Context: an optimization exercise on an open-source flow, tuned for small area and a short achievable clock period. The choices shown serve that exercise and are no tape-out recipe.
Where RTL was checked, it was by simulation tests only, not by an equivalence proof against the original.
The series may have gaps, and a smaller design here may also do less where the tests do not look.
The RTL of runs 11, 14 and 15 was laid out without a check of its function.

$ cat flow/constraint.sdc
create_clock -name core_clock -period 14.0 [get_ports {clk_i}]
set_input_delay 2.8000 -clock core_clock [delete_from_list [all_inputs] [get_ports {clk_i}]]
set_output_delay 2.8000 -clock core_clock [all_outputs]
set_load 0.01 [all_outputs]
$ cat flow/config.mk
export PLATFORM = sky130hd
export DESIGN_NAME = video_uut
export DESIGN_NICKNAME = video_uut
export VERILOG_FILES = /design/flow/design.v
export SDC_FILE = /design/flow/constraint.sdc
export NUM_CORES = 4
export LEC_CHECK = 0
export CAP_MARGIN = 20
export CORE_MARGIN = 2
export CORE_UTILIZATION = 40
export SLEW_MARGIN = 20
$ cat flow/design.v
module video_uut (
    input  wire         clk_i       ,
    input  wire         cen_i       ,
    input  wire         rst_i       ,
    input  wire         vid_sel_i   ,
    input  wire [23:0]  vid_rgb_i   ,
    input  wire [1:0]   vh_blank_i  ,
    input  wire [2:0]   dvh_sync_i  ,
    output wire [2:0]   dvh_sync_o  ,
    output wire [23:0]  vid_rgb_o    
); 
    localparam H_RES = 1920; 
    localparam V_RES = 1080;
    localparam V_MID = V_RES / 2; 
    localparam [23:0] BG_COLOR   = 24'h00_00_00;  
    localparam [23:0] WAVE_COLOR = 24'h00_FF_00;  
    localparam LINE_THICKNESS = 6;   
    localparam ANIM_SPEED     = 1;   
    typedef enum logic [1:0] {
        S_IDLE   = 2'd0,
        S_ATTACK = 2'd1,
        S_HOLD   = 2'd2,
        S_DECAY  = 2'd3
    } state_t;
    reg [23:0]  vid_rgb_d1;
    reg [2:0]   dvh_sync_d1;
    reg [11:0]  x_cnt;
    reg [11:0]  y_cnt;
    reg         prev_de, prev_vs; 
    state_t     current_state;
    reg [7:0]   state_timer;      
    reg [3:0]   global_amp;      
    reg [3:0]   target_amp;      
    reg [5:0]   speed_cnt; 
    reg [15:0]  lfsr; 
    reg [15:0]  phase_ofs; 
    reg [4:0]   freq_1;  
    reg [4:0]   freq_2;  
    logic [15:0] idx_1, idx_2;       
    logic [7:0]  saw_1, saw_2;       
    logic signed [8:0]  tri_1, tri_2;  
    logic signed [10:0] combined_raw; 
    logic signed [12:0] wave_height;
    logic signed [12:0] target_y; 
    logic signed [3:0]  jitter;  
    assign idx_1 = (x_cnt + phase_ofs) * (freq_1);
    assign idx_2 = (x_cnt + phase_ofs) * (freq_2);
    assign saw_1 = idx_1[12:5]; 
    assign saw_2 = idx_2[12:5];
    assign tri_1 = (saw_1 > 127) ? (255 - saw_1) - 64 : saw_1 - 64;
    assign tri_2 = (saw_2 > 127) ? (255 - saw_2) - 64 : saw_2 - 64;
    assign combined_raw = tri_1 + tri_2;
    assign wave_height = (combined_raw * $signed({1'b0, global_amp})) / 2;
    assign jitter   = {1'b0, lfsr[1:0]} - 1; 
    assign target_y = $signed(V_MID) + wave_height + jitter;
    always @(posedge clk_i) begin
        if (rst_i) begin
            current_state <= S_IDLE;
            state_timer   <= 0;
            global_amp    <= 0;
            target_amp    <= 0;
            speed_cnt     <= 0;
            lfsr          <= 16'hACE1;
            phase_ofs     <= 0;
            freq_1        <= 12;
            freq_2        <= 18;
            x_cnt         <= 0;
            y_cnt         <= 0;
            prev_de       <= 0;
            prev_vs       <= 0;
            vid_rgb_d1    <= 0;
            dvh_sync_d1   <= 0;
        end
        else if(cen_i) begin
            lfsr <= {lfsr[14:0], lfsr[15] ^ lfsr[13] ^ lfsr[12] ^ lfsr[10]};
            prev_vs <= dvh_sync_i[1];
            if (dvh_sync_i[1] && !prev_vs) begin 
                if (speed_cnt >= ANIM_SPEED) begin 
                    speed_cnt <= 0;
                    case (current_state)
                        S_IDLE: begin
                            global_amp <= 0;
                            if (state_timer == 0) begin
                                current_state <= S_ATTACK;
                                phase_ofs <= lfsr;  
                                if (lfsr[3:0] < 4) target_amp <= 5; 
                                else if (lfsr[3:0] > 10) target_amp <= 10;
                                else target_amp <= lfsr[3:0];
                                freq_1 <= {1'b0, lfsr[3:0]} + 10;  
                                freq_2 <= {1'b0, lfsr[7:4]} + 14; 
                            end
                            else state_timer <= state_timer - 1;
                        end
                        S_ATTACK: begin
                            if (global_amp >= target_amp) begin
                                current_state <= S_HOLD;
                                state_timer   <= {lfsr[4:0], 2'b00};  
                            end
                            else global_amp <= global_amp + 2;  
                        end
                        S_HOLD: begin
                            if (state_timer == 0) current_state <= S_DECAY;
                            else begin
                                state_timer <= state_timer - 1;
                                if (lfsr[1:0] == 2'b11) freq_1 <= freq_1 + 1;
                                if (lfsr[2:0] == 3'b000 && target_amp < 10) target_amp <= target_amp + 1;
                                if (lfsr[2:0] == 3'b111 && target_amp > 3)  target_amp <= target_amp - 1;
                                if (global_amp < target_amp) global_amp <= global_amp + 1;
                                if (global_amp > target_amp) global_amp <= global_amp - 1;
                            end
                        end
                        S_DECAY: begin
                            if (global_amp <= 1) begin  
                                global_amp    <= 0;
                                current_state <= S_IDLE;
                                state_timer   <= {lfsr[5:0], 2'b00};  
                            end
                            else global_amp <= global_amp - 1;
                        end
                    endcase
                end 
                else speed_cnt <= speed_cnt + 1;
            end
            prev_de <= dvh_sync_i[2]; 
            if (dvh_sync_i[1]) begin 
                y_cnt <= 0; x_cnt <= 0;
            end 
            else if (dvh_sync_i[2]) begin
                x_cnt <= x_cnt + 1;
            end 
            else if (prev_de && !dvh_sync_i[2]) begin
                y_cnt <= y_cnt + 1; x_cnt <= 0;
            end
            if ( (y_cnt >= (target_y - (LINE_THICKNESS/2))) && 
                 (y_cnt <  (target_y + (LINE_THICKNESS/2))) ) 
            begin
                vid_rgb_d1 <= WAVE_COLOR; 
            end 
            else begin
                vid_rgb_d1 <= (vid_sel_i) ? BG_COLOR : vid_rgb_i;
            end
            dvh_sync_d1 <= dvh_sync_i;
        end
    end
    assign dvh_sync_o  = dvh_sync_d1;
    assign vid_rgb_o   = vid_rgb_d1;
endmodule
$ cat flow/run.sh
#!/bin/bash
# synth_recipe.tcl (not shown) runs the flow's synth.tcl, then flattens the netlist and writes it again
# the make line also repeats each setting of config.mk as NAME=value (left out here)
make -C /OpenROAD-flow-scripts/flow DESIGN_CONFIG=/design/flow/config.mk WORK_HOME=/design/flow/orfs CLKGATE_MAP_FILE= SYNTH_SCRIPT=/design/flow/synth_recipe.tcl finish
==> run notes, run 1 <==
Final std cells w/o fill - 2042
Crit share post-route - 0.967
Yosys cell types - 80
Max FFs per register - 24
R2r endpoint - vid_rgb_d1[18]
Largest net degree at the start of global routing - 65
Max clock buf depth - 2
Synth top area share - 0.184
CTS tree - built
Filler Cell Count - 2809
Critical path's slowest cell - fa_1
First-pass GRT wire length - 46.7 mm
Initial Util - 0.405
Multi-input combinational cell count - 1168
Critical path depth in cells - 60
Critical Path Source - x_cnt[1]
Seq cells - 113
Status - complete, no violations
Register bit total from synthesis - 113
Post-DP HPWL - 21.1 mm
Vias per inst - 5.11
Top routing layer in use - met4
WL/cell - 14.0 um
Antenna Nets Post-Route - 0
Hold Path Origin - vid_rgb_d1[7]
Most frequent cell after synthesis - inv_1
==> run_1/layout.png <==
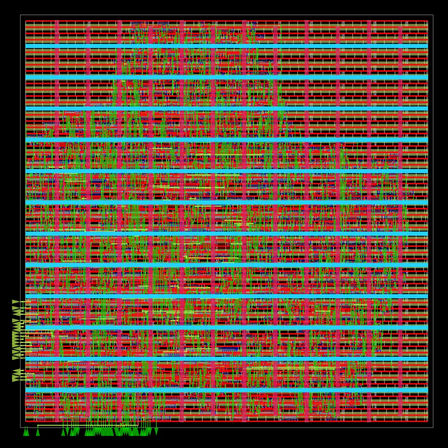
IO Pins: 60
Die Y: 179 um
Post-Route WL: 28.6 mm
final instance area: 15500 um2
site row count: 64

==> run_1/io_placement.png <==
Drawn at 3 px/um. Pins as bars across the die edge, other pins in gray.
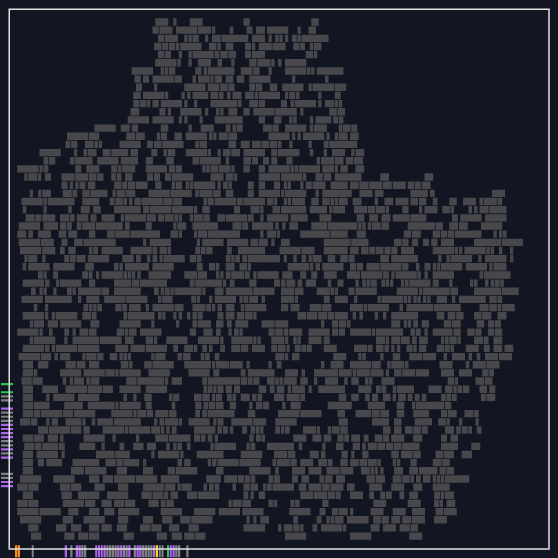
color	port	pins	direction	edge
purple	vid_rgb_i	24	input	15 south, 9 west
orange	vh_blank_i	2	input	south
yellow	rst_i	1	input	south
green	dvh_sync_i	3	input	2 west, 1 south
all pins by edge	39 south, 21 west
count of input and output buffers: 57
die width: 179 um

==> run_1/clk_routes.png <==
Drawn at 3 px/um.
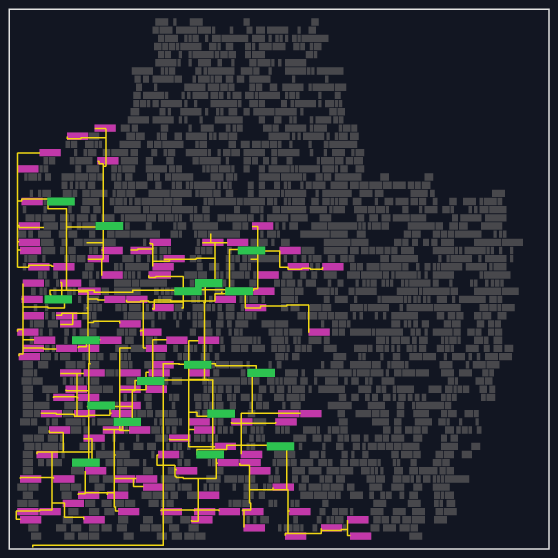
[yellow] clock wires | length: 1660 um
[magenta] flip-flops | count: 113
[green] clock drivers | count: 17
routed clock nets	18
final setup skew: 0.00820 ns
clock latency at the later pin of the worst-skew pair: 0.42 ns

==> run_1/sizes.png <==
Drawn at 3 px/um.
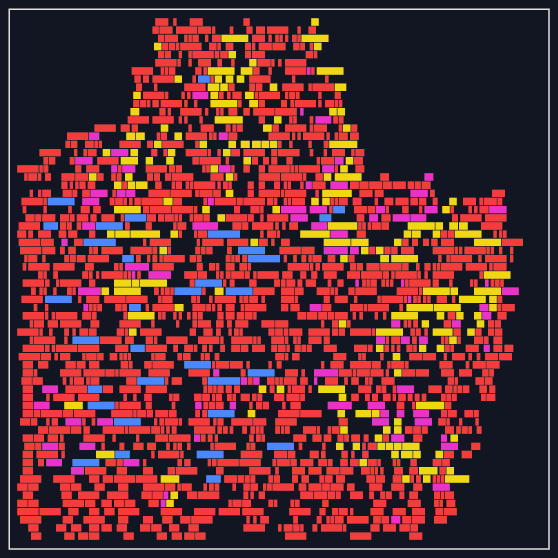

==> inputs of run 2 (changes only) <==
==> flow/design.v (replaced) <==
module video_uut (
    input  wire         clk_i       ,
    input  wire         cen_i       ,
    input  wire         rst_i       ,
    input  wire         vid_sel_i   ,
    input  wire [23:0]  vid_rgb_i   ,
    input  wire [1:0]   vh_blank_i  ,
    input  wire [2:0]   dvh_sync_i  ,
    output wire [2:0]   dvh_sync_o  ,
    output wire [23:0]  vid_rgb_o
);
    localparam [1:0] S_IDLE = 2'd0, S_ATTACK = 2'd1, S_HOLD = 2'd2, S_DECAY = 2'd3;
    reg [23:0] vid_rgb_d1;
    reg [2:0]  dvh_sync_d1;
    reg [11:0] x_cnt, y_cnt;
    reg        prev_de, prev_vs;
    reg [1:0]  state;
    reg [7:0]  timer;
    reg [3:0]  amp, tamp;
    reg        spd;            
    reg [15:0] lfsr;
    reg [12:0] phase;          
    reg [4:0]  freq_1, freq_2;
    wire [12:0] s_x   = {1'b0, x_cnt} + phase;
    wire [12:0] idx_1 = s_x * freq_1;
    wire [12:0] idx_2 = s_x * freq_2;
    wire [6:0]  t_1 = idx_1[11:5] ^ {7{idx_1[12]}};
    wire [6:0]  t_2 = idx_2[11:5] ^ {7{idx_2[12]}};
    wire [7:0]  sum = t_1 + t_2;                  
    wire [11:0] q    = sum * amp;
    wire        corr = ~sum[7] & sum[0] & amp[0];
    wire signed [13:0] kbase = $signed({4'b0, 10'd536 | {8'd0, lfsr[1:0]}}) - $signed({4'b0, amp, 6'b0});
    wire signed [13:0] tline = kbase + $signed({3'b0, q[11:1]}) + $signed({13'b0, corr});
    wire signed [13:0] diff  = $signed({2'b0, y_cnt}) - tline;
    wire draw = ~tline[13] & ~diff[13] & (diff < 14'sd6);
    wire vs_rise = dvh_sync_i[1] & ~prev_vs;
    always @(posedge clk_i) begin
        if (rst_i) begin
            state <= S_IDLE; timer <= 0; amp <= 0; tamp <= 0; spd <= 0;
            lfsr <= 16'hACE1; phase <= 0; freq_1 <= 5'd12; freq_2 <= 5'd18;
            x_cnt <= 0; y_cnt <= 0; prev_de <= 0; prev_vs <= 0;
            vid_rgb_d1 <= 0; dvh_sync_d1 <= 0;
        end else if (cen_i) begin
            lfsr <= {lfsr[14:0], lfsr[15] ^ lfsr[13] ^ lfsr[12] ^ lfsr[10]};
            prev_vs <= dvh_sync_i[1];
            if (vs_rise) begin
                spd <= ~spd;
                if (spd) begin
                    case (state)
                        S_IDLE: begin
                            if (timer == 0) begin
                                state <= S_ATTACK;
                                phase <= lfsr[12:0];
                                if (lfsr[3:0] < 4) tamp <= 5;
                                else if (lfsr[3:0] > 10) tamp <= 10;
                                else tamp <= lfsr[3:0];
                                freq_1 <= {1'b0, lfsr[3:0]} + 5'd10;
                                freq_2 <= {1'b0, lfsr[7:4]} + 5'd14;
                            end else timer <= timer - 1;
                        end
                        S_ATTACK: begin
                            if (amp >= tamp) begin
                                state <= S_HOLD;
                                timer <= {1'b0, lfsr[4:0], 2'b00};
                            end else amp <= amp + 2;
                        end
                        S_HOLD: begin
                            if (timer == 0) state <= S_DECAY;
                            else begin
                                timer <= timer - 1;
                                if (lfsr[1:0] == 2'b11) freq_1 <= freq_1 + 1;
                                if (lfsr[2:0] == 3'b000 && tamp < 10) tamp <= tamp + 1;
                                if (lfsr[2:0] == 3'b111 && tamp > 3)  tamp <= tamp - 1;
                                if (amp < tamp) amp <= amp + 1;
                                if (amp > tamp) amp <= amp - 1;
                            end
                        end
                        S_DECAY: begin
                            if (amp <= 1) begin
                                amp <= 0;
                                state <= S_IDLE;
                                timer <= {lfsr[5:0], 2'b00};
                            end else amp <= amp - 1;
                        end
                    endcase
                end
            end
            prev_de <= dvh_sync_i[2];
            if (dvh_sync_i[1]) begin
                y_cnt <= 0; x_cnt <= 0;
            end else if (dvh_sync_i[2]) begin
                x_cnt <= x_cnt + 1;
            end else if (prev_de) begin
                y_cnt <= y_cnt + 1; x_cnt <= 0;
            end
            if (draw) vid_rgb_d1 <= 24'h00FF00;
            else      vid_rgb_d1 <= vid_sel_i ? 24'h0 : vid_rgb_i;
            dvh_sync_d1 <= dvh_sync_i;
        end
    end
    assign dvh_sync_o = dvh_sync_d1;
    assign vid_rgb_o  = vid_rgb_d1;
endmodule
==> run_2/sizes.png <==
Drawn at 3 px/um.
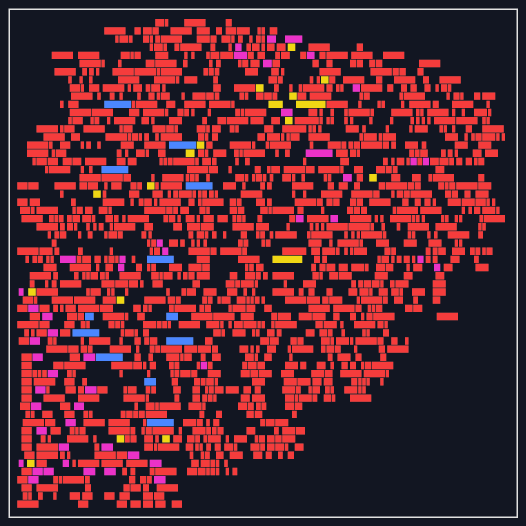
color	size	cells	share
blue	_6 and larger	12	0.88%
red	_0 and _1 cells	1292	94%
magenta	_2 cells	48	3.5%
yellow	_3 and _4 cells	18	1.3%

==> run_2/layout.png <==
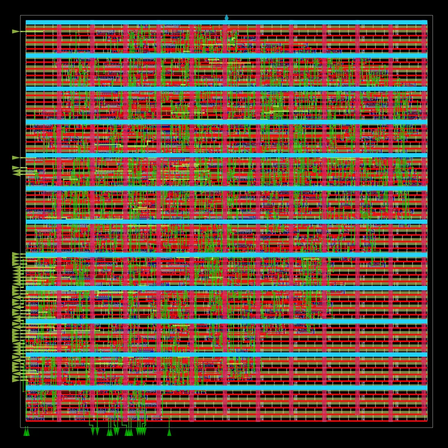
site row count: 60
final std cells w/o fill: 1711

==> run_2/clk_routes.png <==
Drawn at 3 px/um.
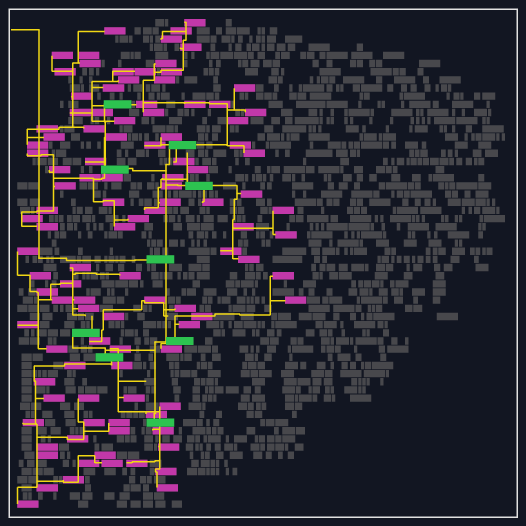
[magenta] flip-flops | count: 108
[green] clock drivers | count: 9
[yellow] clock wires | length: 1360 um
routed clock nets	10

==> run 2 against run 1 <==
Routed wire length down 16%. Design area down 23%. Critical path type unchanged. Still clean on timing, DRC and antenna. Global-route usage up 0.21 points. Register-to-register slack better by 0.55 ns. Synthesized cell count down 10%.
==> run notes, run 2 <==
Fin Setup TNS - 0 ns
Synth top area share - 0.199
CTS tree - built
Largest net degree at the start of global routing - 70
Layout cells sized above 1 - 0.0569
WL/cell - 14.1 um
Multi-input combinational cell count - 1050
Die width - 169 um
Initial Util - 0.405
Max FFs per register - 24
Post-Route WL - 24.1 mm
Hold Path Origin - vid_rgb_d1[6]
Max clock buf depth - 2
Critical path depth in cells - 55
Count of input and output buffers - 57
Critical Path Source - x_cnt[0]
IO Pins - 60
Die Y - 169 um
R2r endpoint - vid_rgb_d1[21]
Status - complete, no violations
Antenna Nets Post-Route - 0
Top routing layer in use - met4
Seq cells - 108
First-pass GRT wire length - 41.2 mm
Most frequent cell after synthesis - nand2_1
Vias per inst - 5.23
Final setup skew - 0.00985 ns
DP Cell Count - 1697
Filler Cell Count - 2705
Register bit total from synthesis - 108
Largest cell class - multi-input combinational cells
Clock latency at the later pin of the worst-skew pair - 0.35 ns
Yosys cell types - 70
==> run_2/metal_density.png <==
Drawn at 2 px/um. The die is cut into 34 by 34 equal tiles; white is low, dark blue is high, scaled to the fullest tile. Values are wire area over tile area, all layers added.
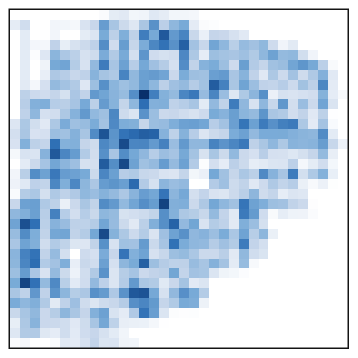

--- run 3 (changed files replaced; the others as in run 2) ---
==> flow/design.v <==
module video_uut (
    input  wire         clk_i       ,
    input  wire         cen_i       ,
    input  wire         rst_i       ,
    input  wire         vid_sel_i   ,
    input  wire [23:0]  vid_rgb_i   ,
    input  wire [1:0]   vh_blank_i  ,
    input  wire [2:0]   dvh_sync_i  ,
    output wire [2:0]   dvh_sync_o  ,
    output wire [23:0]  vid_rgb_o
);
    localparam [1:0] S_IDLE = 2'd0, S_ATTACK = 2'd1, S_HOLD = 2'd2, S_DECAY = 2'd3;
    reg [23:0] vid_rgb_d1;
    reg [2:0]  dvh_sync_d1;
    reg [11:0] x_cnt, y_cnt;
    reg        prev_de, prev_vs;
    reg [1:0]  state;
    reg [7:0]  timer;
    reg [3:0]  amp, tamp;
    reg        spd;            
    reg [15:0] lfsr;
    reg [12:0] phase;          
    reg [4:0]  freq_1, freq_2;
    reg [12:0] acc_1, acc_2;   
    reg [12:0] base_1, base_2; 
    reg [2:0]  bstep;          
    function [12:0] add13(input [12:0] a, input [12:0] b);
        integer i; reg c;
        begin
            c = 1'b0;
            for (i = 0; i < 13; i = i + 1) begin
                add13[i] = a[i] ^ b[i] ^ c;
                c = (a[i] & b[i]) | (c & (a[i] ^ b[i]));
            end
        end
    endfunction
    function [12:0] addf(input [12:0] a, input [4:0] f);
        integer i; reg c;
        begin
            c = 1'b0;
            for (i = 0; i < 5; i = i + 1) begin
                addf[i] = a[i] ^ f[i] ^ c;
                c = (a[i] & f[i]) | (c & (a[i] ^ f[i]));
            end
            for (i = 5; i < 13; i = i + 1) begin
                addf[i] = a[i] ^ c;
                c = a[i] & c;
            end
        end
    endfunction
    wire [6:0]  t_1 = acc_1[11:5] ^ {7{acc_1[12]}};
    wire [6:0]  t_2 = acc_2[11:5] ^ {7{acc_2[12]}};
    wire [7:0]  sum = t_1 + t_2;                  
    reg  [1:0] a1; reg a1_en; reg a2; reg a2_en; reg a2_neg;
    always @* begin
        a1 = 2'd0; a1_en = 1'b1; a2 = 1'b0; a2_en = 1'b0; a2_neg = 1'b0;
        case (amp)
            4'd0:  a1_en = 1'b0;
            4'd1:  a1 = 2'd0;
            4'd2:  a1 = 2'd1;
            4'd3:  begin a1 = 2'd1; a2_en = 1'b1; end
            4'd4:  a1 = 2'd2;
            4'd5:  begin a1 = 2'd2; a2_en = 1'b1; end
            4'd6:  begin a1 = 2'd2; a2_en = 1'b1; a2 = 1'b1; end
            4'd7:  begin a1 = 2'd3; a2_en = 1'b1; a2_neg = 1'b1; end
            4'd8:  a1 = 2'd3;
            4'd9:  begin a1 = 2'd3; a2_en = 1'b1; end
            4'd10: begin a1 = 2'd3; a2_en = 1'b1; a2 = 1'b1; end
            default: begin a1 = 2'd3; a2_en = 1'b1; a2 = 1'b1; end
        endcase
    end
    wire [10:0] term1 = a1_en ? ({3'b0, sum} << a1) : 11'd0;
    wire [8:0]  term2 = a2_en ? ({1'b0, sum} << a2) : 9'd0;
    wire signed [14:0] ybase = $signed({2'b0, y_cnt, 1'b0}) - $signed({3'b0, 11'd1072 | {8'd0, lfsr[1:0], 1'b0}})
                               + $signed({4'b0, amp, 7'b0});
    wire        fix  = sum[7] & sum[0] & amp[0];
    wire signed [14:0] e = ybase - $signed({4'b0, term1}) + (a2_neg ? $signed({6'b0, term2}) : -$signed({6'b0, term2}))
                           + $signed({14'b0, fix});
    wire [2:0]  dv = e[3:1];
    wire draw = (e[14:4] == 11'd0) & (e[3:0] <= 4'd11) & ((y_cnt[11:3] != 0) | (y_cnt[2:0] >= dv));
    wire vs_rise  = dvh_sync_i[1] & ~prev_vs;
    wire upd      = vs_rise & spd;
    wire go       = upd & (state == S_IDLE) & (timer == 0);
    wire glitch   = upd & (state == S_HOLD) & (timer != 0) & (lfsr[1:0] == 2'b11);
    wire [4:0] f1_new = {1'b0, lfsr[3:0]} + 5'd10;
    wire [4:0] f2_new = {1'b0, lfsr[7:4]} + 5'd14;
    wire        stepping = (bstep != 0);
    wire [1:0]  bbit = bstep[1:0] - 2'd1;        
    wire [12:0] b1_sum = add13(stepping ? {base_1[11:0], 1'b0} : base_1, phase & {13{~stepping | freq_1[bbit]}});
    wire [12:0] b2_sum = add13({base_2[11:0], 1'b0}, phase & {13{freq_2[bbit]}});
    wire [12:0] b1_nxt = go ? (lfsr[12:0] & {13{f1_new[4]}}) :
                         (glitch & (&freq_1)) ? 13'd0 :    
                         (glitch | stepping) ? b1_sum : base_1;
    wire [12:0] b2_nxt = go ? (lfsr[12:0] & {13{f2_new[4]}}) : stepping ? b2_sum : base_2;
    wire x_rst = dvh_sync_i[1] | (~dvh_sync_i[2] & prev_de) | (dvh_sync_i[2] & (&x_cnt));
    wire x_inc = ~dvh_sync_i[1] & dvh_sync_i[2];
    always @(posedge clk_i) begin
        if (rst_i) begin
            state <= S_IDLE; timer <= 0; amp <= 0; tamp <= 0; spd <= 0;
            lfsr <= 16'hACE1; phase <= 0; freq_1 <= 5'd12; freq_2 <= 5'd18;
            x_cnt <= 0; y_cnt <= 0; prev_de <= 0; prev_vs <= 0;
            acc_1 <= 0; acc_2 <= 0; base_1 <= 0; base_2 <= 0; bstep <= 0;
            vid_rgb_d1 <= 0; dvh_sync_d1 <= 0;
        end else if (cen_i) begin
            lfsr <= {lfsr[14:0], lfsr[15] ^ lfsr[13] ^ lfsr[12] ^ lfsr[10]};
            prev_vs <= dvh_sync_i[1];
            base_1 <= b1_nxt;
            base_2 <= b2_nxt;
            if (go) bstep <= 3'd4;
            else if (stepping) bstep <= bstep - 1;
            if (vs_rise) begin
                spd <= ~spd;
                if (spd) begin
                    case (state)
                        S_IDLE: begin
                            if (timer == 0) begin
                                state <= S_ATTACK;
                                phase <= lfsr[12:0];
                                if (lfsr[3:0] < 4) tamp <= 5;
                                else if (lfsr[3:0] > 10) tamp <= 10;
                                else tamp <= lfsr[3:0];
                                freq_1 <= f1_new;
                                freq_2 <= f2_new;
                            end else timer <= timer - 1;
                        end
                        S_ATTACK: begin
                            if (amp >= tamp) begin
                                state <= S_HOLD;
                                timer <= {1'b0, lfsr[4:0], 2'b00};
                            end else amp <= amp + 2;
                        end
                        S_HOLD: begin
                            if (timer == 0) state <= S_DECAY;
                            else begin
                                timer <= timer - 1;
                                if (lfsr[1:0] == 2'b11) freq_1 <= freq_1 + 1;
                                if (lfsr[2:0] == 3'b000 && tamp < 10) tamp <= tamp + 1;
                                if (lfsr[2:0] == 3'b111 && tamp > 3)  tamp <= tamp - 1;
                                if (amp < tamp) amp <= amp + 1;
                                if (amp > tamp) amp <= amp - 1;
                            end
                        end
                        S_DECAY: begin
                            if (amp <= 1) begin
                                amp <= 0;
                                state <= S_IDLE;
                                timer <= {lfsr[5:0], 2'b00};
                            end else amp <= amp - 1;
                        end
                    endcase
                end
            end
            prev_de <= dvh_sync_i[2];
            if (dvh_sync_i[1]) y_cnt <= 0;
            else if (~dvh_sync_i[2] & prev_de) y_cnt <= y_cnt + 1;
            if (x_rst) begin
                x_cnt <= 0; acc_1 <= b1_nxt; acc_2 <= b2_nxt;
            end else if (x_inc) begin
                x_cnt <= x_cnt + 1; acc_1 <= addf(acc_1, freq_1); acc_2 <= addf(acc_2, freq_2);
            end
            if (draw) vid_rgb_d1 <= 24'h00FF00;
            else      vid_rgb_d1 <= vid_sel_i ? 24'h0 : vid_rgb_i;
            dvh_sync_d1 <= dvh_sync_i;
        end
    end
    assign dvh_sync_o = dvh_sync_d1;
    assign vid_rgb_o  = vid_rgb_d1;
endmodule
==> run_3/metal_density.png <==
Drawn at 2 px/um. The die is cut into 36 by 36 equal tiles; white is low, dark blue is high, scaled to the fullest tile. Values are wire area over tile area, all layers added.
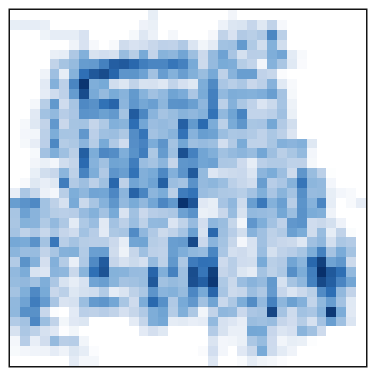
tiles over half the peak	18%
nearly empty tiles	24%
densest ninth of the die	center
fullest tile	0.53
mean over tiles	0.15
emptiest ninth of the die	north-east

==> run_3/io_placement.png <==
Drawn at 3 px/um. Pins as bars across the die edge, other pins in gray.
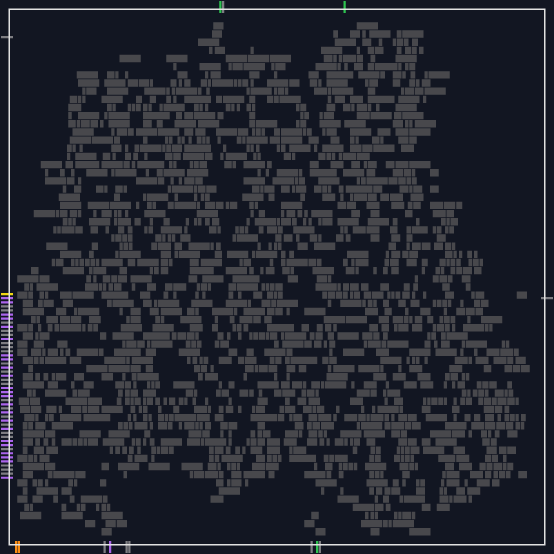
color	port	pins	direction	edge
orange	vh_blank_i	2	input	south
yellow	rst_i	1	input	west
purple	vid_rgb_i	24	input	23 west, 1 south
green	dvh_sync_i	3	input	2 north, 1 south
Die Y: 178 um
die width: 178 um

==> run 3 against run 2 <==
Final cell count rose by 12%. Routed wire length rose by 26%. Global-route usage rose by 2.6 points. Critical path depth fell by 31. Synthesized area rose by 11%. First-iteration DRC count rose by 48%. Design area rose by 12%. Fmax rose by 65%. Synthesized cell count rose by 13%.
==> run notes, run 3 <==
Min-Delay Endpoint - vid_rgb_d1[21]
Post-DP HPWL - 21.2 mm
Most frequent cell after synthesis - nand2_1
Max clock buf depth - 2
Register bit total from synthesis - 169
Max Clock Freq - 0.127 GHz
Hold Path Origin - vid_rgb_d1[21]
Seq cells - 169
Largest cell class - multi-input combinational cells
Pins Over Slew Limit - 0
Sequential share of cell area - 0.251
R2r endpoint - base_1[12]
Status - complete, no violations
CTS tree - built
Top routing layer in use - met4
Synth area leaders - dfxtp_1 28%, ha_1 8.7%, fa_1 7.8%
Vias per inst - 5.47
Max FFs per register - 24
Count of input and output buffers - 57
DP Cell Count - 1877
Final hold viol count - 0
Antenna Nets Post-Route - 0
Crit share post-route - 0.562
Final instance area - 13500 um2
Cells after synthesis - 1512
Synth top area share - 0.279
Fin Setup TNS - 0 ns
Largest net degree at the start of global routing - 61
Resize count post-CTS - 0
Critical path depth in cells - 24
Site row count - 63
Synth Cell Area - 12100 um2
Multi-input combinational cell count - 1160
First-pass GRT wire length - 50.6 mm
Layout cells sized above 1 - 0.0507
Vias in the first global route - 10000
Critical Path Source - bstep[0]
Critical path's slowest cell - nor2_1
RSZ-0062 raised after global routing - no
Initial Util - 0.408
Post-Route WL - 30.3 mm
Yosys cell types - 73
Min setup slack post-route - 6.13 ns
WL/cell - 15.9 um
Final std cells w/o fill - 1909
IO Pins - 60
Synth Area in Simple Gates - 0.201
==> run_3/clk_routes.png <==
Drawn at 3 px/um.
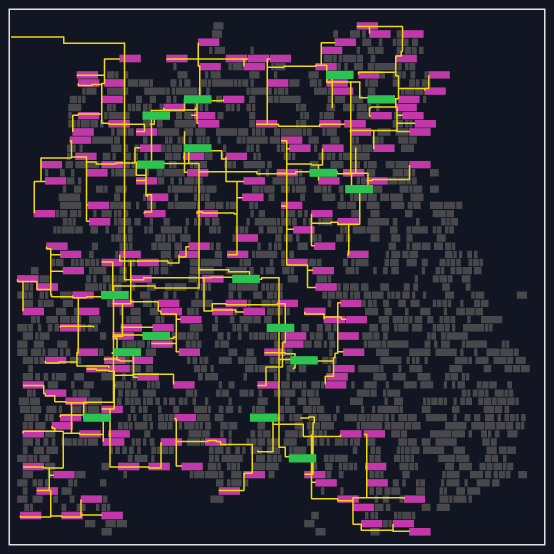
[green] clock drivers | count: 17
[yellow] clock wires | length: 2380 um
[magenta] flip-flops | count: 169
routed clock nets	18
final setup skew: 0.0124 ns
clock latency at the later pin of the worst-skew pair: 0.45 ns

==> run_3/sizes.png <==
Drawn at 3 px/um.
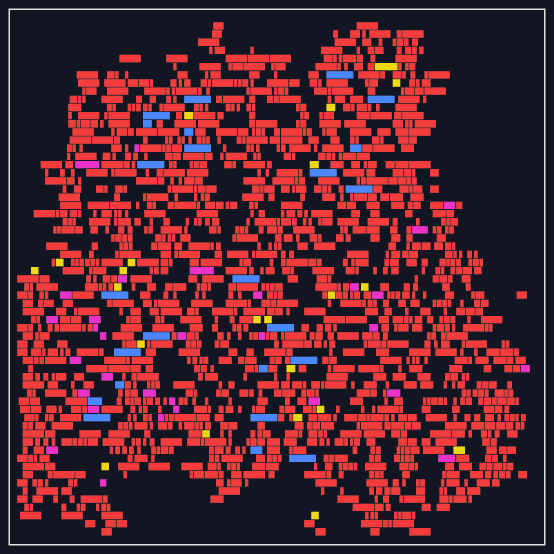

==> inputs of run 4 (changes only) <==
--- a/flow/design.v
+++ b/flow/design.v
@@ -23,7 +23,7 @@
     reg [4:0]  freq_1, freq_2;
     reg [12:0] acc_1, acc_2;   
     reg [12:0] base_1, base_2; 
-    reg [2:0]  bstep;          
+    reg [3:0]  bsel;           
     function [12:0] add13(input [12:0] a, input [12:0] b);
         integer i; reg c;
         begin
@@ -71,23 +71,29 @@
     end
     wire [10:0] term1 = a1_en ? ({3'b0, sum} << a1) : 11'd0;
     wire [8:0]  term2 = a2_en ? ({1'b0, sum} << a2) : 9'd0;
-    wire signed [14:0] ybase = $signed({2'b0, y_cnt, 1'b0}) - $signed({3'b0, 11'd1072 | {8'd0, lfsr[1:0], 1'b0}})
-                               + $signed({4'b0, amp, 7'b0});
-    wire        fix  = sum[7] & sum[0] & amp[0];
-    wire signed [14:0] e = ybase - $signed({4'b0, term1}) + (a2_neg ? $signed({6'b0, term2}) : -$signed({6'b0, term2}))
-                           + $signed({14'b0, fix});
-    wire [2:0]  dv = e[3:1];
-    wire draw = (e[14:4] == 11'd0) & (e[3:0] <= 4'd11) & ((y_cnt[11:3] != 0) | (y_cnt[2:0] >= dv));
+    wire        add1 = a2_en & ~a2_neg;
+    wire [14:0] ybase = {2'b0, y_cnt, 1'b0} - {3'b0, 11'd1072 | {8'd0, lfsr[1:0], 1'b0}}
+                        + {4'b0, amp, 7'b0} + 15'd1 + {14'b0, add1};
+    wire [14:0] op2 = ~{4'b0, term1};
+    wire [14:0] op3 = a2_en ? (a2_neg ? {6'b0, term2} : ~{6'b0, term2}) : 15'd0;
+    wire        fix = sum[7] & sum[0] & amp[0];
+    wire [14:0] cs_s = ybase ^ op2 ^ op3;
+    wire [14:0] cs_c = {(ybase[13:0] & op2[13:0]) | (ybase[13:0] & op3[13:0]) | (op2[13:0] & op3[13:0]), fix};
+    wire [4:0]  lo  = {1'b0, cs_s[3:0]} + {1'b0, cs_c[3:0]};
+    wire [10:0] hx  = cs_s[14:4] ^ cs_c[14:4];
+    wire [10:0] ho  = cs_s[14:4] | cs_c[14:4];
+    wire        hi_zero = ((hx[0] == lo[4])) & (hx[10:1] == ho[9:0]);
+    wire [2:0]  dv = lo[3:1];
+    wire draw = hi_zero & (lo[3:0] <= 4'd11) & ((y_cnt[11:3] != 0) | (y_cnt[2:0] >= dv));
     wire vs_rise  = dvh_sync_i[1] & ~prev_vs;
     wire upd      = vs_rise & spd;
     wire go       = upd & (state == S_IDLE) & (timer == 0);
     wire glitch   = upd & (state == S_HOLD) & (timer != 0) & (lfsr[1:0] == 2'b11);
     wire [4:0] f1_new = {1'b0, lfsr[3:0]} + 5'd10;
     wire [4:0] f2_new = {1'b0, lfsr[7:4]} + 5'd14;
-    wire        stepping = (bstep != 0);
-    wire [1:0]  bbit = bstep[1:0] - 2'd1;        
-    wire [12:0] b1_sum = add13(stepping ? {base_1[11:0], 1'b0} : base_1, phase & {13{~stepping | freq_1[bbit]}});
-    wire [12:0] b2_sum = add13({base_2[11:0], 1'b0}, phase & {13{freq_2[bbit]}});
+    wire        stepping = |bsel;
+    wire [12:0] b1_sum = (stepping ? {base_1[11:0], 1'b0} : base_1) + (phase & {13{~stepping | (|(bsel & freq_1[3:0]))}});
+    wire [12:0] b2_sum = {base_2[11:0], 1'b0} + (phase & {13{|(bsel & freq_2[3:0])}});
     wire [12:0] b1_nxt = go ? (lfsr[12:0] & {13{f1_new[4]}}) :
                          (glitch & (&freq_1)) ? 13'd0 :    
                          (glitch | stepping) ? b1_sum : base_1;
@@ -99,15 +105,15 @@
             state <= S_IDLE; timer <= 0; amp <= 0; tamp <= 0; spd <= 0;
             lfsr <= 16'hACE1; phase <= 0; freq_1 <= 5'd12; freq_2 <= 5'd18;
             x_cnt <= 0; y_cnt <= 0; prev_de <= 0; prev_vs <= 0;
-            acc_1 <= 0; acc_2 <= 0; base_1 <= 0; base_2 <= 0; bstep <= 0;
+            acc_1 <= 0; acc_2 <= 0; base_1 <= 0; base_2 <= 0; bsel <= 0;
             vid_rgb_d1 <= 0; dvh_sync_d1 <= 0;
         end else if (cen_i) begin
             lfsr <= {lfsr[14:0], lfsr[15] ^ lfsr[13] ^ lfsr[12] ^ lfsr[10]};
             prev_vs <= dvh_sync_i[1];
             base_1 <= b1_nxt;
             base_2 <= b2_nxt;
-            if (go) bstep <= 3'd4;
-            else if (stepping) bstep <= bstep - 1;
+            if (go) bsel <= 4'b1000;
+            else bsel <= {1'b0, bsel[3:1]};
             if (vs_rise) begin
                 spd <= ~spd;
                 if (spd) begin
==> run_4/sizes.png <==
Drawn at 3 px/um.
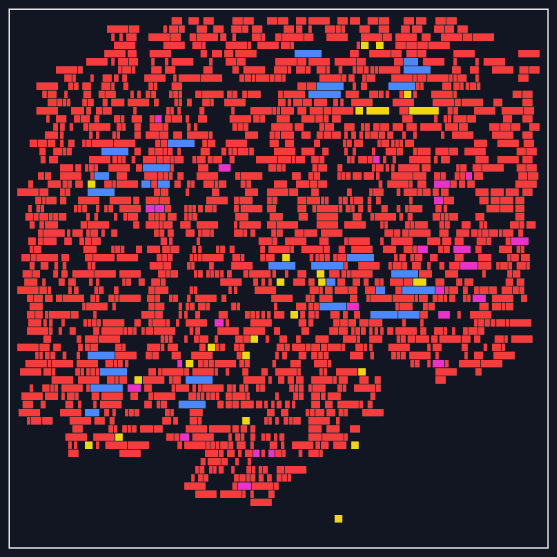
color	size	cells	share
magenta	_2 cells	24	1.5%
red	_0 and _1 cells	1485	95%
yellow	_3 and _4 cells	24	1.5%
blue	_6 and larger	29	1.9%
min setup slack post-route: 8.26 ns
Signal buffers: 73

==> run_4/layout.png <==
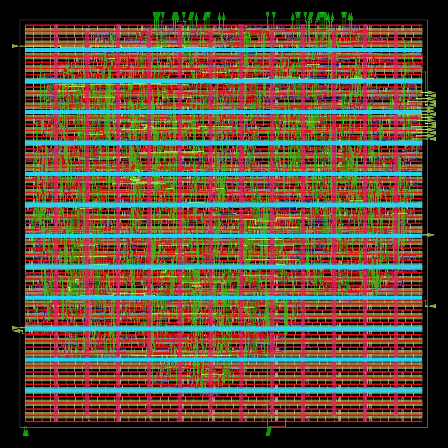
die width: 179 um
final core occ: 0.452
final instance area: 13700 um2

==> run 4 against run 3 <==
Clock skew fell by 0.00082 ns. Worst hold slack better by 0.021 ns. Register-to-register slack improved by 2.1 ns. Synthesized cell count grew 2.6%. Via count is 2.9% higher. Critical path type unchanged.
==> run notes, run 4 <==
Top routing layer in use - met4
Seq cells - 170
Multi-input combinational cell count - 1224
Resize count post-CTS - 0
Post-Route WL - 31.3 mm
Clock latency at the later pin of the worst-skew pair - 0.44 ns
Antenna Nets Post-Route - 0
Synth area leaders - dfxtp_1 28%, ha_1 9.9%, nand2_1 5.8%
First-pass GRT wire length - 51.9 mm
Pins Over Slew Limit - 0
Synth Cell Area - 12300 um2
Critical Path Source - lfsr[0]
Register bit total from synthesis - 170
Critical path's slowest cell - dfxtp_1
IO Pins - 60
Yosys cell types - 81
Status - complete, no violations
Sequential share of cell area - 0.248
Fin Setup TNS - 0 ns
Post-DP HPWL - 22.0 mm
Final hold viol count - 0
Count of input and output buffers - 57
Synth Area in Simple Gates - 0.218
Final std cells w/o fill - 1958
Site row count - 64
Most frequent cell after synthesis - nand2_1
Max Clock Freq - 0.174 GHz
Critical path depth in cells - 17
Synth top area share - 0.278
Max FFs per register - 24
CTS tree - built
Vias per inst - 5.49
Min-Delay Endpoint - phase[5]
Hold Path Origin - phase[5]
Filler Cell Count - 3015
==> run_4/clk_routes.png <==
Drawn at 3 px/um.
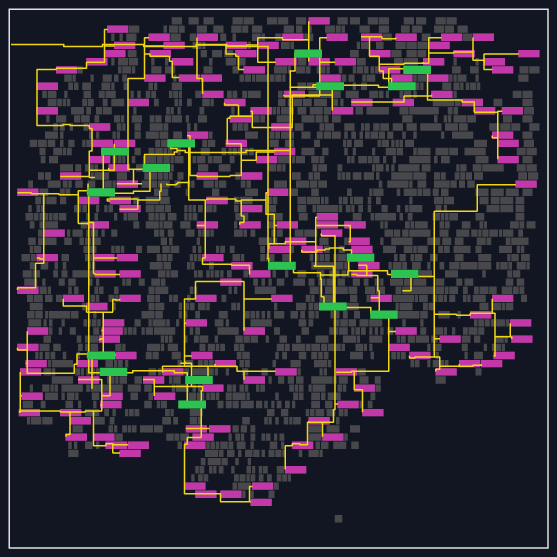
[yellow] clock wires | length: 2520 um
[green] clock drivers | count: 17
[magenta] flip-flops | count: 170
flops lie	spread over the die
final setup skew: 0.0115 ns

==> run_4/io_placement.png <==
Drawn at 3 px/um. Pins as bars across the die edge, other pins in gray.
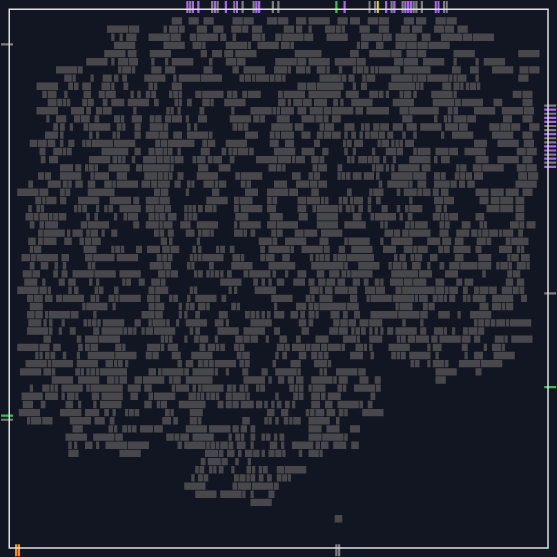

==> inputs of run 5 (changes only) <==
--- a/flow/config.mk
+++ b/flow/config.mk
@@ -5,6 +5,7 @@
 export SDC_FILE = /design/flow/constraint.sdc
 export NUM_CORES = 4
 export LEC_CHECK = 0
+export ABC_AREA = 1
 export CAP_MARGIN = 20
 export CORE_MARGIN = 2
 export CORE_UTILIZATION = 40
==> run_5/io_placement.png <==
Drawn at 2 px/um. Pins as bars across the die edge, other pins in gray.
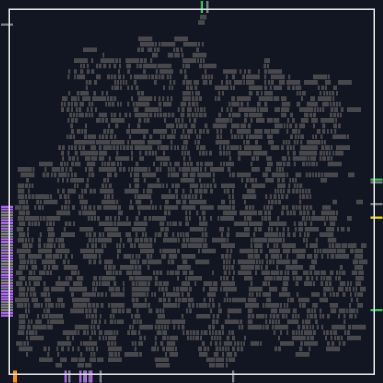
color	port	pins	direction	edge
green	dvh_sync_i	3	input	2 east, 1 north
yellow	rst_i	1	input	east
orange	vh_blank_i	2	input	south
purple	vid_rgb_i	24	input	20 west, 4 south
all pins by edge	42 west, 11 south, 5 east, 2 north

==> run_5/metal_density.png <==
Drawn at 2 px/um. The die is cut into 36 by 36 equal tiles; white is low, dark blue is high, scaled to the fullest tile. Values are wire area over tile area, all layers added.
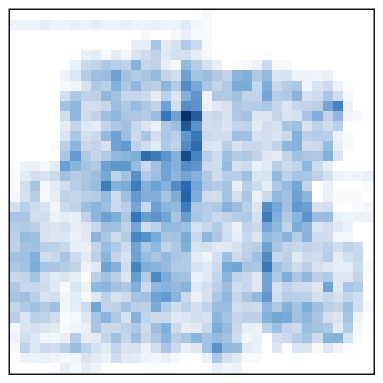
mean over tiles	0.16
densest ninth of the die	center
nearly empty tiles	22%
tiles over half the peak	7.1%
fullest tile	0.72
total number of vias: 11700
WL/cell: 14.5 um
Post-Route WL: 32.9 mm
all-layer global routing usage: 0.204

==> run 5 against run 4 <==
Die area increased by 2.9%. Worst setup slack worse by 0.33 ns. Critical path depth is 5 lower. Clock-buffer cell count fell by 2. Register-to-register slack improved by 0.65 ns. Sequential share of layout area is 0.46 points lower. Largest cell class unchanged.
==> run notes, run 5 <==
Hold Path Origin - timer[5]
Multi-input combinational cell count - 1310
Die Y - 182 um
CTS tree - built
IO Pins - 60
Register bit total from synthesis - 170
Synth Cell Area - 12600 um2
Layout cells sized above 1 - 0.0633
Vias in the first global route - 11100
Clock latency at the later pin of the worst-skew pair - 0.44 ns
Site row count - 65
Min-Delay Endpoint - timer[5]
Seq cells - 170
Min setup slack post-route - 7.93 ns
Largest cell class - multi-input combinational cells
Cells after synthesis - 1834
Synth Area in Simple Gates - 0.220
Final hold viol count - 0
Most frequent cell after synthesis - nand2_1
Final std cells w/o fill - 2267
Final core occ - 0.446
Critical Path Source - dvh_sync_i[1]
R2r endpoint - vid_rgb_d1[2]
Status - complete, no violations
Final setup skew - 0.0108 ns
Fin Setup TNS - 0 ns
Antenna Nets Post-Route - 0
RSZ-0062 raised after global routing - no
Max clock buf depth - 2
Pins Over Slew Limit - 0
DP Cell Count - 2235
Sequential share of cell area - 0.243
Resize count post-CTS - 0
Largest net degree at the start of global routing - 65
Die width - 182 um
Post-DP HPWL - 24.2 mm
Critical path depth in cells - 12
Crit share post-route - 0.433
Yosys cell types - 60
First-pass GRT wire length - 55.1 mm
Vias per inst - 5.14
==> run_5/sizes.png <==
Drawn at 2 px/um.
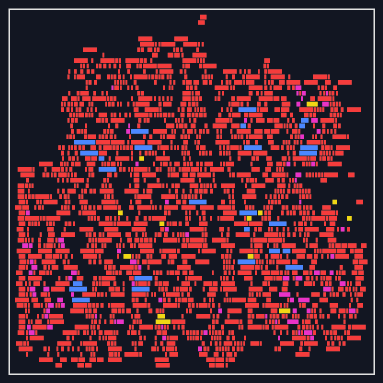
color	size	cells	share
blue	_6 and larger	26	1.4%
red	_0 and _1 cells	1747	94%
yellow	_3 and _4 cells	13	0.70%
magenta	_2 cells	79	4.2%
Layout area overhead: 10.7%
Signal buffers: 63
final instance area: 14000 um2

==> run_5/layout.png <==
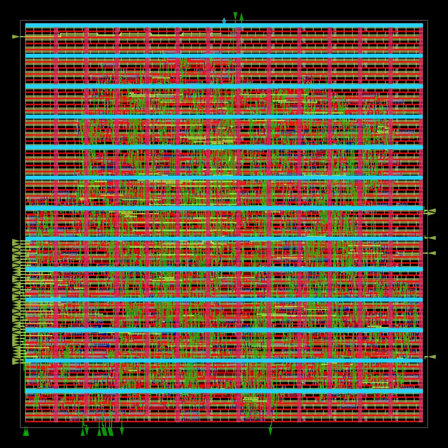

==> inputs of run 6 (changes only) <==
--- a/flow/config.mk
+++ b/flow/config.mk
@@ -8,5 +8,6 @@
 export ABC_AREA = 1
 export CAP_MARGIN = 20
 export CORE_MARGIN = 2
-export CORE_UTILIZATION = 40
+export CORE_UTILIZATION = 65
+export PLACE_DENSITY = 0.75
 export SLEW_MARGIN = 20
==> run_6/layout.png <==
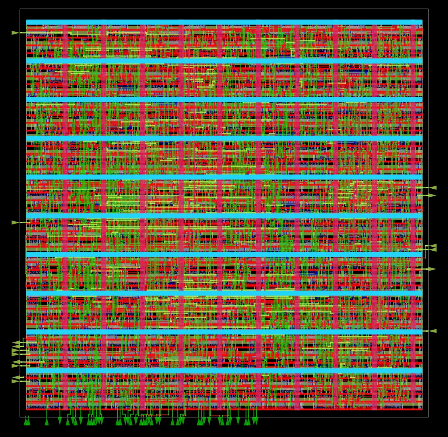
final core occ: 0.734
Die Area: 20600 um2
final std cells w/o fill: 2126
Die Y: 143 um

==> run_6/sizes.png <==
Drawn at 3 px/um.
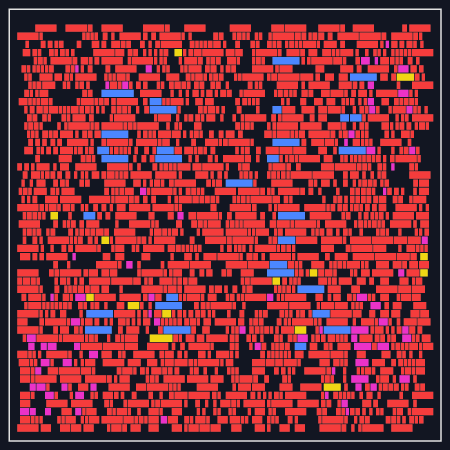
color	size	cells	share
magenta	_2 cells	74	4.0%
blue	_6 and larger	31	1.7%
red	_0 and _1 cells	1747	94%
yellow	_3 and _4 cells	14	0.75%
Layout area overhead: 9.72%
Signal buffers: 64
final instance area: 13900 um2
min setup slack post-route: 8.11 ns

==> run 6 against run 5 <==
Still clean on timing, DRC and antenna. Sequential share of layout area rose by 0.21 points. Register-to-register slack improved by 0.04 ns. Final cell count fell by 6.2%. Clock skew rose by 0.0042 ns. Design area fell by 0.87%. Via count rose by 2.1%. Sequential cell count did not move.
==> run notes, run 6 <==
Status - complete, no violations
Synth Cell Area - 12600 um2
IO Pins - 60
Min-Delay Endpoint - timer[5]
First-pass GRT wire length - 52.7 mm
Largest net degree at the start of global routing - 71
Register bit total from synthesis - 170
Filler Cell Count - 1585
Cells after synthesis - 1834
Die width - 143 um
Most frequent cell after synthesis - nand2_1
All-layer global routing usage - 0.316
Initial Util - 0.669
Vias in the first global route - 11200
Synth area leaders - dfxtp_1 27%, ha_1 9.6%, nand2_1 9.4%
Post-Route WL - 31.7 mm
Pins Over Slew Limit - 0
Final hold viol count - 0
Max FFs per register - 24
Max clock buf depth - 2
Vias per inst - 5.60
Fin Setup TNS - 0 ns
CTS tree - built
Hold Path Origin - timer[5]
Max Clock Freq - 0.170 GHz
Largest cell class - multi-input combinational cells
Seq cells - 170
Top routing layer in use - met4
==> run_6/clk_routes.png <==
Drawn at 4 px/um.
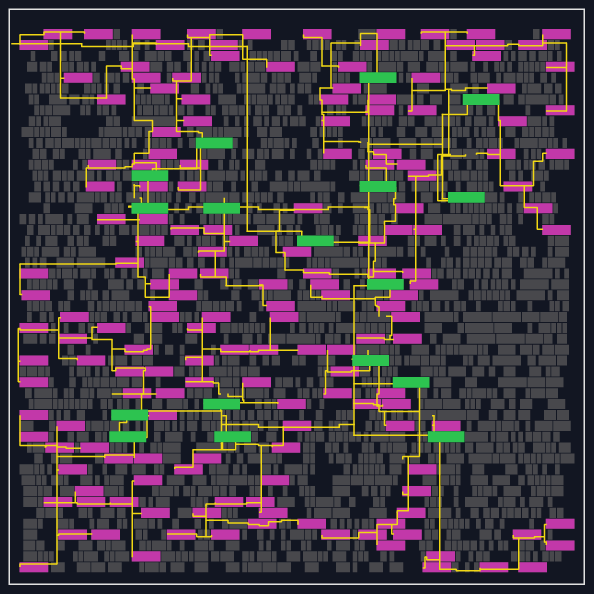
[green] clock drivers | count: 17
[magenta] flip-flops | count: 170
[yellow] clock wires | length: 2220 um
flops lie	spread over the die
routed clock nets	18

==> run_6/metal_density.png <==
Drawn at 2 px/um. The die is cut into 29 by 29 equal tiles; white is low, dark blue is high, scaled to the fullest tile. Values are wire area over tile area, all layers added.
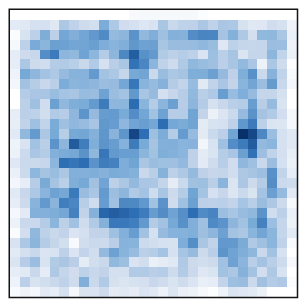

## Run 7: files that changed since run 6, shown whole
==> flow/design.v <==
module video_uut (
    input  wire         clk_i       ,
    input  wire         cen_i       ,
    input  wire         rst_i       ,
    input  wire         vid_sel_i   ,
    input  wire [23:0]  vid_rgb_i   ,
    input  wire [1:0]   vh_blank_i  ,
    input  wire [2:0]   dvh_sync_i  ,
    output wire [2:0]   dvh_sync_o  ,
    output wire [23:0]  vid_rgb_o
);
    localparam [1:0] S_IDLE = 2'd0, S_ATTACK = 2'd1, S_HOLD = 2'd2, S_DECAY = 2'd3;
    reg [23:0] vid_rgb_d1;
    reg [2:0]  dvh_sync_d1;
    reg [11:0] x_cnt, y_cnt;
    reg        prev_de, prev_vs;
    reg [1:0]  state;
    reg [7:0]  timer;
    reg [3:0]  amp, tamp;
    reg        spd;            
    reg [15:0] lfsr;
    reg [12:0] phase;          
    reg [4:0]  freq_1, freq_2;
    reg [12:0] acc_1, acc_2;   
    reg [12:0] base_1, base_2; 
    reg [3:0]  bsel;           
    function [12:0] add13(input [12:0] a, input [12:0] b);
        integer i; reg c;
        begin
            c = 1'b0;
            for (i = 0; i < 13; i = i + 1) begin
                add13[i] = a[i] ^ b[i] ^ c;
                c = (a[i] & b[i]) | (c & (a[i] ^ b[i]));
            end
        end
    endfunction
    function [12:0] addf(input [12:0] a, input [4:0] f);
        integer i; reg c;
        begin
            c = 1'b0;
            for (i = 0; i < 5; i = i + 1) begin
                addf[i] = a[i] ^ f[i] ^ c;
                c = (a[i] & f[i]) | (c & (a[i] ^ f[i]));
            end
            for (i = 5; i < 13; i = i + 1) begin
                addf[i] = a[i] ^ c;
                c = a[i] & c;
            end
        end
    endfunction
    wire [6:0]  t_1 = acc_1[11:5] ^ {7{acc_1[12]}};
    wire [6:0]  t_2 = acc_2[11:5] ^ {7{acc_2[12]}};
    wire [7:0]  sum = t_1 + t_2;                  
    reg  [1:0] a1; reg a1_en; reg a2; reg a2_en; reg a2_neg;
    always @* begin
        a1 = 2'd0; a1_en = 1'b1; a2 = 1'b0; a2_en = 1'b0; a2_neg = 1'b0;
        case (amp)
            4'd0:  a1_en = 1'b0;
            4'd1:  a1 = 2'd0;
            4'd2:  a1 = 2'd1;
            4'd3:  begin a1 = 2'd1; a2_en = 1'b1; end
            4'd4:  a1 = 2'd2;
            4'd5:  begin a1 = 2'd2; a2_en = 1'b1; end
            4'd6:  begin a1 = 2'd2; a2_en = 1'b1; a2 = 1'b1; end
            4'd7:  begin a1 = 2'd3; a2_en = 1'b1; a2_neg = 1'b1; end
            4'd8:  a1 = 2'd3;
            4'd9:  begin a1 = 2'd3; a2_en = 1'b1; end
            4'd10: begin a1 = 2'd3; a2_en = 1'b1; a2 = 1'b1; end
            default: begin a1 = 2'd3; a2_en = 1'b1; a2 = 1'b1; end
        endcase
    end
    wire [10:0] term1 = a1_en ? ({3'b0, sum} << a1) : 11'd0;
    wire [8:0]  term2 = a2_en ? ({1'b0, sum} << a2) : 9'd0;
    wire        add1 = a2_en & ~a2_neg;
    wire [14:0] y2  = {2'b0, y_cnt, 1'b0} + {4'b0, amp, 7'b0};
    wire [14:0] kc  = ~{4'b0, 11'd1072 | {8'd0, lfsr[1:0], 1'b0}} + 15'd2 + {14'b0, add1};
    wire [14:0] op2 = ~{4'b0, term1};
    wire [14:0] op3 = a2_en ? (a2_neg ? {6'b0, term2} : ~{6'b0, term2}) : 15'd0;
    wire        fix = sum[7] & sum[0] & amp[0];
    wire [14:0] c1_s = y2 ^ kc ^ op2;
    wire [14:0] c1_c = {(y2[13:0] & kc[13:0]) | (y2[13:0] & op2[13:0]) | (kc[13:0] & op2[13:0]), fix};
    wire [14:0] cs_s = c1_s ^ c1_c ^ op3;
    wire [14:0] cs_c = {(c1_s[13:0] & c1_c[13:0]) | (c1_s[13:0] & op3[13:0]) | (c1_c[13:0] & op3[13:0]), 1'b0};
    wire [4:0]  lo  = {1'b0, cs_s[3:0]} + {1'b0, cs_c[3:0]};
    wire [10:0] hx  = cs_s[14:4] ^ cs_c[14:4];
    wire [10:0] ho  = cs_s[14:4] | cs_c[14:4];
    wire        hi_zero = ((hx[0] == lo[4])) & (hx[10:1] == ho[9:0]);
    wire [2:0]  dv = lo[3:1];
    wire draw = hi_zero & (lo[3:0] <= 4'd11) & ((y_cnt[11:3] != 0) | (y_cnt[2:0] >= dv));
    wire t_zero = (timer == 8'd0);
    wire lt = amp < tamp;
    wire gt = tamp < amp;
    wire st_idle = (state == S_IDLE), st_att = (state == S_ATTACK), st_hold = (state == S_HOLD), st_dec = (state == S_DECAY);
    wire hold_run = st_hold & ~t_zero;
    wire amp_low  = (amp[3:1] == 3'd0);                   
    wire glitch_c = hold_run & (lfsr[1:0] == 2'b11);
    wire tamp_inc = hold_run & (lfsr[2:0] == 3'b000) & (tamp < 4'd10);
    wire tamp_dec = hold_run & (lfsr[2:0] == 3'b111) & (tamp > 4'd3);
    wire [3:0] tamp_pick = (lfsr[3:0] < 4'd4) ? 4'd5 : (lfsr[3:0] > 4'd10) ? 4'd10 : lfsr[3:0];
    wire go_c = st_idle & t_zero;
    wire tamp_we = go_c | tamp_inc | tamp_dec;
    wire [3:0] tamp_nxt = go_c ? tamp_pick : tamp + (tamp_inc ? 4'd1 : 4'd15);
    wire amp_up2 = st_att & lt;
    wire amp_we  = amp_up2 | (hold_run & (lt | gt)) | st_dec;
    wire [3:0] amp_step = amp_up2 ? 4'd2 : (st_hold & lt) ? 4'd1 : 4'd15;
    wire [3:0] amp_nxt = (st_dec & amp_low) ? 4'd0 : amp + amp_step;
    wire timer_ld_h = st_att & ~lt;
    wire timer_ld_i = st_dec & amp_low;
    wire timer_we = timer_ld_h | timer_ld_i | ((st_idle | st_hold) & ~t_zero);
    wire [7:0] timer_nxt = timer_ld_h ? {1'b0, lfsr[4:0], 2'b00} : timer_ld_i ? {lfsr[5:0], 2'b00} : timer - 8'd1;
    reg  [1:0] st_nxt;
    always @* begin
        st_nxt = state;
        if (go_c) st_nxt = S_ATTACK;
        if (timer_ld_h) st_nxt = S_HOLD;
        if (st_hold & t_zero) st_nxt = S_DECAY;
        if (timer_ld_i) st_nxt = S_IDLE;
    end
    wire vs_rise  = dvh_sync_i[1] & ~prev_vs;
    wire upd      = vs_rise & spd;
    wire go       = upd & go_c;
    wire glitch   = upd & glitch_c;
    wire [4:0] f1_new = {1'b0, lfsr[3:0]} + 5'd10;
    wire [4:0] f2_new = {1'b0, lfsr[7:4]} + 5'd14;
    wire        stepping = |bsel;
    wire [12:0] b1_sum = (stepping ? {base_1[11:0], 1'b0} : base_1) + (phase & {13{~stepping | (|(bsel & freq_1[3:0]))}});
    wire [12:0] b2_sum = {base_2[11:0], 1'b0} + (phase & {13{|(bsel & freq_2[3:0])}});
    wire [12:0] b1_nxt = go ? (lfsr[12:0] & {13{f1_new[4]}}) :
                         (glitch & (&freq_1)) ? 13'd0 :    
                         (glitch | stepping) ? b1_sum : base_1;
    wire [12:0] b2_nxt = go ? (lfsr[12:0] & {13{f2_new[4]}}) : stepping ? b2_sum : base_2;
    wire x_rst = dvh_sync_i[1] | (~dvh_sync_i[2] & prev_de) | (dvh_sync_i[2] & (&x_cnt));
    wire x_inc = ~dvh_sync_i[1] & dvh_sync_i[2];
    always @(posedge clk_i) begin
        if (rst_i) begin
            state <= S_IDLE; timer <= 0; amp <= 0; tamp <= 0; spd <= 0;
            lfsr <= 16'hACE1;
            y_cnt <= 0; prev_de <= 0; prev_vs <= 0;
            vid_rgb_d1 <= 0; dvh_sync_d1 <= 0;
        end else if (cen_i) begin
            lfsr <= {lfsr[14:0], lfsr[15] ^ lfsr[13] ^ lfsr[12] ^ lfsr[10]};
            prev_vs <= dvh_sync_i[1];
            if (vs_rise) begin
                spd <= ~spd;
                if (spd) begin
                    state <= st_nxt;
                    if (timer_we) timer <= timer_nxt;
                    if (amp_we)   amp   <= amp_nxt;
                    if (tamp_we)  tamp  <= tamp_nxt;
                end
            end
            prev_de <= dvh_sync_i[2];
            if (dvh_sync_i[1]) y_cnt <= 0;
            else if (~dvh_sync_i[2] & prev_de) y_cnt <= y_cnt + 1;
            if (draw) vid_rgb_d1 <= 24'h00FF00;
            else      vid_rgb_d1 <= vid_sel_i ? 24'h0 : vid_rgb_i;
            dvh_sync_d1 <= dvh_sync_i;
        end
    end
    always @(posedge clk_i) begin
        if (cen_i) begin
            base_1 <= b1_nxt;
            base_2 <= b2_nxt;
            if (go) bsel <= 4'b1000;
            else bsel <= {1'b0, bsel[3:1]};
            if (go) begin
                phase  <= lfsr[12:0];
                freq_1 <= f1_new;
                freq_2 <= f2_new;
            end else if (glitch) freq_1 <= freq_1 + 1;
            if (x_rst) begin
                x_cnt <= 0; acc_1 <= b1_nxt; acc_2 <= b2_nxt;
            end else if (x_inc) begin
                x_cnt <= x_cnt + 1; acc_1 <= addf(acc_1, freq_1); acc_2 <= addf(acc_2, freq_2);
            end
        end
    end
    assign dvh_sync_o = dvh_sync_d1;
    assign vid_rgb_o  = vid_rgb_d1;
endmodule
==> flow/config.mk <==
export PLATFORM = sky130hd
export DESIGN_NAME = video_uut
export DESIGN_NICKNAME = video_uut
export VERILOG_FILES = /design/flow/design.v
export SDC_FILE = /design/flow/constraint.sdc
export NUM_CORES = 4
export LEC_CHECK = 0
export CAP_MARGIN = 20
export CORE_MARGIN = 2
export CORE_UTILIZATION = 40
export SLEW_MARGIN = 20
==> run_7/metal_density.png <==
Drawn at 2 px/um. The die is cut into 35 by 35 equal tiles; white is low, dark blue is high, scaled to the fullest tile. Values are wire area over tile area, all layers added.
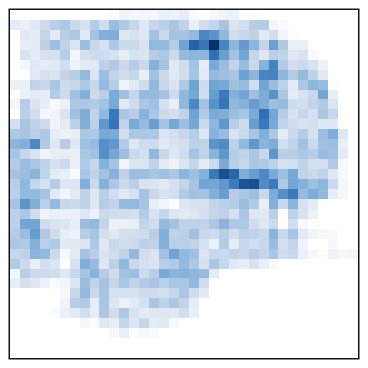
densest ninth of the die	north
emptiest ninth of the die	south-east
mean over tiles	0.14

==> run_7/sizes.png <==
Drawn at 3 px/um.
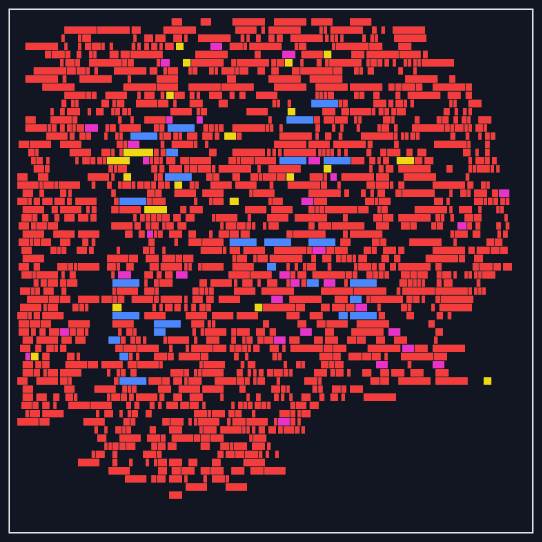
color	size	cells	share
red	_0 and _1 cells	1226	94%
yellow	_3 and _4 cells	20	1.5%
magenta	_2 cells	31	2.4%
blue	_6 and larger	25	1.9%

==> run_7/clk_routes.png <==
Drawn at 3 px/um.
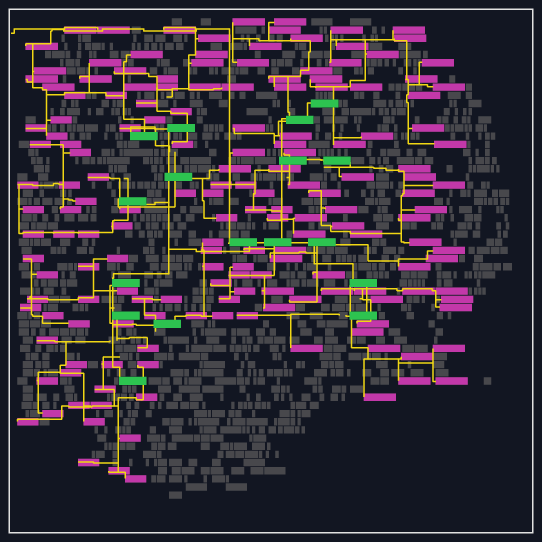
[yellow] clock wires | length: 2360 um
[green] clock drivers | count: 17
[magenta] flip-flops | count: 170
routed clock nets	18
clock latency at the later pin of the worst-skew pair: 0.43 ns
final setup skew: 0.0172 ns

==> run 7 against run 6 <==
Clock skew increased by 0.0022 ns. Worst hold slack improved by 0.017 ns. First-iteration DRC count decreased by 35%. Clock-buffer cell count grew 1. Routed wire length down 16%. Global-route usage decreased by 14 points.
==> run notes, run 7 <==
Status - complete, no violations
Crit share post-route - 0.423
Fin Setup TNS - 0 ns
Total number of vias - 8850
IO Pins - 60
Layout area overhead - 12.4%
WL/cell - 15.7 um
Max Clock Freq - 0.169 GHz
Critical path's slowest cell - nor2b_2
Synth area leaders - edfxtp_1 23%, dfxtp_1 14%, ha_1 10%
Sequential share of cell area - 0.331
Critical path depth in cells - 20
Final core occ - 0.455
Signal buffers - 64
Filler Cell Count - 2836
Post-DP HPWL - 19.0 mm
Max clock buf depth - 2
RSZ-0062 raised after global routing - no
Post-Route WL - 26.5 mm
Critical Path Source - acc_1[12]
Vias per inst - 5.25
DP Cell Count - 1654
Antenna Nets Post-Route - 0
Cells after synthesis - 1263
Min-Delay Endpoint - lfsr[15]
==> run_7/io_placement.png <==
Drawn at 3 px/um. Pins as bars across the die edge, other pins in gray.
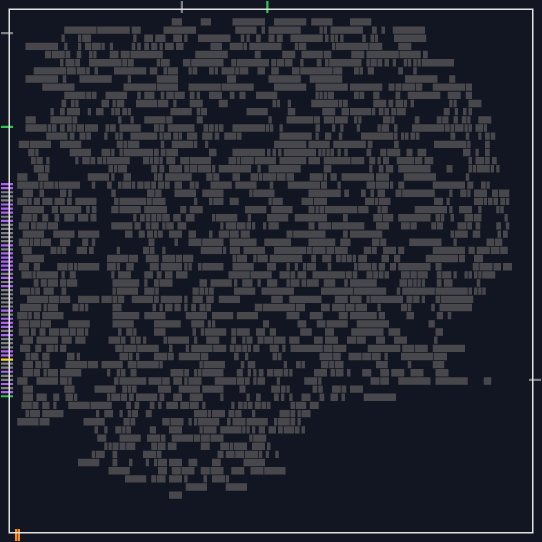

==> inputs of run 8 (changes only) <==
==> flow/flow/run.sh (new file) <==
#!/bin/bash
# Standard ORFS layout, with timing repair aiming at extra setup slack so that
# the achieved period (not only the 14 ns clock) is optimised.
set -euo pipefail
bash standard.sh finish SETUP_SLACK_MARGIN=9.5 > flow_make.log 2>&1
==> flow/standard.sh (new file) <==
#!/bin/bash
# synth_recipe.tcl (not shown) runs the flow's synth.tcl, then flattens the netlist and writes it again
# the make line also repeats each setting of config.mk as NAME=value (left out here)
make -C /OpenROAD-flow-scripts/flow DESIGN_CONFIG=/design/flow/config.mk WORK_HOME=/design/flow/orfs CLKGATE_MAP_FILE= SYNTH_SCRIPT=/design/flow/synth_recipe.tcl "${@:-finish}"
removed: flow/run.sh
==> run_8/io_placement.png <==
Drawn at 3 px/um. Pins as bars across the die edge, other pins in gray.
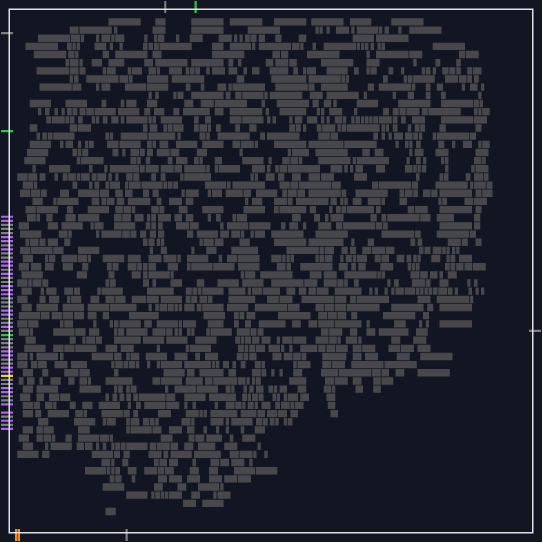
color	port	pins	direction	edge
purple	vid_rgb_i	24	input	west
green	dvh_sync_i	3	input	2 west, 1 north
yellow	rst_i	1	input	west
orange	vh_blank_i	2	input	south

==> run_8/layout.png <==
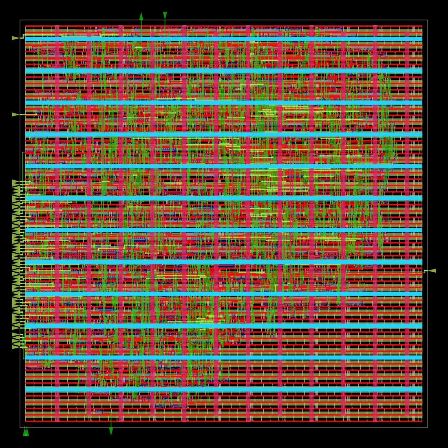
final std cells w/o fill: 1726
die width: 174 um

==> run_8/metal_density.png <==
Drawn at 2 px/um. The die is cut into 35 by 35 equal tiles; white is low, dark blue is high, scaled to the fullest tile. Values are wire area over tile area, all layers added.
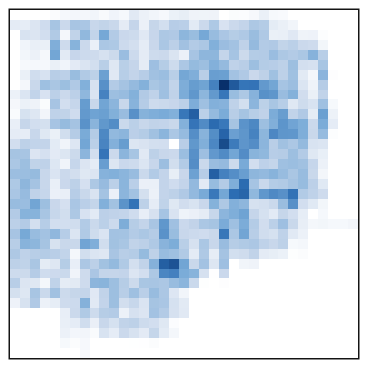
fullest tile	0.65
emptiest ninth of the die	south-east
tiles over half the peak	8.2%
WL/cell: 16.5 um
total number of vias: 9141
Post-Route WL: 28.4 mm

==> run 8 against run 7 <==
Still clean. Design area is 6.2% higher. Worst setup slack better by 0.84 ns. Routed wire length is 7.2% higher. Final cell count grew 2.4%. Synthesized area unchanged. Sequential cell count unchanged. Critical endpoint is now vid_rgb_d1[23].
==> run notes, run 8 <==
Resize count post-CTS - 43
Status - complete, no violations
Signal buffers - 104
Die Area - 30300 um2
All-layer global routing usage - 0.188
First-pass GRT wire length - 45.5 mm
Final hold viol count - 0
Final instance area - 13800 um2
Synth top area share - 0.234
Filler Cell Count - 2754
Cells after synthesis - 1263
IO Pins - 60
Antenna Nets Post-Route - 0
Final core occ - 0.483
RSZ-0062 raised after global routing - yes
Initial Util - 0.405
Top routing layer in use - met4
DP Cell Count - 1655
Synth Area in Simple Gates - 0.189
Largest net degree at the start of global routing - 61
Pins Over Slew Limit - 0
Sequential share of cell area - 0.312
Fin Setup TNS - 0 ns
Yosys cell types - 69
Largest cell class - multi-input combinational cells
Min-Delay Endpoint - lfsr[15]
Vias per inst - 5.30
Layout cells sized above 1 - 0.134
Vias in the first global route - 8813
Most frequent cell after synthesis - nand2_1
Crit share post-route - 0.363
Hold Path Origin - lfsr[14]
Min setup slack post-route - 8.91 ns
Critical path's slowest cell - fa_1
Multi-input combinational cell count - 967
Layout area overhead - 19.4%
Register bit total from synthesis - 170
CTS tree - built
Max Clock Freq - 0.197 GHz
Max FFs per register - 24
Critical Path Source - acc_1[5]
==> run_8/sizes.png <==
Drawn at 3 px/um.
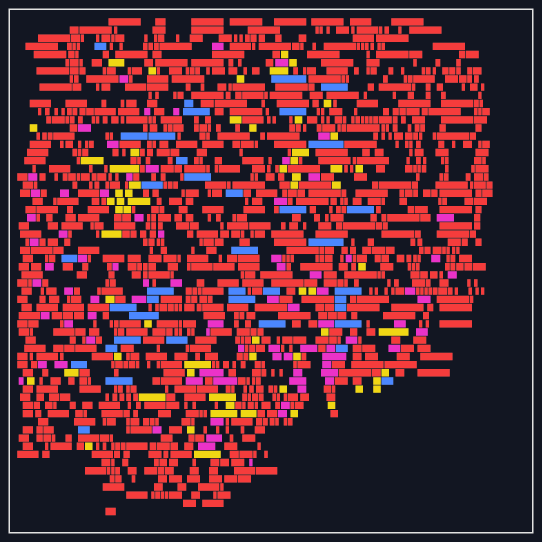

==> inputs of run 9 (changes only) <==
--- a/flow/design.v
+++ b/flow/design.v
@@ -51,24 +51,11 @@
     wire [6:0]  t_1 = acc_1[11:5] ^ {7{acc_1[12]}};
     wire [6:0]  t_2 = acc_2[11:5] ^ {7{acc_2[12]}};
     wire [7:0]  sum = t_1 + t_2;                  
-    reg  [1:0] a1; reg a1_en; reg a2; reg a2_en; reg a2_neg;
-    always @* begin
-        a1 = 2'd0; a1_en = 1'b1; a2 = 1'b0; a2_en = 1'b0; a2_neg = 1'b0;
-        case (amp)
-            4'd0:  a1_en = 1'b0;
-            4'd1:  a1 = 2'd0;
-            4'd2:  a1 = 2'd1;
-            4'd3:  begin a1 = 2'd1; a2_en = 1'b1; end
-            4'd4:  a1 = 2'd2;
-            4'd5:  begin a1 = 2'd2; a2_en = 1'b1; end
-            4'd6:  begin a1 = 2'd2; a2_en = 1'b1; a2 = 1'b1; end
-            4'd7:  begin a1 = 2'd3; a2_en = 1'b1; a2_neg = 1'b1; end
-            4'd8:  a1 = 2'd3;
-            4'd9:  begin a1 = 2'd3; a2_en = 1'b1; end
-            4'd10: begin a1 = 2'd3; a2_en = 1'b1; a2 = 1'b1; end
-            default: begin a1 = 2'd3; a2_en = 1'b1; a2 = 1'b1; end
-        endcase
-    end
+    wire       a1_en  = (amp != 4'd0);
+    wire [1:0] a1     = (amp >= 4'd7) ? 2'd3 : (amp >= 4'd4) ? 2'd2 : (amp >= 4'd2) ? 2'd1 : 2'd0;
+    wire       a2_en  = ~((amp == 4'd0) | (amp == 4'd1) | (amp == 4'd2) | (amp == 4'd4) | (amp == 4'd8));
+    wire       a2     = (amp == 4'd6) | (amp >= 4'd10);
+    wire       a2_neg = (amp == 4'd7);
     wire [10:0] term1 = a1_en ? ({3'b0, sum} << a1) : 11'd0;
     wire [8:0]  term2 = a2_en ? ({1'b0, sum} << a2) : 9'd0;
     wire        add1 = a2_en & ~a2_neg;
@@ -77,10 +64,9 @@
     wire [14:0] op2 = ~{4'b0, term1};
     wire [14:0] op3 = a2_en ? (a2_neg ? {6'b0, term2} : ~{6'b0, term2}) : 15'd0;
     wire        fix = sum[7] & sum[0] & amp[0];
-    wire [14:0] c1_s = y2 ^ kc ^ op2;
-    wire [14:0] c1_c = {(y2[13:0] & kc[13:0]) | (y2[13:0] & op2[13:0]) | (kc[13:0] & op2[13:0]), fix};
-    wire [14:0] cs_s = c1_s ^ c1_c ^ op3;
-    wire [14:0] cs_c = {(c1_s[13:0] & c1_c[13:0]) | (c1_s[13:0] & op3[13:0]) | (c1_c[13:0] & op3[13:0]), 1'b0};
+    wire [14:0] ypre = y2 + kc;
+    wire [14:0] cs_s = ypre ^ op2 ^ op3;
+    wire [14:0] cs_c = {(ypre[13:0] & op2[13:0]) | (ypre[13:0] & op3[13:0]) | (op2[13:0] & op3[13:0]), fix};
     wire [4:0]  lo  = {1'b0, cs_s[3:0]} + {1'b0, cs_c[3:0]};
     wire [10:0] hx  = cs_s[14:4] ^ cs_c[14:4];
     wire [10:0] ho  = cs_s[14:4] | cs_c[14:4];
==> run_9/sizes.png <==
Drawn at 3 px/um.
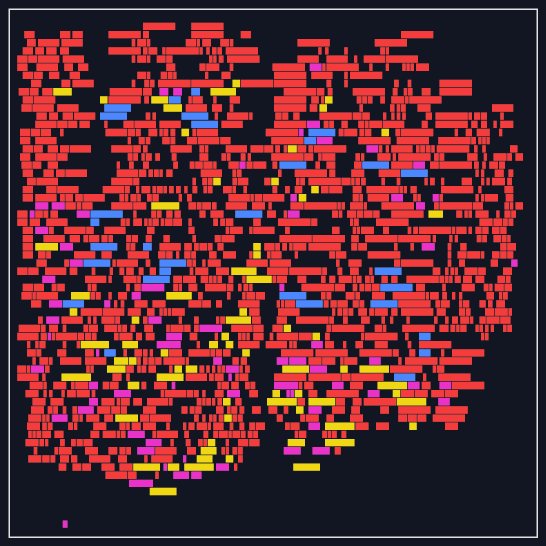
color	size	cells	share
blue	_6 and larger	30	2.2%
magenta	_2 cells	74	5.4%
red	_0 and _1 cells	1183	87%
yellow	_3 and _4 cells	72	5.3%
final instance area: 14000 um2
Layout area overhead: 19.3%
min setup slack post-route: 9.12 ns

==> run_9/layout.png <==
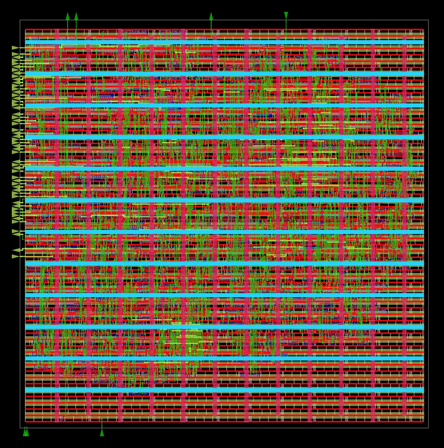
final core occ: 0.486
site row count: 62

==> run 9 against run 8 <==
Synthesized cell count up 2.1%. Global-route usage up 0.085 points. Final cell count up 0.98%. Core utilization up 0.30 points. Die area up 1.7%. Synthesized area up 1.8%. Critical path type unchanged.
==> run notes, run 9 <==
Resize count post-CTS - 77
Synth Cell Area - 11800 um2
Critical Path Source - acc_1[12]
Vias per inst - 5.38
Status - complete, no violations
Synth area leaders - edfxtp_1 23%, dfxtp_1 13%, ha_1 11%
Max FFs per register - 24
Die Area - 30800 um2
Max Clock Freq - 0.205 GHz
Critical path depth in cells - 23
R2r endpoint - vid_rgb_d1[22]
Multi-input combinational cell count - 996
DP Cell Count - 1683
Final std cells w/o fill - 1743
Final hold viol count - 0
Die Y - 175 um
Critical path's slowest cell - fa_1
Initial Util - 0.408
Largest cell class - multi-input combinational cells
Hold Path Origin - timer[1]
Crit share post-route - 0.348
Most frequent cell after synthesis - nand2_1
Pins Over Slew Limit - 0
Die width - 175 um
IO Pins - 60
Vias in the first global route - 9262
Count of input and output buffers - 57
Signal buffers - 91
Synth top area share - 0.230
Clock latency at the later pin of the worst-skew pair - 0.43 ns
Max clock buf depth - 2
Filler Cell Count - 2765
Total number of vias - 9370
Final setup skew - 0.0169 ns
==> run_9/metal_density.png <==
Drawn at 2 px/um. The die is cut into 35 by 35 equal tiles; white is low, dark blue is high, scaled to the fullest tile. Values are wire area over tile area, all layers added.
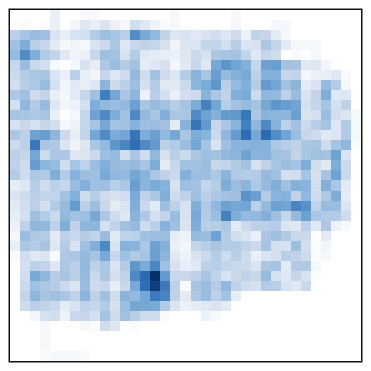
emptiest ninth of the die	south-east
tiles over half the peak	7.8%
mean over tiles	0.15
densest ninth of the die	center
fullest tile	0.62
Post-Route WL: 28.8 mm
all-layer global routing usage: 0.189
WL/cell: 16.5 um

==> run_9/clk_routes.png <==
Drawn at 3 px/um.
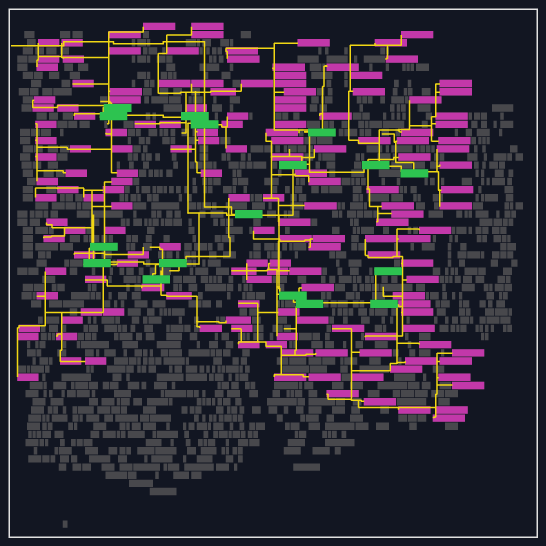

==> inputs of run 10 (changes only) <==
==> flow/flow/run.sh (replaced) <==
#!/bin/bash
# Standard ORFS layout, with timing repair aiming at extra setup slack so that
# the achieved period (not only the 14 ns clock) is optimised.
set -euo pipefail
bash standard.sh finish SETUP_SLACK_MARGIN=10 > flow_make.log 2>&1
==> run_10/clk_routes.png <==
Drawn at 3 px/um.
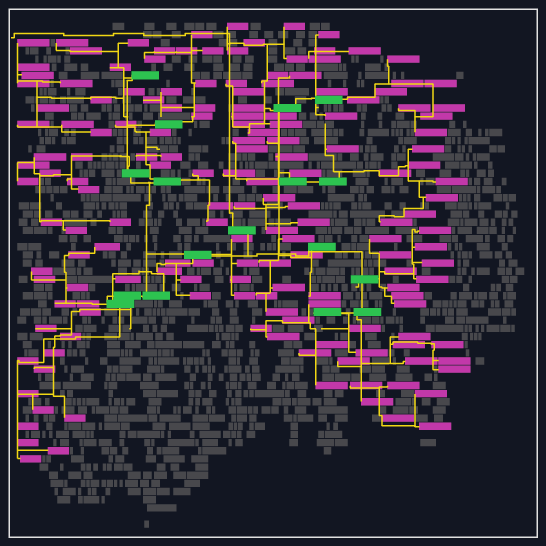
[green] clock drivers | count: 17
[yellow] clock wires | length: 2190 um
[magenta] flip-flops | count: 164
routed clock nets	18
final setup skew: 0.0169 ns
clock latency at the later pin of the worst-skew pair: 0.44 ns

==> run_10/io_placement.png <==
Drawn at 3 px/um. Pins as bars across the die edge, other pins in gray.
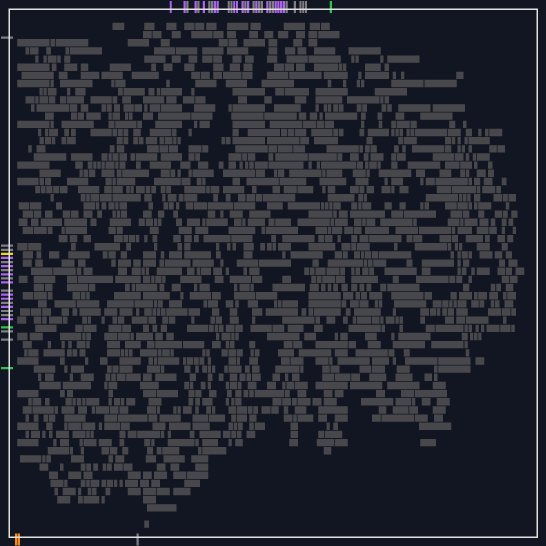
color	port	pins	direction	edge
purple	vid_rgb_i	24	input	16 north, 8 west
green	dvh_sync_i	3	input	2 west, 1 north
yellow	rst_i	1	input	west
orange	vh_blank_i	2	input	south
all pins by edge	34 north, 23 west, 3 south
Die Y: 175 um
die width: 175 um

==> run_10/metal_density.png <==
Drawn at 2 px/um. The die is cut into 35 by 35 equal tiles; white is low, dark blue is high, scaled to the fullest tile. Values are wire area over tile area, all layers added.
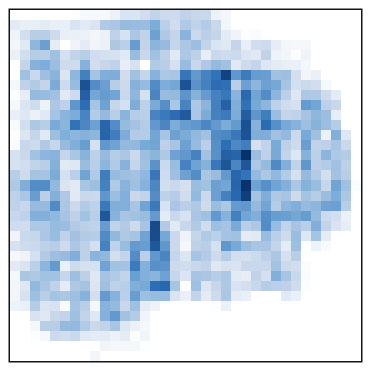
mean over tiles	0.16
fullest tile	0.60
nearly empty tiles	23%
emptiest ninth of the die	south-east
tiles over half the peak	15%
densest ninth of the die	center

==> run 10 against run 9 <==
First-iteration DRC count decreased by 4.1%. Core utilization increased by 2.0 points. Largest cell class unchanged. Clock-buffer cell count increased by 3. Synthesized area unchanged.
==> run notes, run 10 <==
Status - complete, no violations
Sequential share of cell area - 0.288
Vias in the first global route - 9526
IO Pins - 60
Top routing layer in use - met4
Synth area leaders - edfxtp_1 23%, dfxtp_1 13%, ha_1 11%
R2r endpoint - vid_rgb_d1[19]
Max clock buf depth - 2
RSZ-0062 raised after global routing - yes
Most frequent cell after synthesis - nand2_1
Largest net degree at the start of global routing - 45
WL/cell - 18.1 um
Synth Area in Simple Gates - 0.174
Synth Cell Area - 11800 um2
Initial Util - 0.408
First-pass GRT wire length - 50.1 mm
Filler Cell Count - 2677
Register bit total from synthesis - 164
Largest cell class - multi-input combinational cells
Cells after synthesis - 1289
Final std cells w/o fill - 1771
Max Clock Freq - 0.197 GHz
Min-Delay Endpoint - lfsr[15]
Critical path depth in cells - 21
Antenna Nets Post-Route - 0
Final core occ - 0.506
Critical path's slowest cell - fa_1
Layout area overhead - 24.2%
Resize count post-CTS - 125
Pins Over Slew Limit - 0
==> run_10/sizes.png <==
Drawn at 3 px/um.
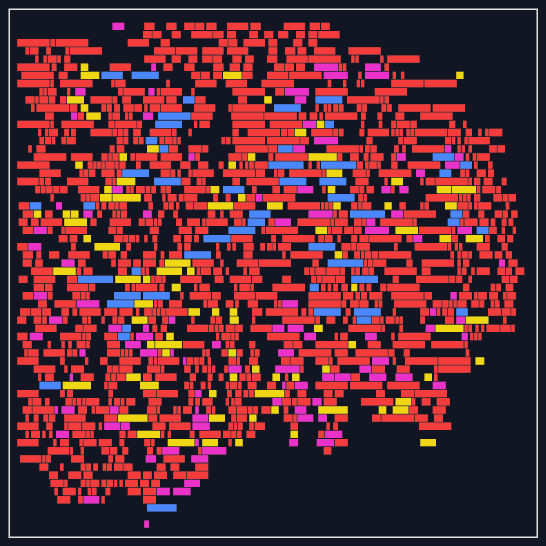

==> inputs of run 11 (changes only) <==
--- a/flow/design.v
+++ b/flow/design.v
@@ -59,12 +59,11 @@
     wire [10:0] term1 = a1_en ? ({3'b0, sum} << a1) : 11'd0;
     wire [8:0]  term2 = a2_en ? ({1'b0, sum} << a2) : 9'd0;
     wire        add1 = a2_en & ~a2_neg;
-    wire [14:0] y2  = {2'b0, y_cnt, 1'b0} + {4'b0, amp, 7'b0};
-    wire [14:0] kc  = ~{4'b0, 11'd1072 | {8'd0, lfsr[1:0], 1'b0}} + 15'd2 + {14'b0, add1};
+    wire [14:0] kc  = ~{4'b0, 11'd1072 | {8'd0, lfsr[1:0], 1'b0}} + 15'd2 + {14'b0, add1} + {4'b0, amp, 7'b0};
     wire [14:0] op2 = ~{4'b0, term1};
     wire [14:0] op3 = a2_en ? (a2_neg ? {6'b0, term2} : ~{6'b0, term2}) : 15'd0;
     wire        fix = sum[7] & sum[0] & amp[0];
-    wire [14:0] ypre = y2 + kc;
+    wire [14:0] ypre = {2'b0, y_cnt, 1'b0} + kc;
     wire [14:0] cs_s = ypre ^ op2 ^ op3;
     wire [14:0] cs_c = {(ypre[13:0] & op2[13:0]) | (ypre[13:0] & op3[13:0]) | (op2[13:0] & op3[13:0]), fix};
     wire [4:0]  lo  = {1'b0, cs_s[3:0]} + {1'b0, cs_c[3:0]};
==> flow/flow/run.sh (replaced) <==
#!/bin/bash
# Standard ORFS layout, with timing repair aiming at extra setup slack so that
# the achieved period (not only the 14 ns clock) is optimised, and plain buf_2
# cells (instead of delay buffers) as the port buffers.
set -euo pipefail
bash standard.sh finish SETUP_SLACK_MARGIN=9.5 "BUFFER_PORTS_ARGS=-buffer_cell sky130_fd_sc_hd__buf_2" > flow_make.log 2>&1
--- a/flow/config.mk
+++ b/flow/config.mk
@@ -8,4 +8,5 @@
 export CAP_MARGIN = 20
 export CORE_MARGIN = 2
 export CORE_UTILIZATION = 40
+export CTS_BUF_LIST = sky130_fd_sc_hd__clkbuf_4 sky130_fd_sc_hd__clkbuf_8
 export SLEW_MARGIN = 20
==> run_11/sizes.png <==
Drawn at 3 px/um.
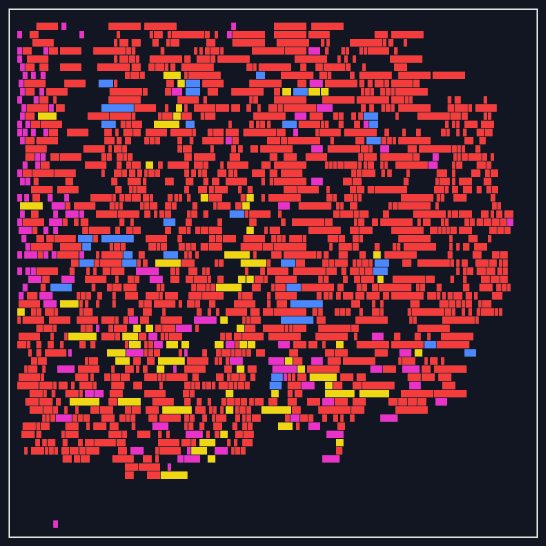
color	size	cells	share
blue	_6 and larger	32	2.4%
yellow	_3 and _4 cells	64	4.7%
magenta	_2 cells	124	9.1%
red	_0 and _1 cells	1140	84%
final instance area: 13500 um2
Layout area overhead: 14.5%

==> run_11/clk_routes.png <==
Drawn at 3 px/um.
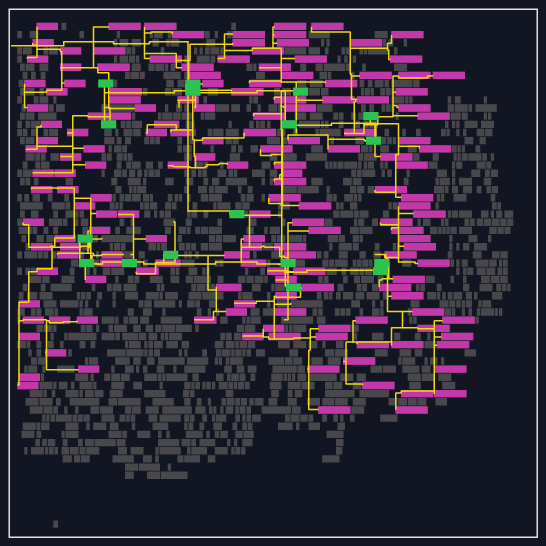
[yellow] clock wires | length: 2110 um
[magenta] flip-flops | count: 164
[green] clock drivers | count: 17
routed clock nets	18
final setup skew: 0.0203 ns

==> run_11/io_placement.png <==
Drawn at 3 px/um. Pins as bars across the die edge, other pins in gray.
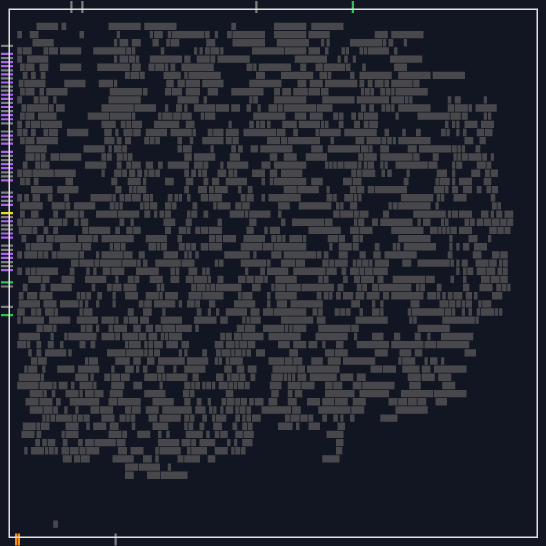
color	port	pins	direction	edge
green	dvh_sync_i	3	input	2 west, 1 north
yellow	rst_i	1	input	west
orange	vh_blank_i	2	input	south
purple	vid_rgb_i	24	input	west
all pins by edge	53 west, 4 north, 3 south

==> run 11 against run 10 <==
First-iteration DRC count decreased by 11%. Critical path depth unchanged. Still clean. Worst setup slack improved by 0.13 ns.
==> run notes, run 11 <==
Status - complete, no violations
Final hold viol count - 0
Cells after synthesis - 1289
Clock latency at the later pin of the worst-skew pair - 0.46 ns
Final std cells w/o fill - 1744
Initial Util - 0.408
Resize count post-CTS - 54
Final core occ - 0.467
IO Pins - 60
CTS tree - built
Most frequent cell after synthesis - nand2_1
Min-Delay Endpoint - timer[1]
RSZ-0062 raised after global routing - yes
Crit share post-route - 0.354
Die Area - 30800 um2
Die width - 175 um
Multi-input combinational cell count - 996
Post-DP HPWL - 20.6 mm
Vias per inst - 5.42
Post-Route WL - 28.7 mm
Synth area leaders - edfxtp_1 23%, dfxtp_1 13%, ha_1 11%
Pins Over Slew Limit - 0
Largest net degree at the start of global routing - 70
Max Clock Freq - 0.202 GHz
Layout cells sized above 1 - 0.162
Synth Area in Simple Gates - 0.174
Count of input and output buffers - 57
Hold Path Origin - timer[1]
Die Y - 175 um
Total number of vias - 9460
Critical path's slowest cell - or4b_4
Top routing layer in use - met4
All-layer global routing usage - 0.187
Critical Path Source - acc_1[12]
==> run_11/layout.png <==
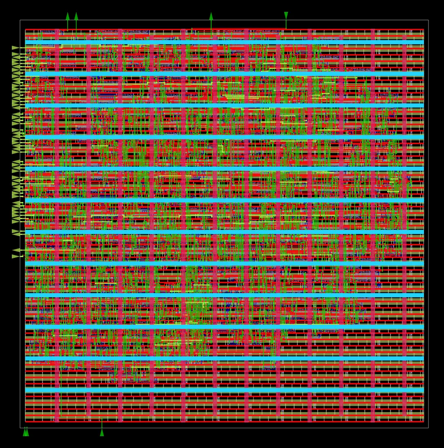

==> inputs of run 12 (changes only) <==
--- a/flow/design.v
+++ b/flow/design.v
@@ -51,11 +51,8 @@
     wire [6:0]  t_1 = acc_1[11:5] ^ {7{acc_1[12]}};
     wire [6:0]  t_2 = acc_2[11:5] ^ {7{acc_2[12]}};
     wire [7:0]  sum = t_1 + t_2;                  
-    wire       a1_en  = (amp != 4'd0);
-    wire [1:0] a1     = (amp >= 4'd7) ? 2'd3 : (amp >= 4'd4) ? 2'd2 : (amp >= 4'd2) ? 2'd1 : 2'd0;
-    wire       a2_en  = ~((amp == 4'd0) | (amp == 4'd1) | (amp == 4'd2) | (amp == 4'd4) | (amp == 4'd8));
-    wire       a2     = (amp == 4'd6) | (amp >= 4'd10);
-    wire       a2_neg = (amp == 4'd7);
+    reg        a1_en, a2_en, a2, a2_neg;
+    reg  [1:0] a1;
     wire [10:0] term1 = a1_en ? ({3'b0, sum} << a1) : 11'd0;
     wire [8:0]  term2 = a2_en ? ({1'b0, sum} << a2) : 9'd0;
     wire        add1 = a2_en & ~a2_neg;
@@ -119,6 +116,7 @@
     always @(posedge clk_i) begin
         if (rst_i) begin
             state <= S_IDLE; timer <= 0; amp <= 0; tamp <= 0; spd <= 0;
+            a1_en <= 0; a1 <= 0; a2_en <= 0; a2 <= 0; a2_neg <= 0;
             lfsr <= 16'hACE1;
             y_cnt <= 0; prev_de <= 0; prev_vs <= 0;
             vid_rgb_d1 <= 0; dvh_sync_d1 <= 0;
@@ -130,7 +128,14 @@
                 if (spd) begin
                     state <= st_nxt;
                     if (timer_we) timer <= timer_nxt;
-                    if (amp_we)   amp   <= amp_nxt;
+                    if (amp_we) begin
+                        amp    <= amp_nxt;
+                        a1_en  <= (amp_nxt != 4'd0);
+                        a1     <= (amp_nxt >= 4'd7) ? 2'd3 : (amp_nxt >= 4'd4) ? 2'd2 : (amp_nxt >= 4'd2) ? 2'd1 : 2'd0;
+                        a2_en  <= ~((amp_nxt == 4'd0) | (amp_nxt == 4'd1) | (amp_nxt == 4'd2) | (amp_nxt == 4'd4) | (amp_nxt == 4'd8));
+                        a2     <= (amp_nxt == 4'd6) | (amp_nxt >= 4'd10);
+                        a2_neg <= (amp_nxt == 4'd7);
+                    end
                     if (tamp_we)  tamp  <= tamp_nxt;
                 end
             end
==> run_12/layout.png <==
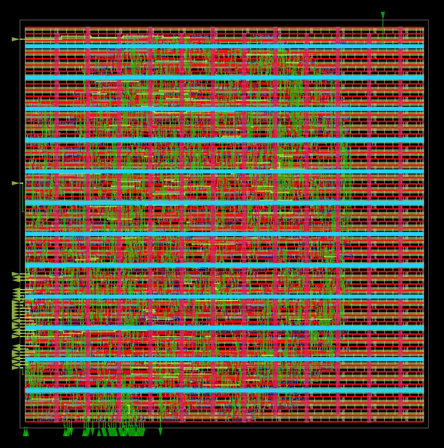
final instance area: 13500 um2
die width: 177 um

==> run_12/clk_routes.png <==
Drawn at 3 px/um.
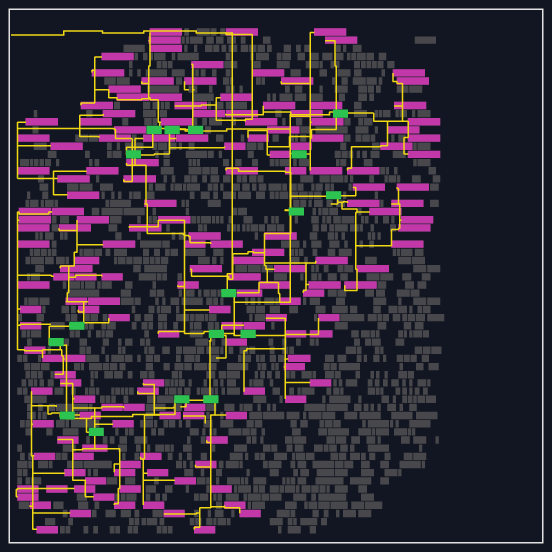
[yellow] clock wires | length: 2340 um
[green] clock drivers | count: 17
[magenta] flip-flops | count: 170
routed clock nets	18

==> run 12 against run 11 <==
Fmax is 2.0% higher. Synthesized cell count is 1.6% higher.
==> run notes, run 12 <==
Critical path's slowest cell - fa_2
Max clock buf depth - 2
Initial Util - 0.406
Layout cells sized above 1 - 0.131
Max Clock Freq - 0.206 GHz
Hold Path Origin - vid_rgb_d1[3]
Post-Synth Adder-Cell Area - 0.148
Clock latency at the later pin of the worst-skew pair - 0.47 ns
Min-Delay Endpoint - vid_rgb_d1[3]
Final hold viol count - 0
Critical path depth in cells - 21
Filler Cell Count - 2971
WL/cell - 16.7 um
Final core occ - 0.454
Antenna Nets Post-Route - 0
CTS tree - built
Hold Path Cell Cnt - 1
Final std cells w/o fill - 1752
Post-DP HPWL - 20.5 mm
Pins Over Slew Limit - 0
RSZ-0062 raised after global routing - yes
Max FFs per register - 24
Signal buffers - 80
Seq cells - 170
Die Area - 31400 um2
Top routing layer in use - met4
Most frequent cell after synthesis - nand2_1
Resize count post-CTS - 27
Cells after synthesis - 1310
Critical Path Source - acc_2[12]
Sequential share of cell area - 0.321
Final setup skew - 0.0175 ns
Largest net degree at the start of global routing - 50
Fin Setup TNS - 0 ns
Largest cell class - multi-input combinational cells
Layout area overhead - 12.0%
Vias per inst - 5.41
Met1 usage - 0.271
IO Pins - 60
Multi-input combinational cell count - 1010
Synth Flop Type - edfxtp_1
Min setup slack post-route - 9.15 ns
Yosys cell types - 74
Site row count - 63
Count of input and output buffers - 57
Min Tclk post-route - 4.85 ns
Synth area leaders - edfxtp_1 22%, dfxtp_1 13%, ha_1 11%
Crit share post-route - 0.347
Status - complete, no violations
Register bit total from synthesis - 170
First-pass GRT wire length - 47.7 mm
==> run_12/io_placement.png <==
Drawn at 3 px/um. Pins as bars across the die edge, other pins in gray.
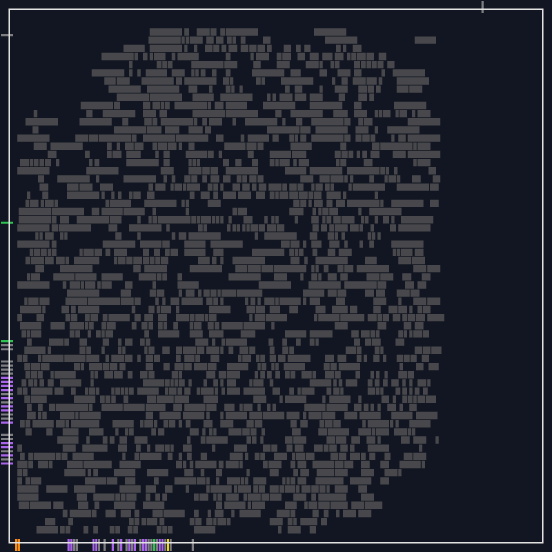
color	port	pins	direction	edge
yellow	rst_i	1	input	south
purple	vid_rgb_i	24	input	12 south, 12 west
orange	vh_blank_i	2	input	south
green	dvh_sync_i	3	input	2 west, 1 south
all pins by edge	30 south, 29 west, 1 north
Die Y: 177 um

==> run_12/sizes.png <==
Drawn at 3 px/um.
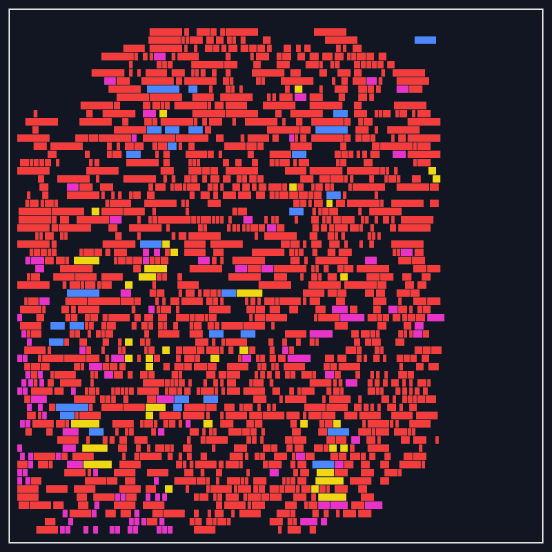

==> inputs of run 13 (changes only) <==
==> flow/flow/run.sh (replaced) <==
#!/bin/bash
# Standard ORFS layout, with timing repair aiming at extra setup slack so that
# the achieved period (not only the 14 ns clock) is optimised.
set -euo pipefail
bash standard.sh finish SETUP_SLACK_MARGIN=9.5 > flow_make.log 2>&1
--- a/flow/config.mk
+++ b/flow/config.mk
@@ -8,5 +8,4 @@
 export CAP_MARGIN = 20
 export CORE_MARGIN = 2
 export CORE_UTILIZATION = 40
-export CTS_BUF_LIST = sky130_fd_sc_hd__clkbuf_4 sky130_fd_sc_hd__clkbuf_8
 export SLEW_MARGIN = 20
==> run_13/sizes.png <==
Drawn at 3 px/um.
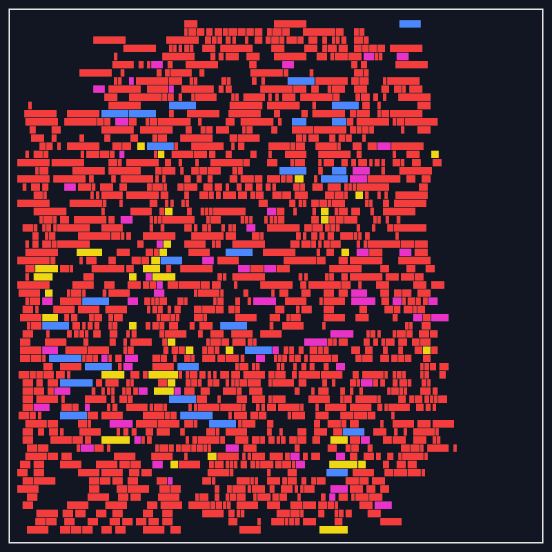
color	size	cells	share
red	_0 and _1 cells	1233	91%
magenta	_2 cells	62	4.6%
yellow	_3 and _4 cells	36	2.6%
blue	_6 and larger	28	2.1%

==> run_13/clk_routes.png <==
Drawn at 3 px/um.
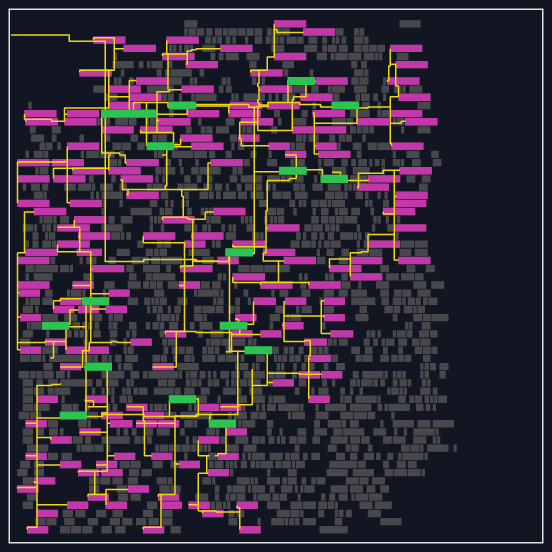
[yellow] clock wires | length: 2290 um
[magenta] flip-flops | count: 170
[green] clock drivers | count: 17
routed clock nets	18

==> run 13 against run 12 <==
Clock-buffer cell count is 1 higher. Final cell count is 0.17% lower. Critical path type unchanged. Routed wire length is 0.41% lower. Worst hold slack worse by 0.0015 ns. Fmax is 1.3% lower. Sequential share of layout area is 1.1 points lower. Die area stayed put. Core utilization is 1.6 points higher. Register-to-register slack worse by 0.06 ns. Highest routed layer unchanged. Critical path depth stayed put.
==> run notes, run 13 <==
First-pass GRT wire length - 47.5 mm
Count of input and output buffers - 57
Synth Flop Type - edfxtp_1
Fin Setup TNS - 0 ns
Initial Util - 0.406
Final core occ - 0.470
R2r endpoint - vid_rgb_d1[13]
Synth Area in Simple Gates - 0.186
Max clock buf depth - 2
Final hold viol count - 0
Post-Synth Adder-Cell Area - 0.148
Seq cells - 170
Final setup skew - 0.00998 ns
DP Cell Count - 1703
Site row count - 63
Cells after synthesis - 1310
Critical Path Source - acc_2[12]
CTS tree - built
Status - complete, no violations
Antenna Nets Post-Route - 0
Min Tclk post-route - 4.92 ns
Filler Cell Count - 2907
Max Clock Freq - 0.203 GHz
Vias in the first global route - 9130
Vias per inst - 5.38
Yosys cell types - 74
Sequential share of cell area - 0.309
Resize count post-CTS - 39
Die width - 177 um
Pins Over Slew Limit - 0
Synth top area share - 0.225
==> run_13/metal_density.png <==
Drawn at 2 px/um. The die is cut into 35 by 35 equal tiles; white is low, dark blue is high, scaled to the fullest tile. Values are wire area over tile area, all layers added.
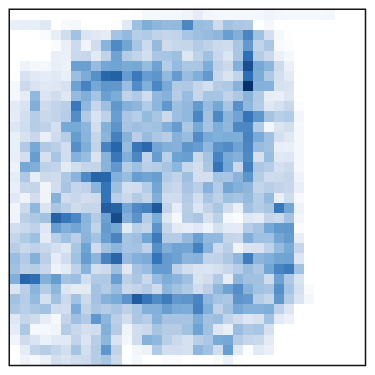
mean over tiles	0.14
fullest tile	0.54
nearly empty tiles	23%
Post-Route WL: 29.1 mm
WL/cell: 16.6 um
all-layer global routing usage: 0.190

==> run_13/layout.png <==
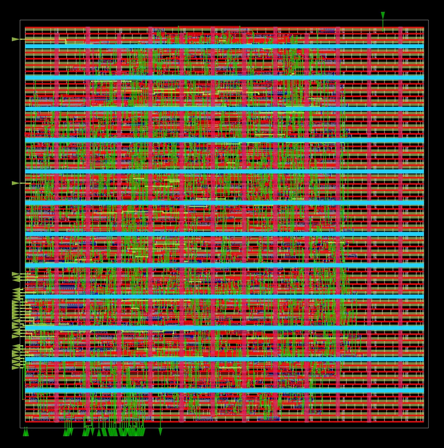

==> inputs of run 14 (changes only) <==
--- a/flow/design.v
+++ b/flow/design.v
@@ -12,7 +12,7 @@
     localparam [1:0] S_IDLE = 2'd0, S_ATTACK = 2'd1, S_HOLD = 2'd2, S_DECAY = 2'd3;
     reg [23:0] vid_rgb_d1;
     reg [2:0]  dvh_sync_d1;
-    reg [11:0] x_cnt, y_cnt;
+    reg [11:0] x_cnt, y_cnt;    
     reg        prev_de, prev_vs;
     reg [1:0]  state;
     reg [7:0]  timer;
@@ -54,11 +54,10 @@
     reg        a1_en, a2_en, a2, a2_neg;
     reg  [1:0] a1;
     wire [10:0] term1 = a1_en ? ({3'b0, sum} << a1) : 11'd0;
-    wire [8:0]  term2 = a2_en ? ({1'b0, sum} << a2) : 9'd0;
     wire        add1 = a2_en & ~a2_neg;
     wire [14:0] kc  = ~{4'b0, 11'd1072 | {8'd0, lfsr[1:0], 1'b0}} + 15'd2 + {14'b0, add1} + {4'b0, amp, 7'b0};
     wire [14:0] op2 = ~{4'b0, term1};
-    wire [14:0] op3 = a2_en ? (a2_neg ? {6'b0, term2} : ~{6'b0, term2}) : 15'd0;
+    wire [14:0] op3 = ~a2_en ? 15'd0 : a2_neg ? {7'b0, sum} : a2 ? ~{6'b0, sum, 1'b0} : ~{7'b0, sum};
     wire        fix = sum[7] & sum[0] & amp[0];
     wire [14:0] ypre = {2'b0, y_cnt, 1'b0} + kc;
     wire [14:0] cs_s = ypre ^ op2 ^ op3;
@@ -111,7 +110,9 @@
                          (glitch & (&freq_1)) ? 13'd0 :    
                          (glitch | stepping) ? b1_sum : base_1;
     wire [12:0] b2_nxt = go ? (lfsr[12:0] & {13{f2_new[4]}}) : stepping ? b2_sum : base_2;
-    wire x_rst = dvh_sync_i[1] | (~dvh_sync_i[2] & prev_de) | (dvh_sync_i[2] & (&x_cnt));
+    wire x_last = (x_cnt == 12'h800);
+    wire x_fb   = x_cnt[11] ^ x_cnt[10] ^ x_cnt[9] ^ x_cnt[3] ^ (x_cnt[10:0] == 11'd0);
+    wire x_rst = dvh_sync_i[1] | (~dvh_sync_i[2] & prev_de) | (dvh_sync_i[2] & x_last);
     wire x_inc = ~dvh_sync_i[1] & dvh_sync_i[2];
     always @(posedge clk_i) begin
         if (rst_i) begin
@@ -161,7 +162,7 @@
             if (x_rst) begin
                 x_cnt <= 0; acc_1 <= b1_nxt; acc_2 <= b2_nxt;
             end else if (x_inc) begin
-                x_cnt <= x_cnt + 1; acc_1 <= addf(acc_1, freq_1); acc_2 <= addf(acc_2, freq_2);
+                x_cnt <= {x_cnt[10:0], x_fb}; acc_1 <= addf(acc_1, freq_1); acc_2 <= addf(acc_2, freq_2);
             end
         end
     end
==> flow/flow/run.sh (replaced) <==
#!/bin/bash
# Standard ORFS layout, with timing repair aiming at extra setup slack so that
# the achieved period (not only the 14 ns clock) is optimised, and plain buf_2
# cells (instead of delay buffers) as the port buffers.
set -euo pipefail
bash standard.sh finish SETUP_SLACK_MARGIN=9.5 "BUFFER_PORTS_ARGS=-buffer_cell sky130_fd_sc_hd__buf_2" > flow_make.log 2>&1
--- a/flow/config.mk
+++ b/flow/config.mk
@@ -8,4 +8,5 @@
 export CAP_MARGIN = 20
 export CORE_MARGIN = 2
 export CORE_UTILIZATION = 40
+export CTS_BUF_LIST = sky130_fd_sc_hd__clkbuf_4 sky130_fd_sc_hd__clkbuf_8
 export SLEW_MARGIN = 20
==> run_14/layout.png <==
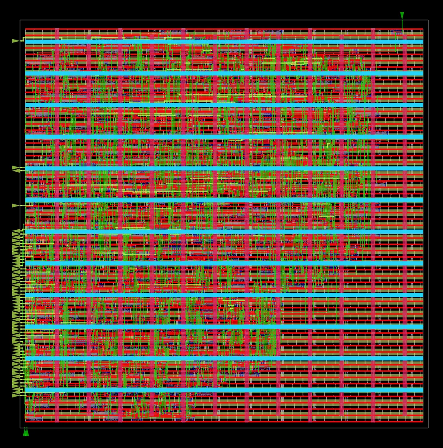
Die Y: 175 um
final std cells w/o fill: 1725
Post-Route WL: 29.3 mm
Die Area: 30700 um2

==> run_14/metal_density.png <==
Drawn at 2 px/um. The die is cut into 35 by 35 equal tiles; white is low, dark blue is high, scaled to the fullest tile. Values are wire area over tile area, all layers added.
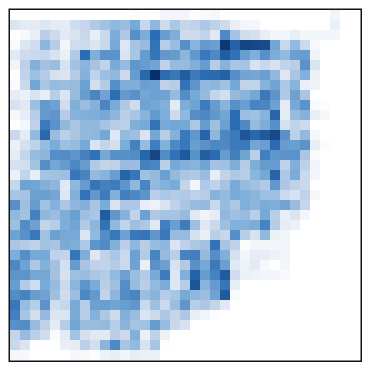
fullest tile	0.49
tiles over half the peak	24%
mean over tiles	0.15

==> run 14 against run 13 <==
Synthesized cell count is 2.9% lower. Clock skew up 0.010 ns. Core utilization decreased by 0.49 points. Critical endpoint is now vid_rgb_d1[17]. Sequential share of layout area increased by 1.3 points. Highest routed layer unchanged. Largest cell class unchanged. Non-clock buffer count increased by 14. Sequential cell count unchanged. Register-to-register slack better by 0.05 ns.
==> run notes, run 14 <==
Multi-input combinational cell count - 971
Max FFs per register - 24
Hold Path Origin - vid_rgb_d1[20]
Pins Over Slew Limit - 0
Post-Synth Adder-Cell Area - 0.152
Initial Util - 0.408
Status - complete, no violations
Final setup skew - 0.0200 ns
Min-Delay Endpoint - vid_rgb_d1[20]
Yosys cell types - 77
Final core occ - 0.465
Final hold viol count - 0
Max clock buf depth - 2
Post-DP HPWL - 20.2 mm
Synth top area share - 0.230
First-pass GRT wire length - 47.8 mm
Antenna Nets Post-Route - 0
Min Tclk post-route - 4.86 ns
Critical path's slowest cell - fa_1
DP Cell Count - 1662
Critical Path Source - acc_2[12]
Seq cells - 170
All-layer global routing usage - 0.195
Die width - 175 um
Site row count - 62
Most frequent cell after synthesis - nand2_1
==> run_14/sizes.png <==
Drawn at 3 px/um.
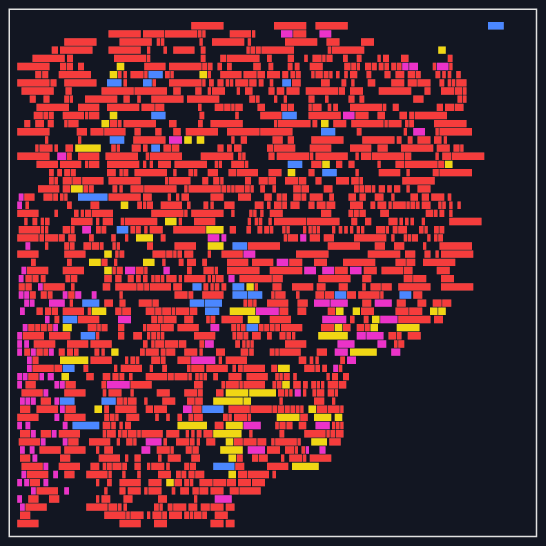
color	size	cells	share
magenta	_2 cells	110	8.2%
red	_0 and _1 cells	1135	85%
blue	_6 and larger	34	2.5%
yellow	_3 and _4 cells	62	4.6%
min setup slack post-route: 9.14 ns
Layout area overhead: 14.2%
final instance area: 13400 um2

==> run_14/io_placement.png <==
Drawn at 3 px/um. Pins as bars across the die edge, other pins in gray.
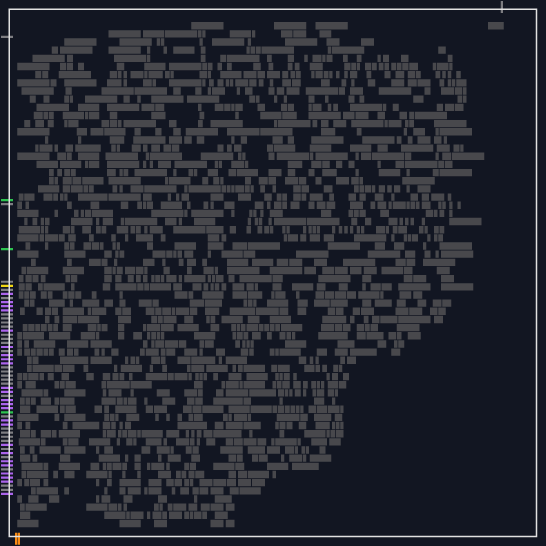

==> inputs of run 15 (changes only) <==
--- a/flow/design.v
+++ b/flow/design.v
@@ -10,7 +10,8 @@
     output wire [23:0]  vid_rgb_o
 );
     localparam [1:0] S_IDLE = 2'd0, S_ATTACK = 2'd1, S_HOLD = 2'd2, S_DECAY = 2'd3;
-    reg [23:0] vid_rgb_d1;
+    reg [23:0] vid_rgb_d1;     
+    reg        draw_d1;        
     reg [2:0]  dvh_sync_d1;
     reg [11:0] x_cnt, y_cnt;    
     reg        prev_de, prev_vs;
@@ -120,7 +121,7 @@
             a1_en <= 0; a1 <= 0; a2_en <= 0; a2 <= 0; a2_neg <= 0;
             lfsr <= 16'hACE1;
             y_cnt <= 0; prev_de <= 0; prev_vs <= 0;
-            vid_rgb_d1 <= 0; dvh_sync_d1 <= 0;
+            vid_rgb_d1 <= 0; draw_d1 <= 0; dvh_sync_d1 <= 0;
         end else if (cen_i) begin
             lfsr <= {lfsr[14:0], lfsr[15] ^ lfsr[13] ^ lfsr[12] ^ lfsr[10]};
             prev_vs <= dvh_sync_i[1];
@@ -143,8 +144,8 @@
             prev_de <= dvh_sync_i[2];
             if (dvh_sync_i[1]) y_cnt <= 0;
             else if (~dvh_sync_i[2] & prev_de) y_cnt <= y_cnt + 1;
-            if (draw) vid_rgb_d1 <= 24'h00FF00;
-            else      vid_rgb_d1 <= vid_sel_i ? 24'h0 : vid_rgb_i;
+            draw_d1    <= draw;
+            vid_rgb_d1 <= vid_sel_i ? 24'h0 : vid_rgb_i;
             dvh_sync_d1 <= dvh_sync_i;
         end
     end
@@ -167,5 +168,5 @@
         end
     end
     assign dvh_sync_o = dvh_sync_d1;
-    assign vid_rgb_o  = vid_rgb_d1;
+    assign vid_rgb_o  = draw_d1 ? 24'h00FF00 : vid_rgb_d1;
 endmodule
==> run_15/io_placement.png <==
Drawn at 3 px/um. Pins as bars across the die edge, other pins in gray.
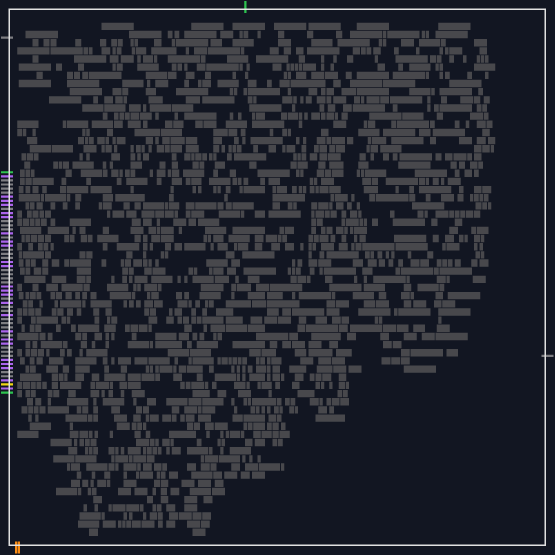
color	port	pins	direction	edge
green	dvh_sync_i	3	input	2 west, 1 north
purple	vid_rgb_i	24	input	west
orange	vh_blank_i	2	input	south
yellow	rst_i	1	input	west
all pins by edge	56 west, 2 south, 1 east, 1 north

==> run_15/sizes.png <==
Drawn at 3 px/um.
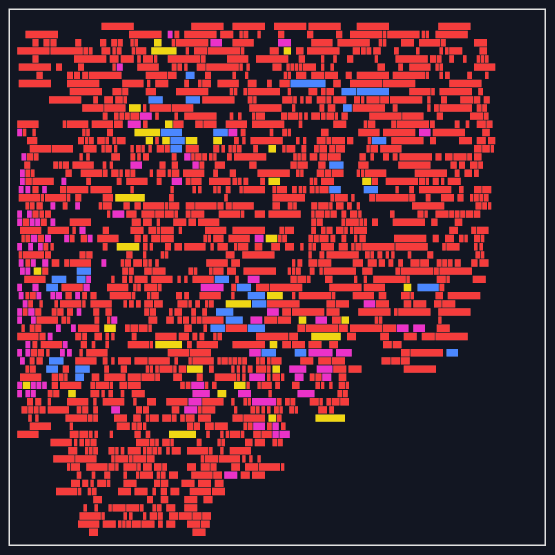
color	size	cells	share
magenta	_2 cells	106	7.5%
red	_0 and _1 cells	1232	88%
yellow	_3 and _4 cells	35	2.5%
blue	_6 and larger	35	2.5%
Layout area overhead: 11.4%
Signal buffers: 75
final instance area: 13500 um2
min setup slack post-route: 9.46 ns

==> run 15 against run 14 <==
Non-clock buffer count fell by 17. Final cell count rose by 4.2%. Global-route usage fell by 0.60 points. Via count rose by 2.4%. Critical path type is now flop to primary output.
==> run notes, run 15 <==
Critical Path Source - draw_d1
Total number of vias - 9589
Critical path's slowest cell - dfxtp_1
Post-Synth Adder-Cell Area - 0.148
Critical path depth in cells - 2
Final hold viol count - 0
Cells after synthesis - 1365
Multi-input combinational cell count - 1054
Vias in the first global route - 9103
Synth Cell Area - 12100 um2
Largest net degree at the start of global routing - 63
Synth top area share - 0.223
Antenna Nets Post-Route - 0
Post-Route WL - 29.3 mm
Largest cell class - multi-input combinational cells
Top routing layer in use - met4
CP max stage delay - 0.90 ns
Yosys top cell by area - edfxtp_1
CTS H-tree lvls - 4
RSZ-0062 raised after global routing - yes
Synth Area in Simple Gates - 0.208
Post-DP HPWL - 21.1 mm
Fin Setup TNS - 0 ns
Antenna Cells - 0
Initial Util - 0.407
Min-Delay Endpoint - vid_rgb_d1[22]
IO Pins - 60
Min Tclk post-route - 4.54 ns
Vias per inst - 5.33
Site row count - 63
Max clock buf depth - 2
Synth area leaders - edfxtp_1 22%, dfxtp_1 13%, ha_1 10%
WL/cell - 16.3 um
Met1 usage - 0.263
Max FFs per register - 24
CTS tree - built
Hold Path Cell Cnt - 2
Max Clock Freq - 0.220 GHz
Yosys cell types - 73
Layout cells sized above 1 - 0.125
Seq cells - 171
Crit share post-route - 0.324
Pins Over Slew Limit - 0
Register bit total from synthesis - 171
DP Cell Count - 1755
Hold Path Origin - vid_rgb_d1[22]
Status - complete, no violations
First-pass GRT wire length - 47.5 mm
Most frequent cell after synthesis - nand2_1
Resize count post-CTS - 21
R2r endpoint - draw_d1
Final setup skew - 0.0210 ns
Final std cells w/o fill - 1798
All-layer global routing usage - 0.189
==> run_15/layout.png <==
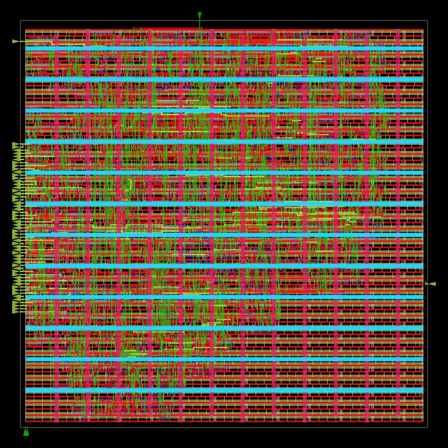
final core occ: 0.454
Die Area: 31700 um2
die width: 178 um

==> run_15/metal_density.png <==
Drawn at 2 px/um. The die is cut into 36 by 36 equal tiles; white is low, dark blue is high, scaled to the fullest tile. Values are wire area over tile area, all layers added.
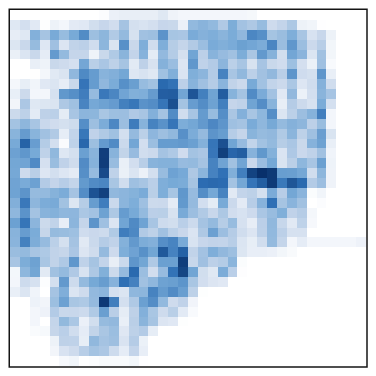

==> inputs of run 16 (changes only) <==
--- a/flow/design.v
+++ b/flow/design.v
@@ -12,6 +12,7 @@
     localparam [1:0] S_IDLE = 2'd0, S_ATTACK = 2'd1, S_HOLD = 2'd2, S_DECAY = 2'd3;
     reg [23:0] vid_rgb_d1;     
     reg        draw_d1;        
+    reg        bg_d1;          
     reg [2:0]  dvh_sync_d1;
     reg [11:0] x_cnt, y_cnt;    
     reg        prev_de, prev_vs;
@@ -121,7 +122,7 @@
             a1_en <= 0; a1 <= 0; a2_en <= 0; a2 <= 0; a2_neg <= 0;
             lfsr <= 16'hACE1;
             y_cnt <= 0; prev_de <= 0; prev_vs <= 0;
-            vid_rgb_d1 <= 0; draw_d1 <= 0; dvh_sync_d1 <= 0;
+            vid_rgb_d1 <= 0; draw_d1 <= 0; bg_d1 <= 1; dvh_sync_d1 <= 0;
         end else if (cen_i) begin
             lfsr <= {lfsr[14:0], lfsr[15] ^ lfsr[13] ^ lfsr[12] ^ lfsr[10]};
             prev_vs <= dvh_sync_i[1];
@@ -145,6 +146,7 @@
             if (dvh_sync_i[1]) y_cnt <= 0;
             else if (~dvh_sync_i[2] & prev_de) y_cnt <= y_cnt + 1;
             draw_d1    <= draw;
+            bg_d1      <= ~draw;
             vid_rgb_d1 <= vid_sel_i ? 24'h0 : vid_rgb_i;
             dvh_sync_d1 <= dvh_sync_i;
         end
@@ -168,5 +170,6 @@
         end
     end
     assign dvh_sync_o = dvh_sync_d1;
-    assign vid_rgb_o  = draw_d1 ? 24'h00FF00 : vid_rgb_d1;
+    assign vid_rgb_o  = {vid_rgb_d1[23:16] & {8{bg_d1}}, vid_rgb_d1[15:8] | {8{draw_d1}},
+                         vid_rgb_d1[7:0] & {8{bg_d1}}};
 endmodule
==> run_16/metal_density.png <==
Drawn at 2 px/um. The die is cut into 36 by 36 equal tiles; white is low, dark blue is high, scaled to the fullest tile. Values are wire area over tile area, all layers added.
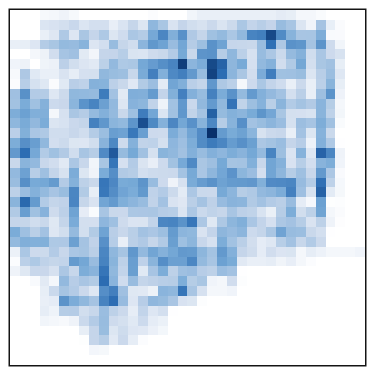
nearly empty tiles	25%
mean over tiles	0.15
fullest tile	0.57
emptiest ninth of the die	south-east
tiles over half the peak	14%

==> run_16/io_placement.png <==
Drawn at 3 px/um. Pins as bars across the die edge, other pins in gray.
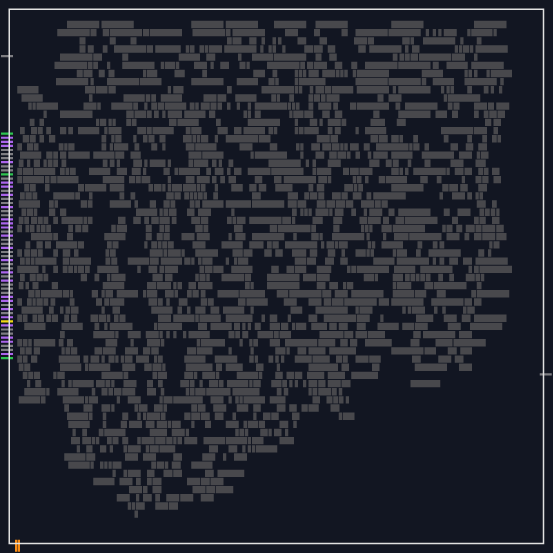
color	port	pins	direction	edge
orange	vh_blank_i	2	input	south
purple	vid_rgb_i	24	input	west
green	dvh_sync_i	3	input	west
yellow	rst_i	1	input	west
Die Y: 178 um
die width: 178 um

==> run 16 against run 15 <==
Global-route usage is 0.13 points lower. Critical endpoint is now acc_1[9]. First-iteration DRC count is 1.4% lower. Largest cell class unchanged. Sequential share of layout area hardly changed. Design area is 0.62% higher.
==> run notes, run 16 <==
Status - complete, no violations
Synth Cell Area - 12000 um2
First-pass GRT wire length - 47.6 mm
Filler Cell Count - 2924
Most frequent cell after synthesis - nand2_1
Resize count post-CTS - 22
IO Pins - 60
Seq cells - 172
CP max stage delay - 0.33 ns
Critical path's slowest cell - nor2_4
Final setup skew - 0.0237 ns
Min-Delay Endpoint - vid_rgb_d1[22]
CTS H-tree lvls - 4
Yosys top cell by area - edfxtp_1
Count of input and output buffers - 57
Final core occ - 0.459
Largest net degree at the start of global routing - 65
Min setup slack post-route - 9.56 ns
Synth Flop Type - edfxtp_1
WL/cell - 16.7 um
Total number of vias - 9534
Antenna Nets Post-Route - 0
Post-Route WL - 29.6 mm
Clock latency at the later pin of the worst-skew pair - 0.48 ns
Min Tclk post-route - 4.44 ns
Initial Util - 0.407
Site row count - 63
==> run_16/sizes.png <==
Drawn at 3 px/um.
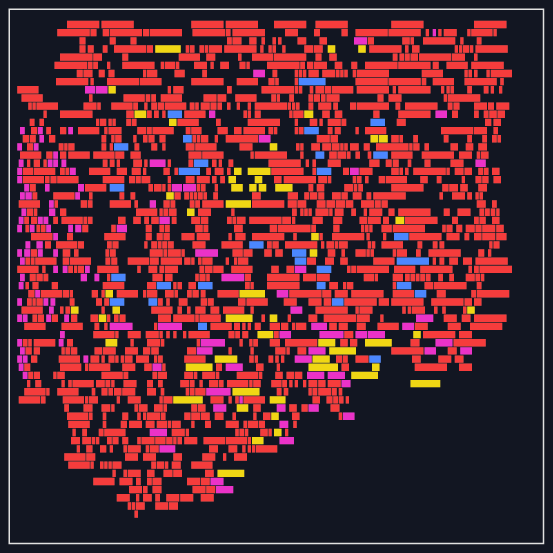
color	size	cells	share
magenta	_2 cells	118	8.6%
yellow	_3 and _4 cells	53	3.8%
red	_0 and _1 cells	1180	86%
blue	_6 and larger	29	2.1%

==> what the ideal ports hide <==
Ports are ideal in the flow. The routed layouts listed here were re-timed in OpenROAD.
Step 1 assumes that a clkbuf_16 drives the clock port and a buf_2 every other input.
Step 2 times the ports against the registers' clock, not the clock port: input delays grow and output delays shrink by t, the midpoint of the rising clock arrivals with the driver on.
Three values: ideal, step 1, step 2; two values: the first two.
run	t (ns)	setup WS [ns]	cell pins on the clock port's net
run 1	0.454	0.456 / 0.456 / 0.456	1
run 2	0.383	1.009 / 1.009 / 1.009	1
run 3	0.488	6.127 / 6.127 / 6.127	1
run 4	0.485	8.258 / 8.258 / 8.188	1
run 5	0.486	7.932 / 7.948 / 7.462	1
run 6	0.488	8.108 / 8.124 / 7.636	1
run 7	0.470	8.074 / 8.074 / 8.074	1
run 8	0.479	8.911 / 8.911 / 8.911	1
run 9	0.468	9.121 / 9.121 / 9.121	1
run 10	0.475	8.919 / 8.919 / 8.919	1
run 11	0.494	9.049 / 9.049 / 9.049	1
run 12	0.502	9.145 / 9.145 / 9.144	1
run 13	0.479	9.081 / 9.081 / 9.081	1
run 14	0.502	9.135 / 9.135 / 9.008	1
run 15	0.518	9.462 / 9.413 / 9.095	1
run 16	0.506	9.557 / 9.560 / 9.054	1
After both steps setup and hold are still met in every run listed. The setup slack of run 16, which loses most, moves by +0.003 ns with the drivers and by -0.503 ns with both steps.
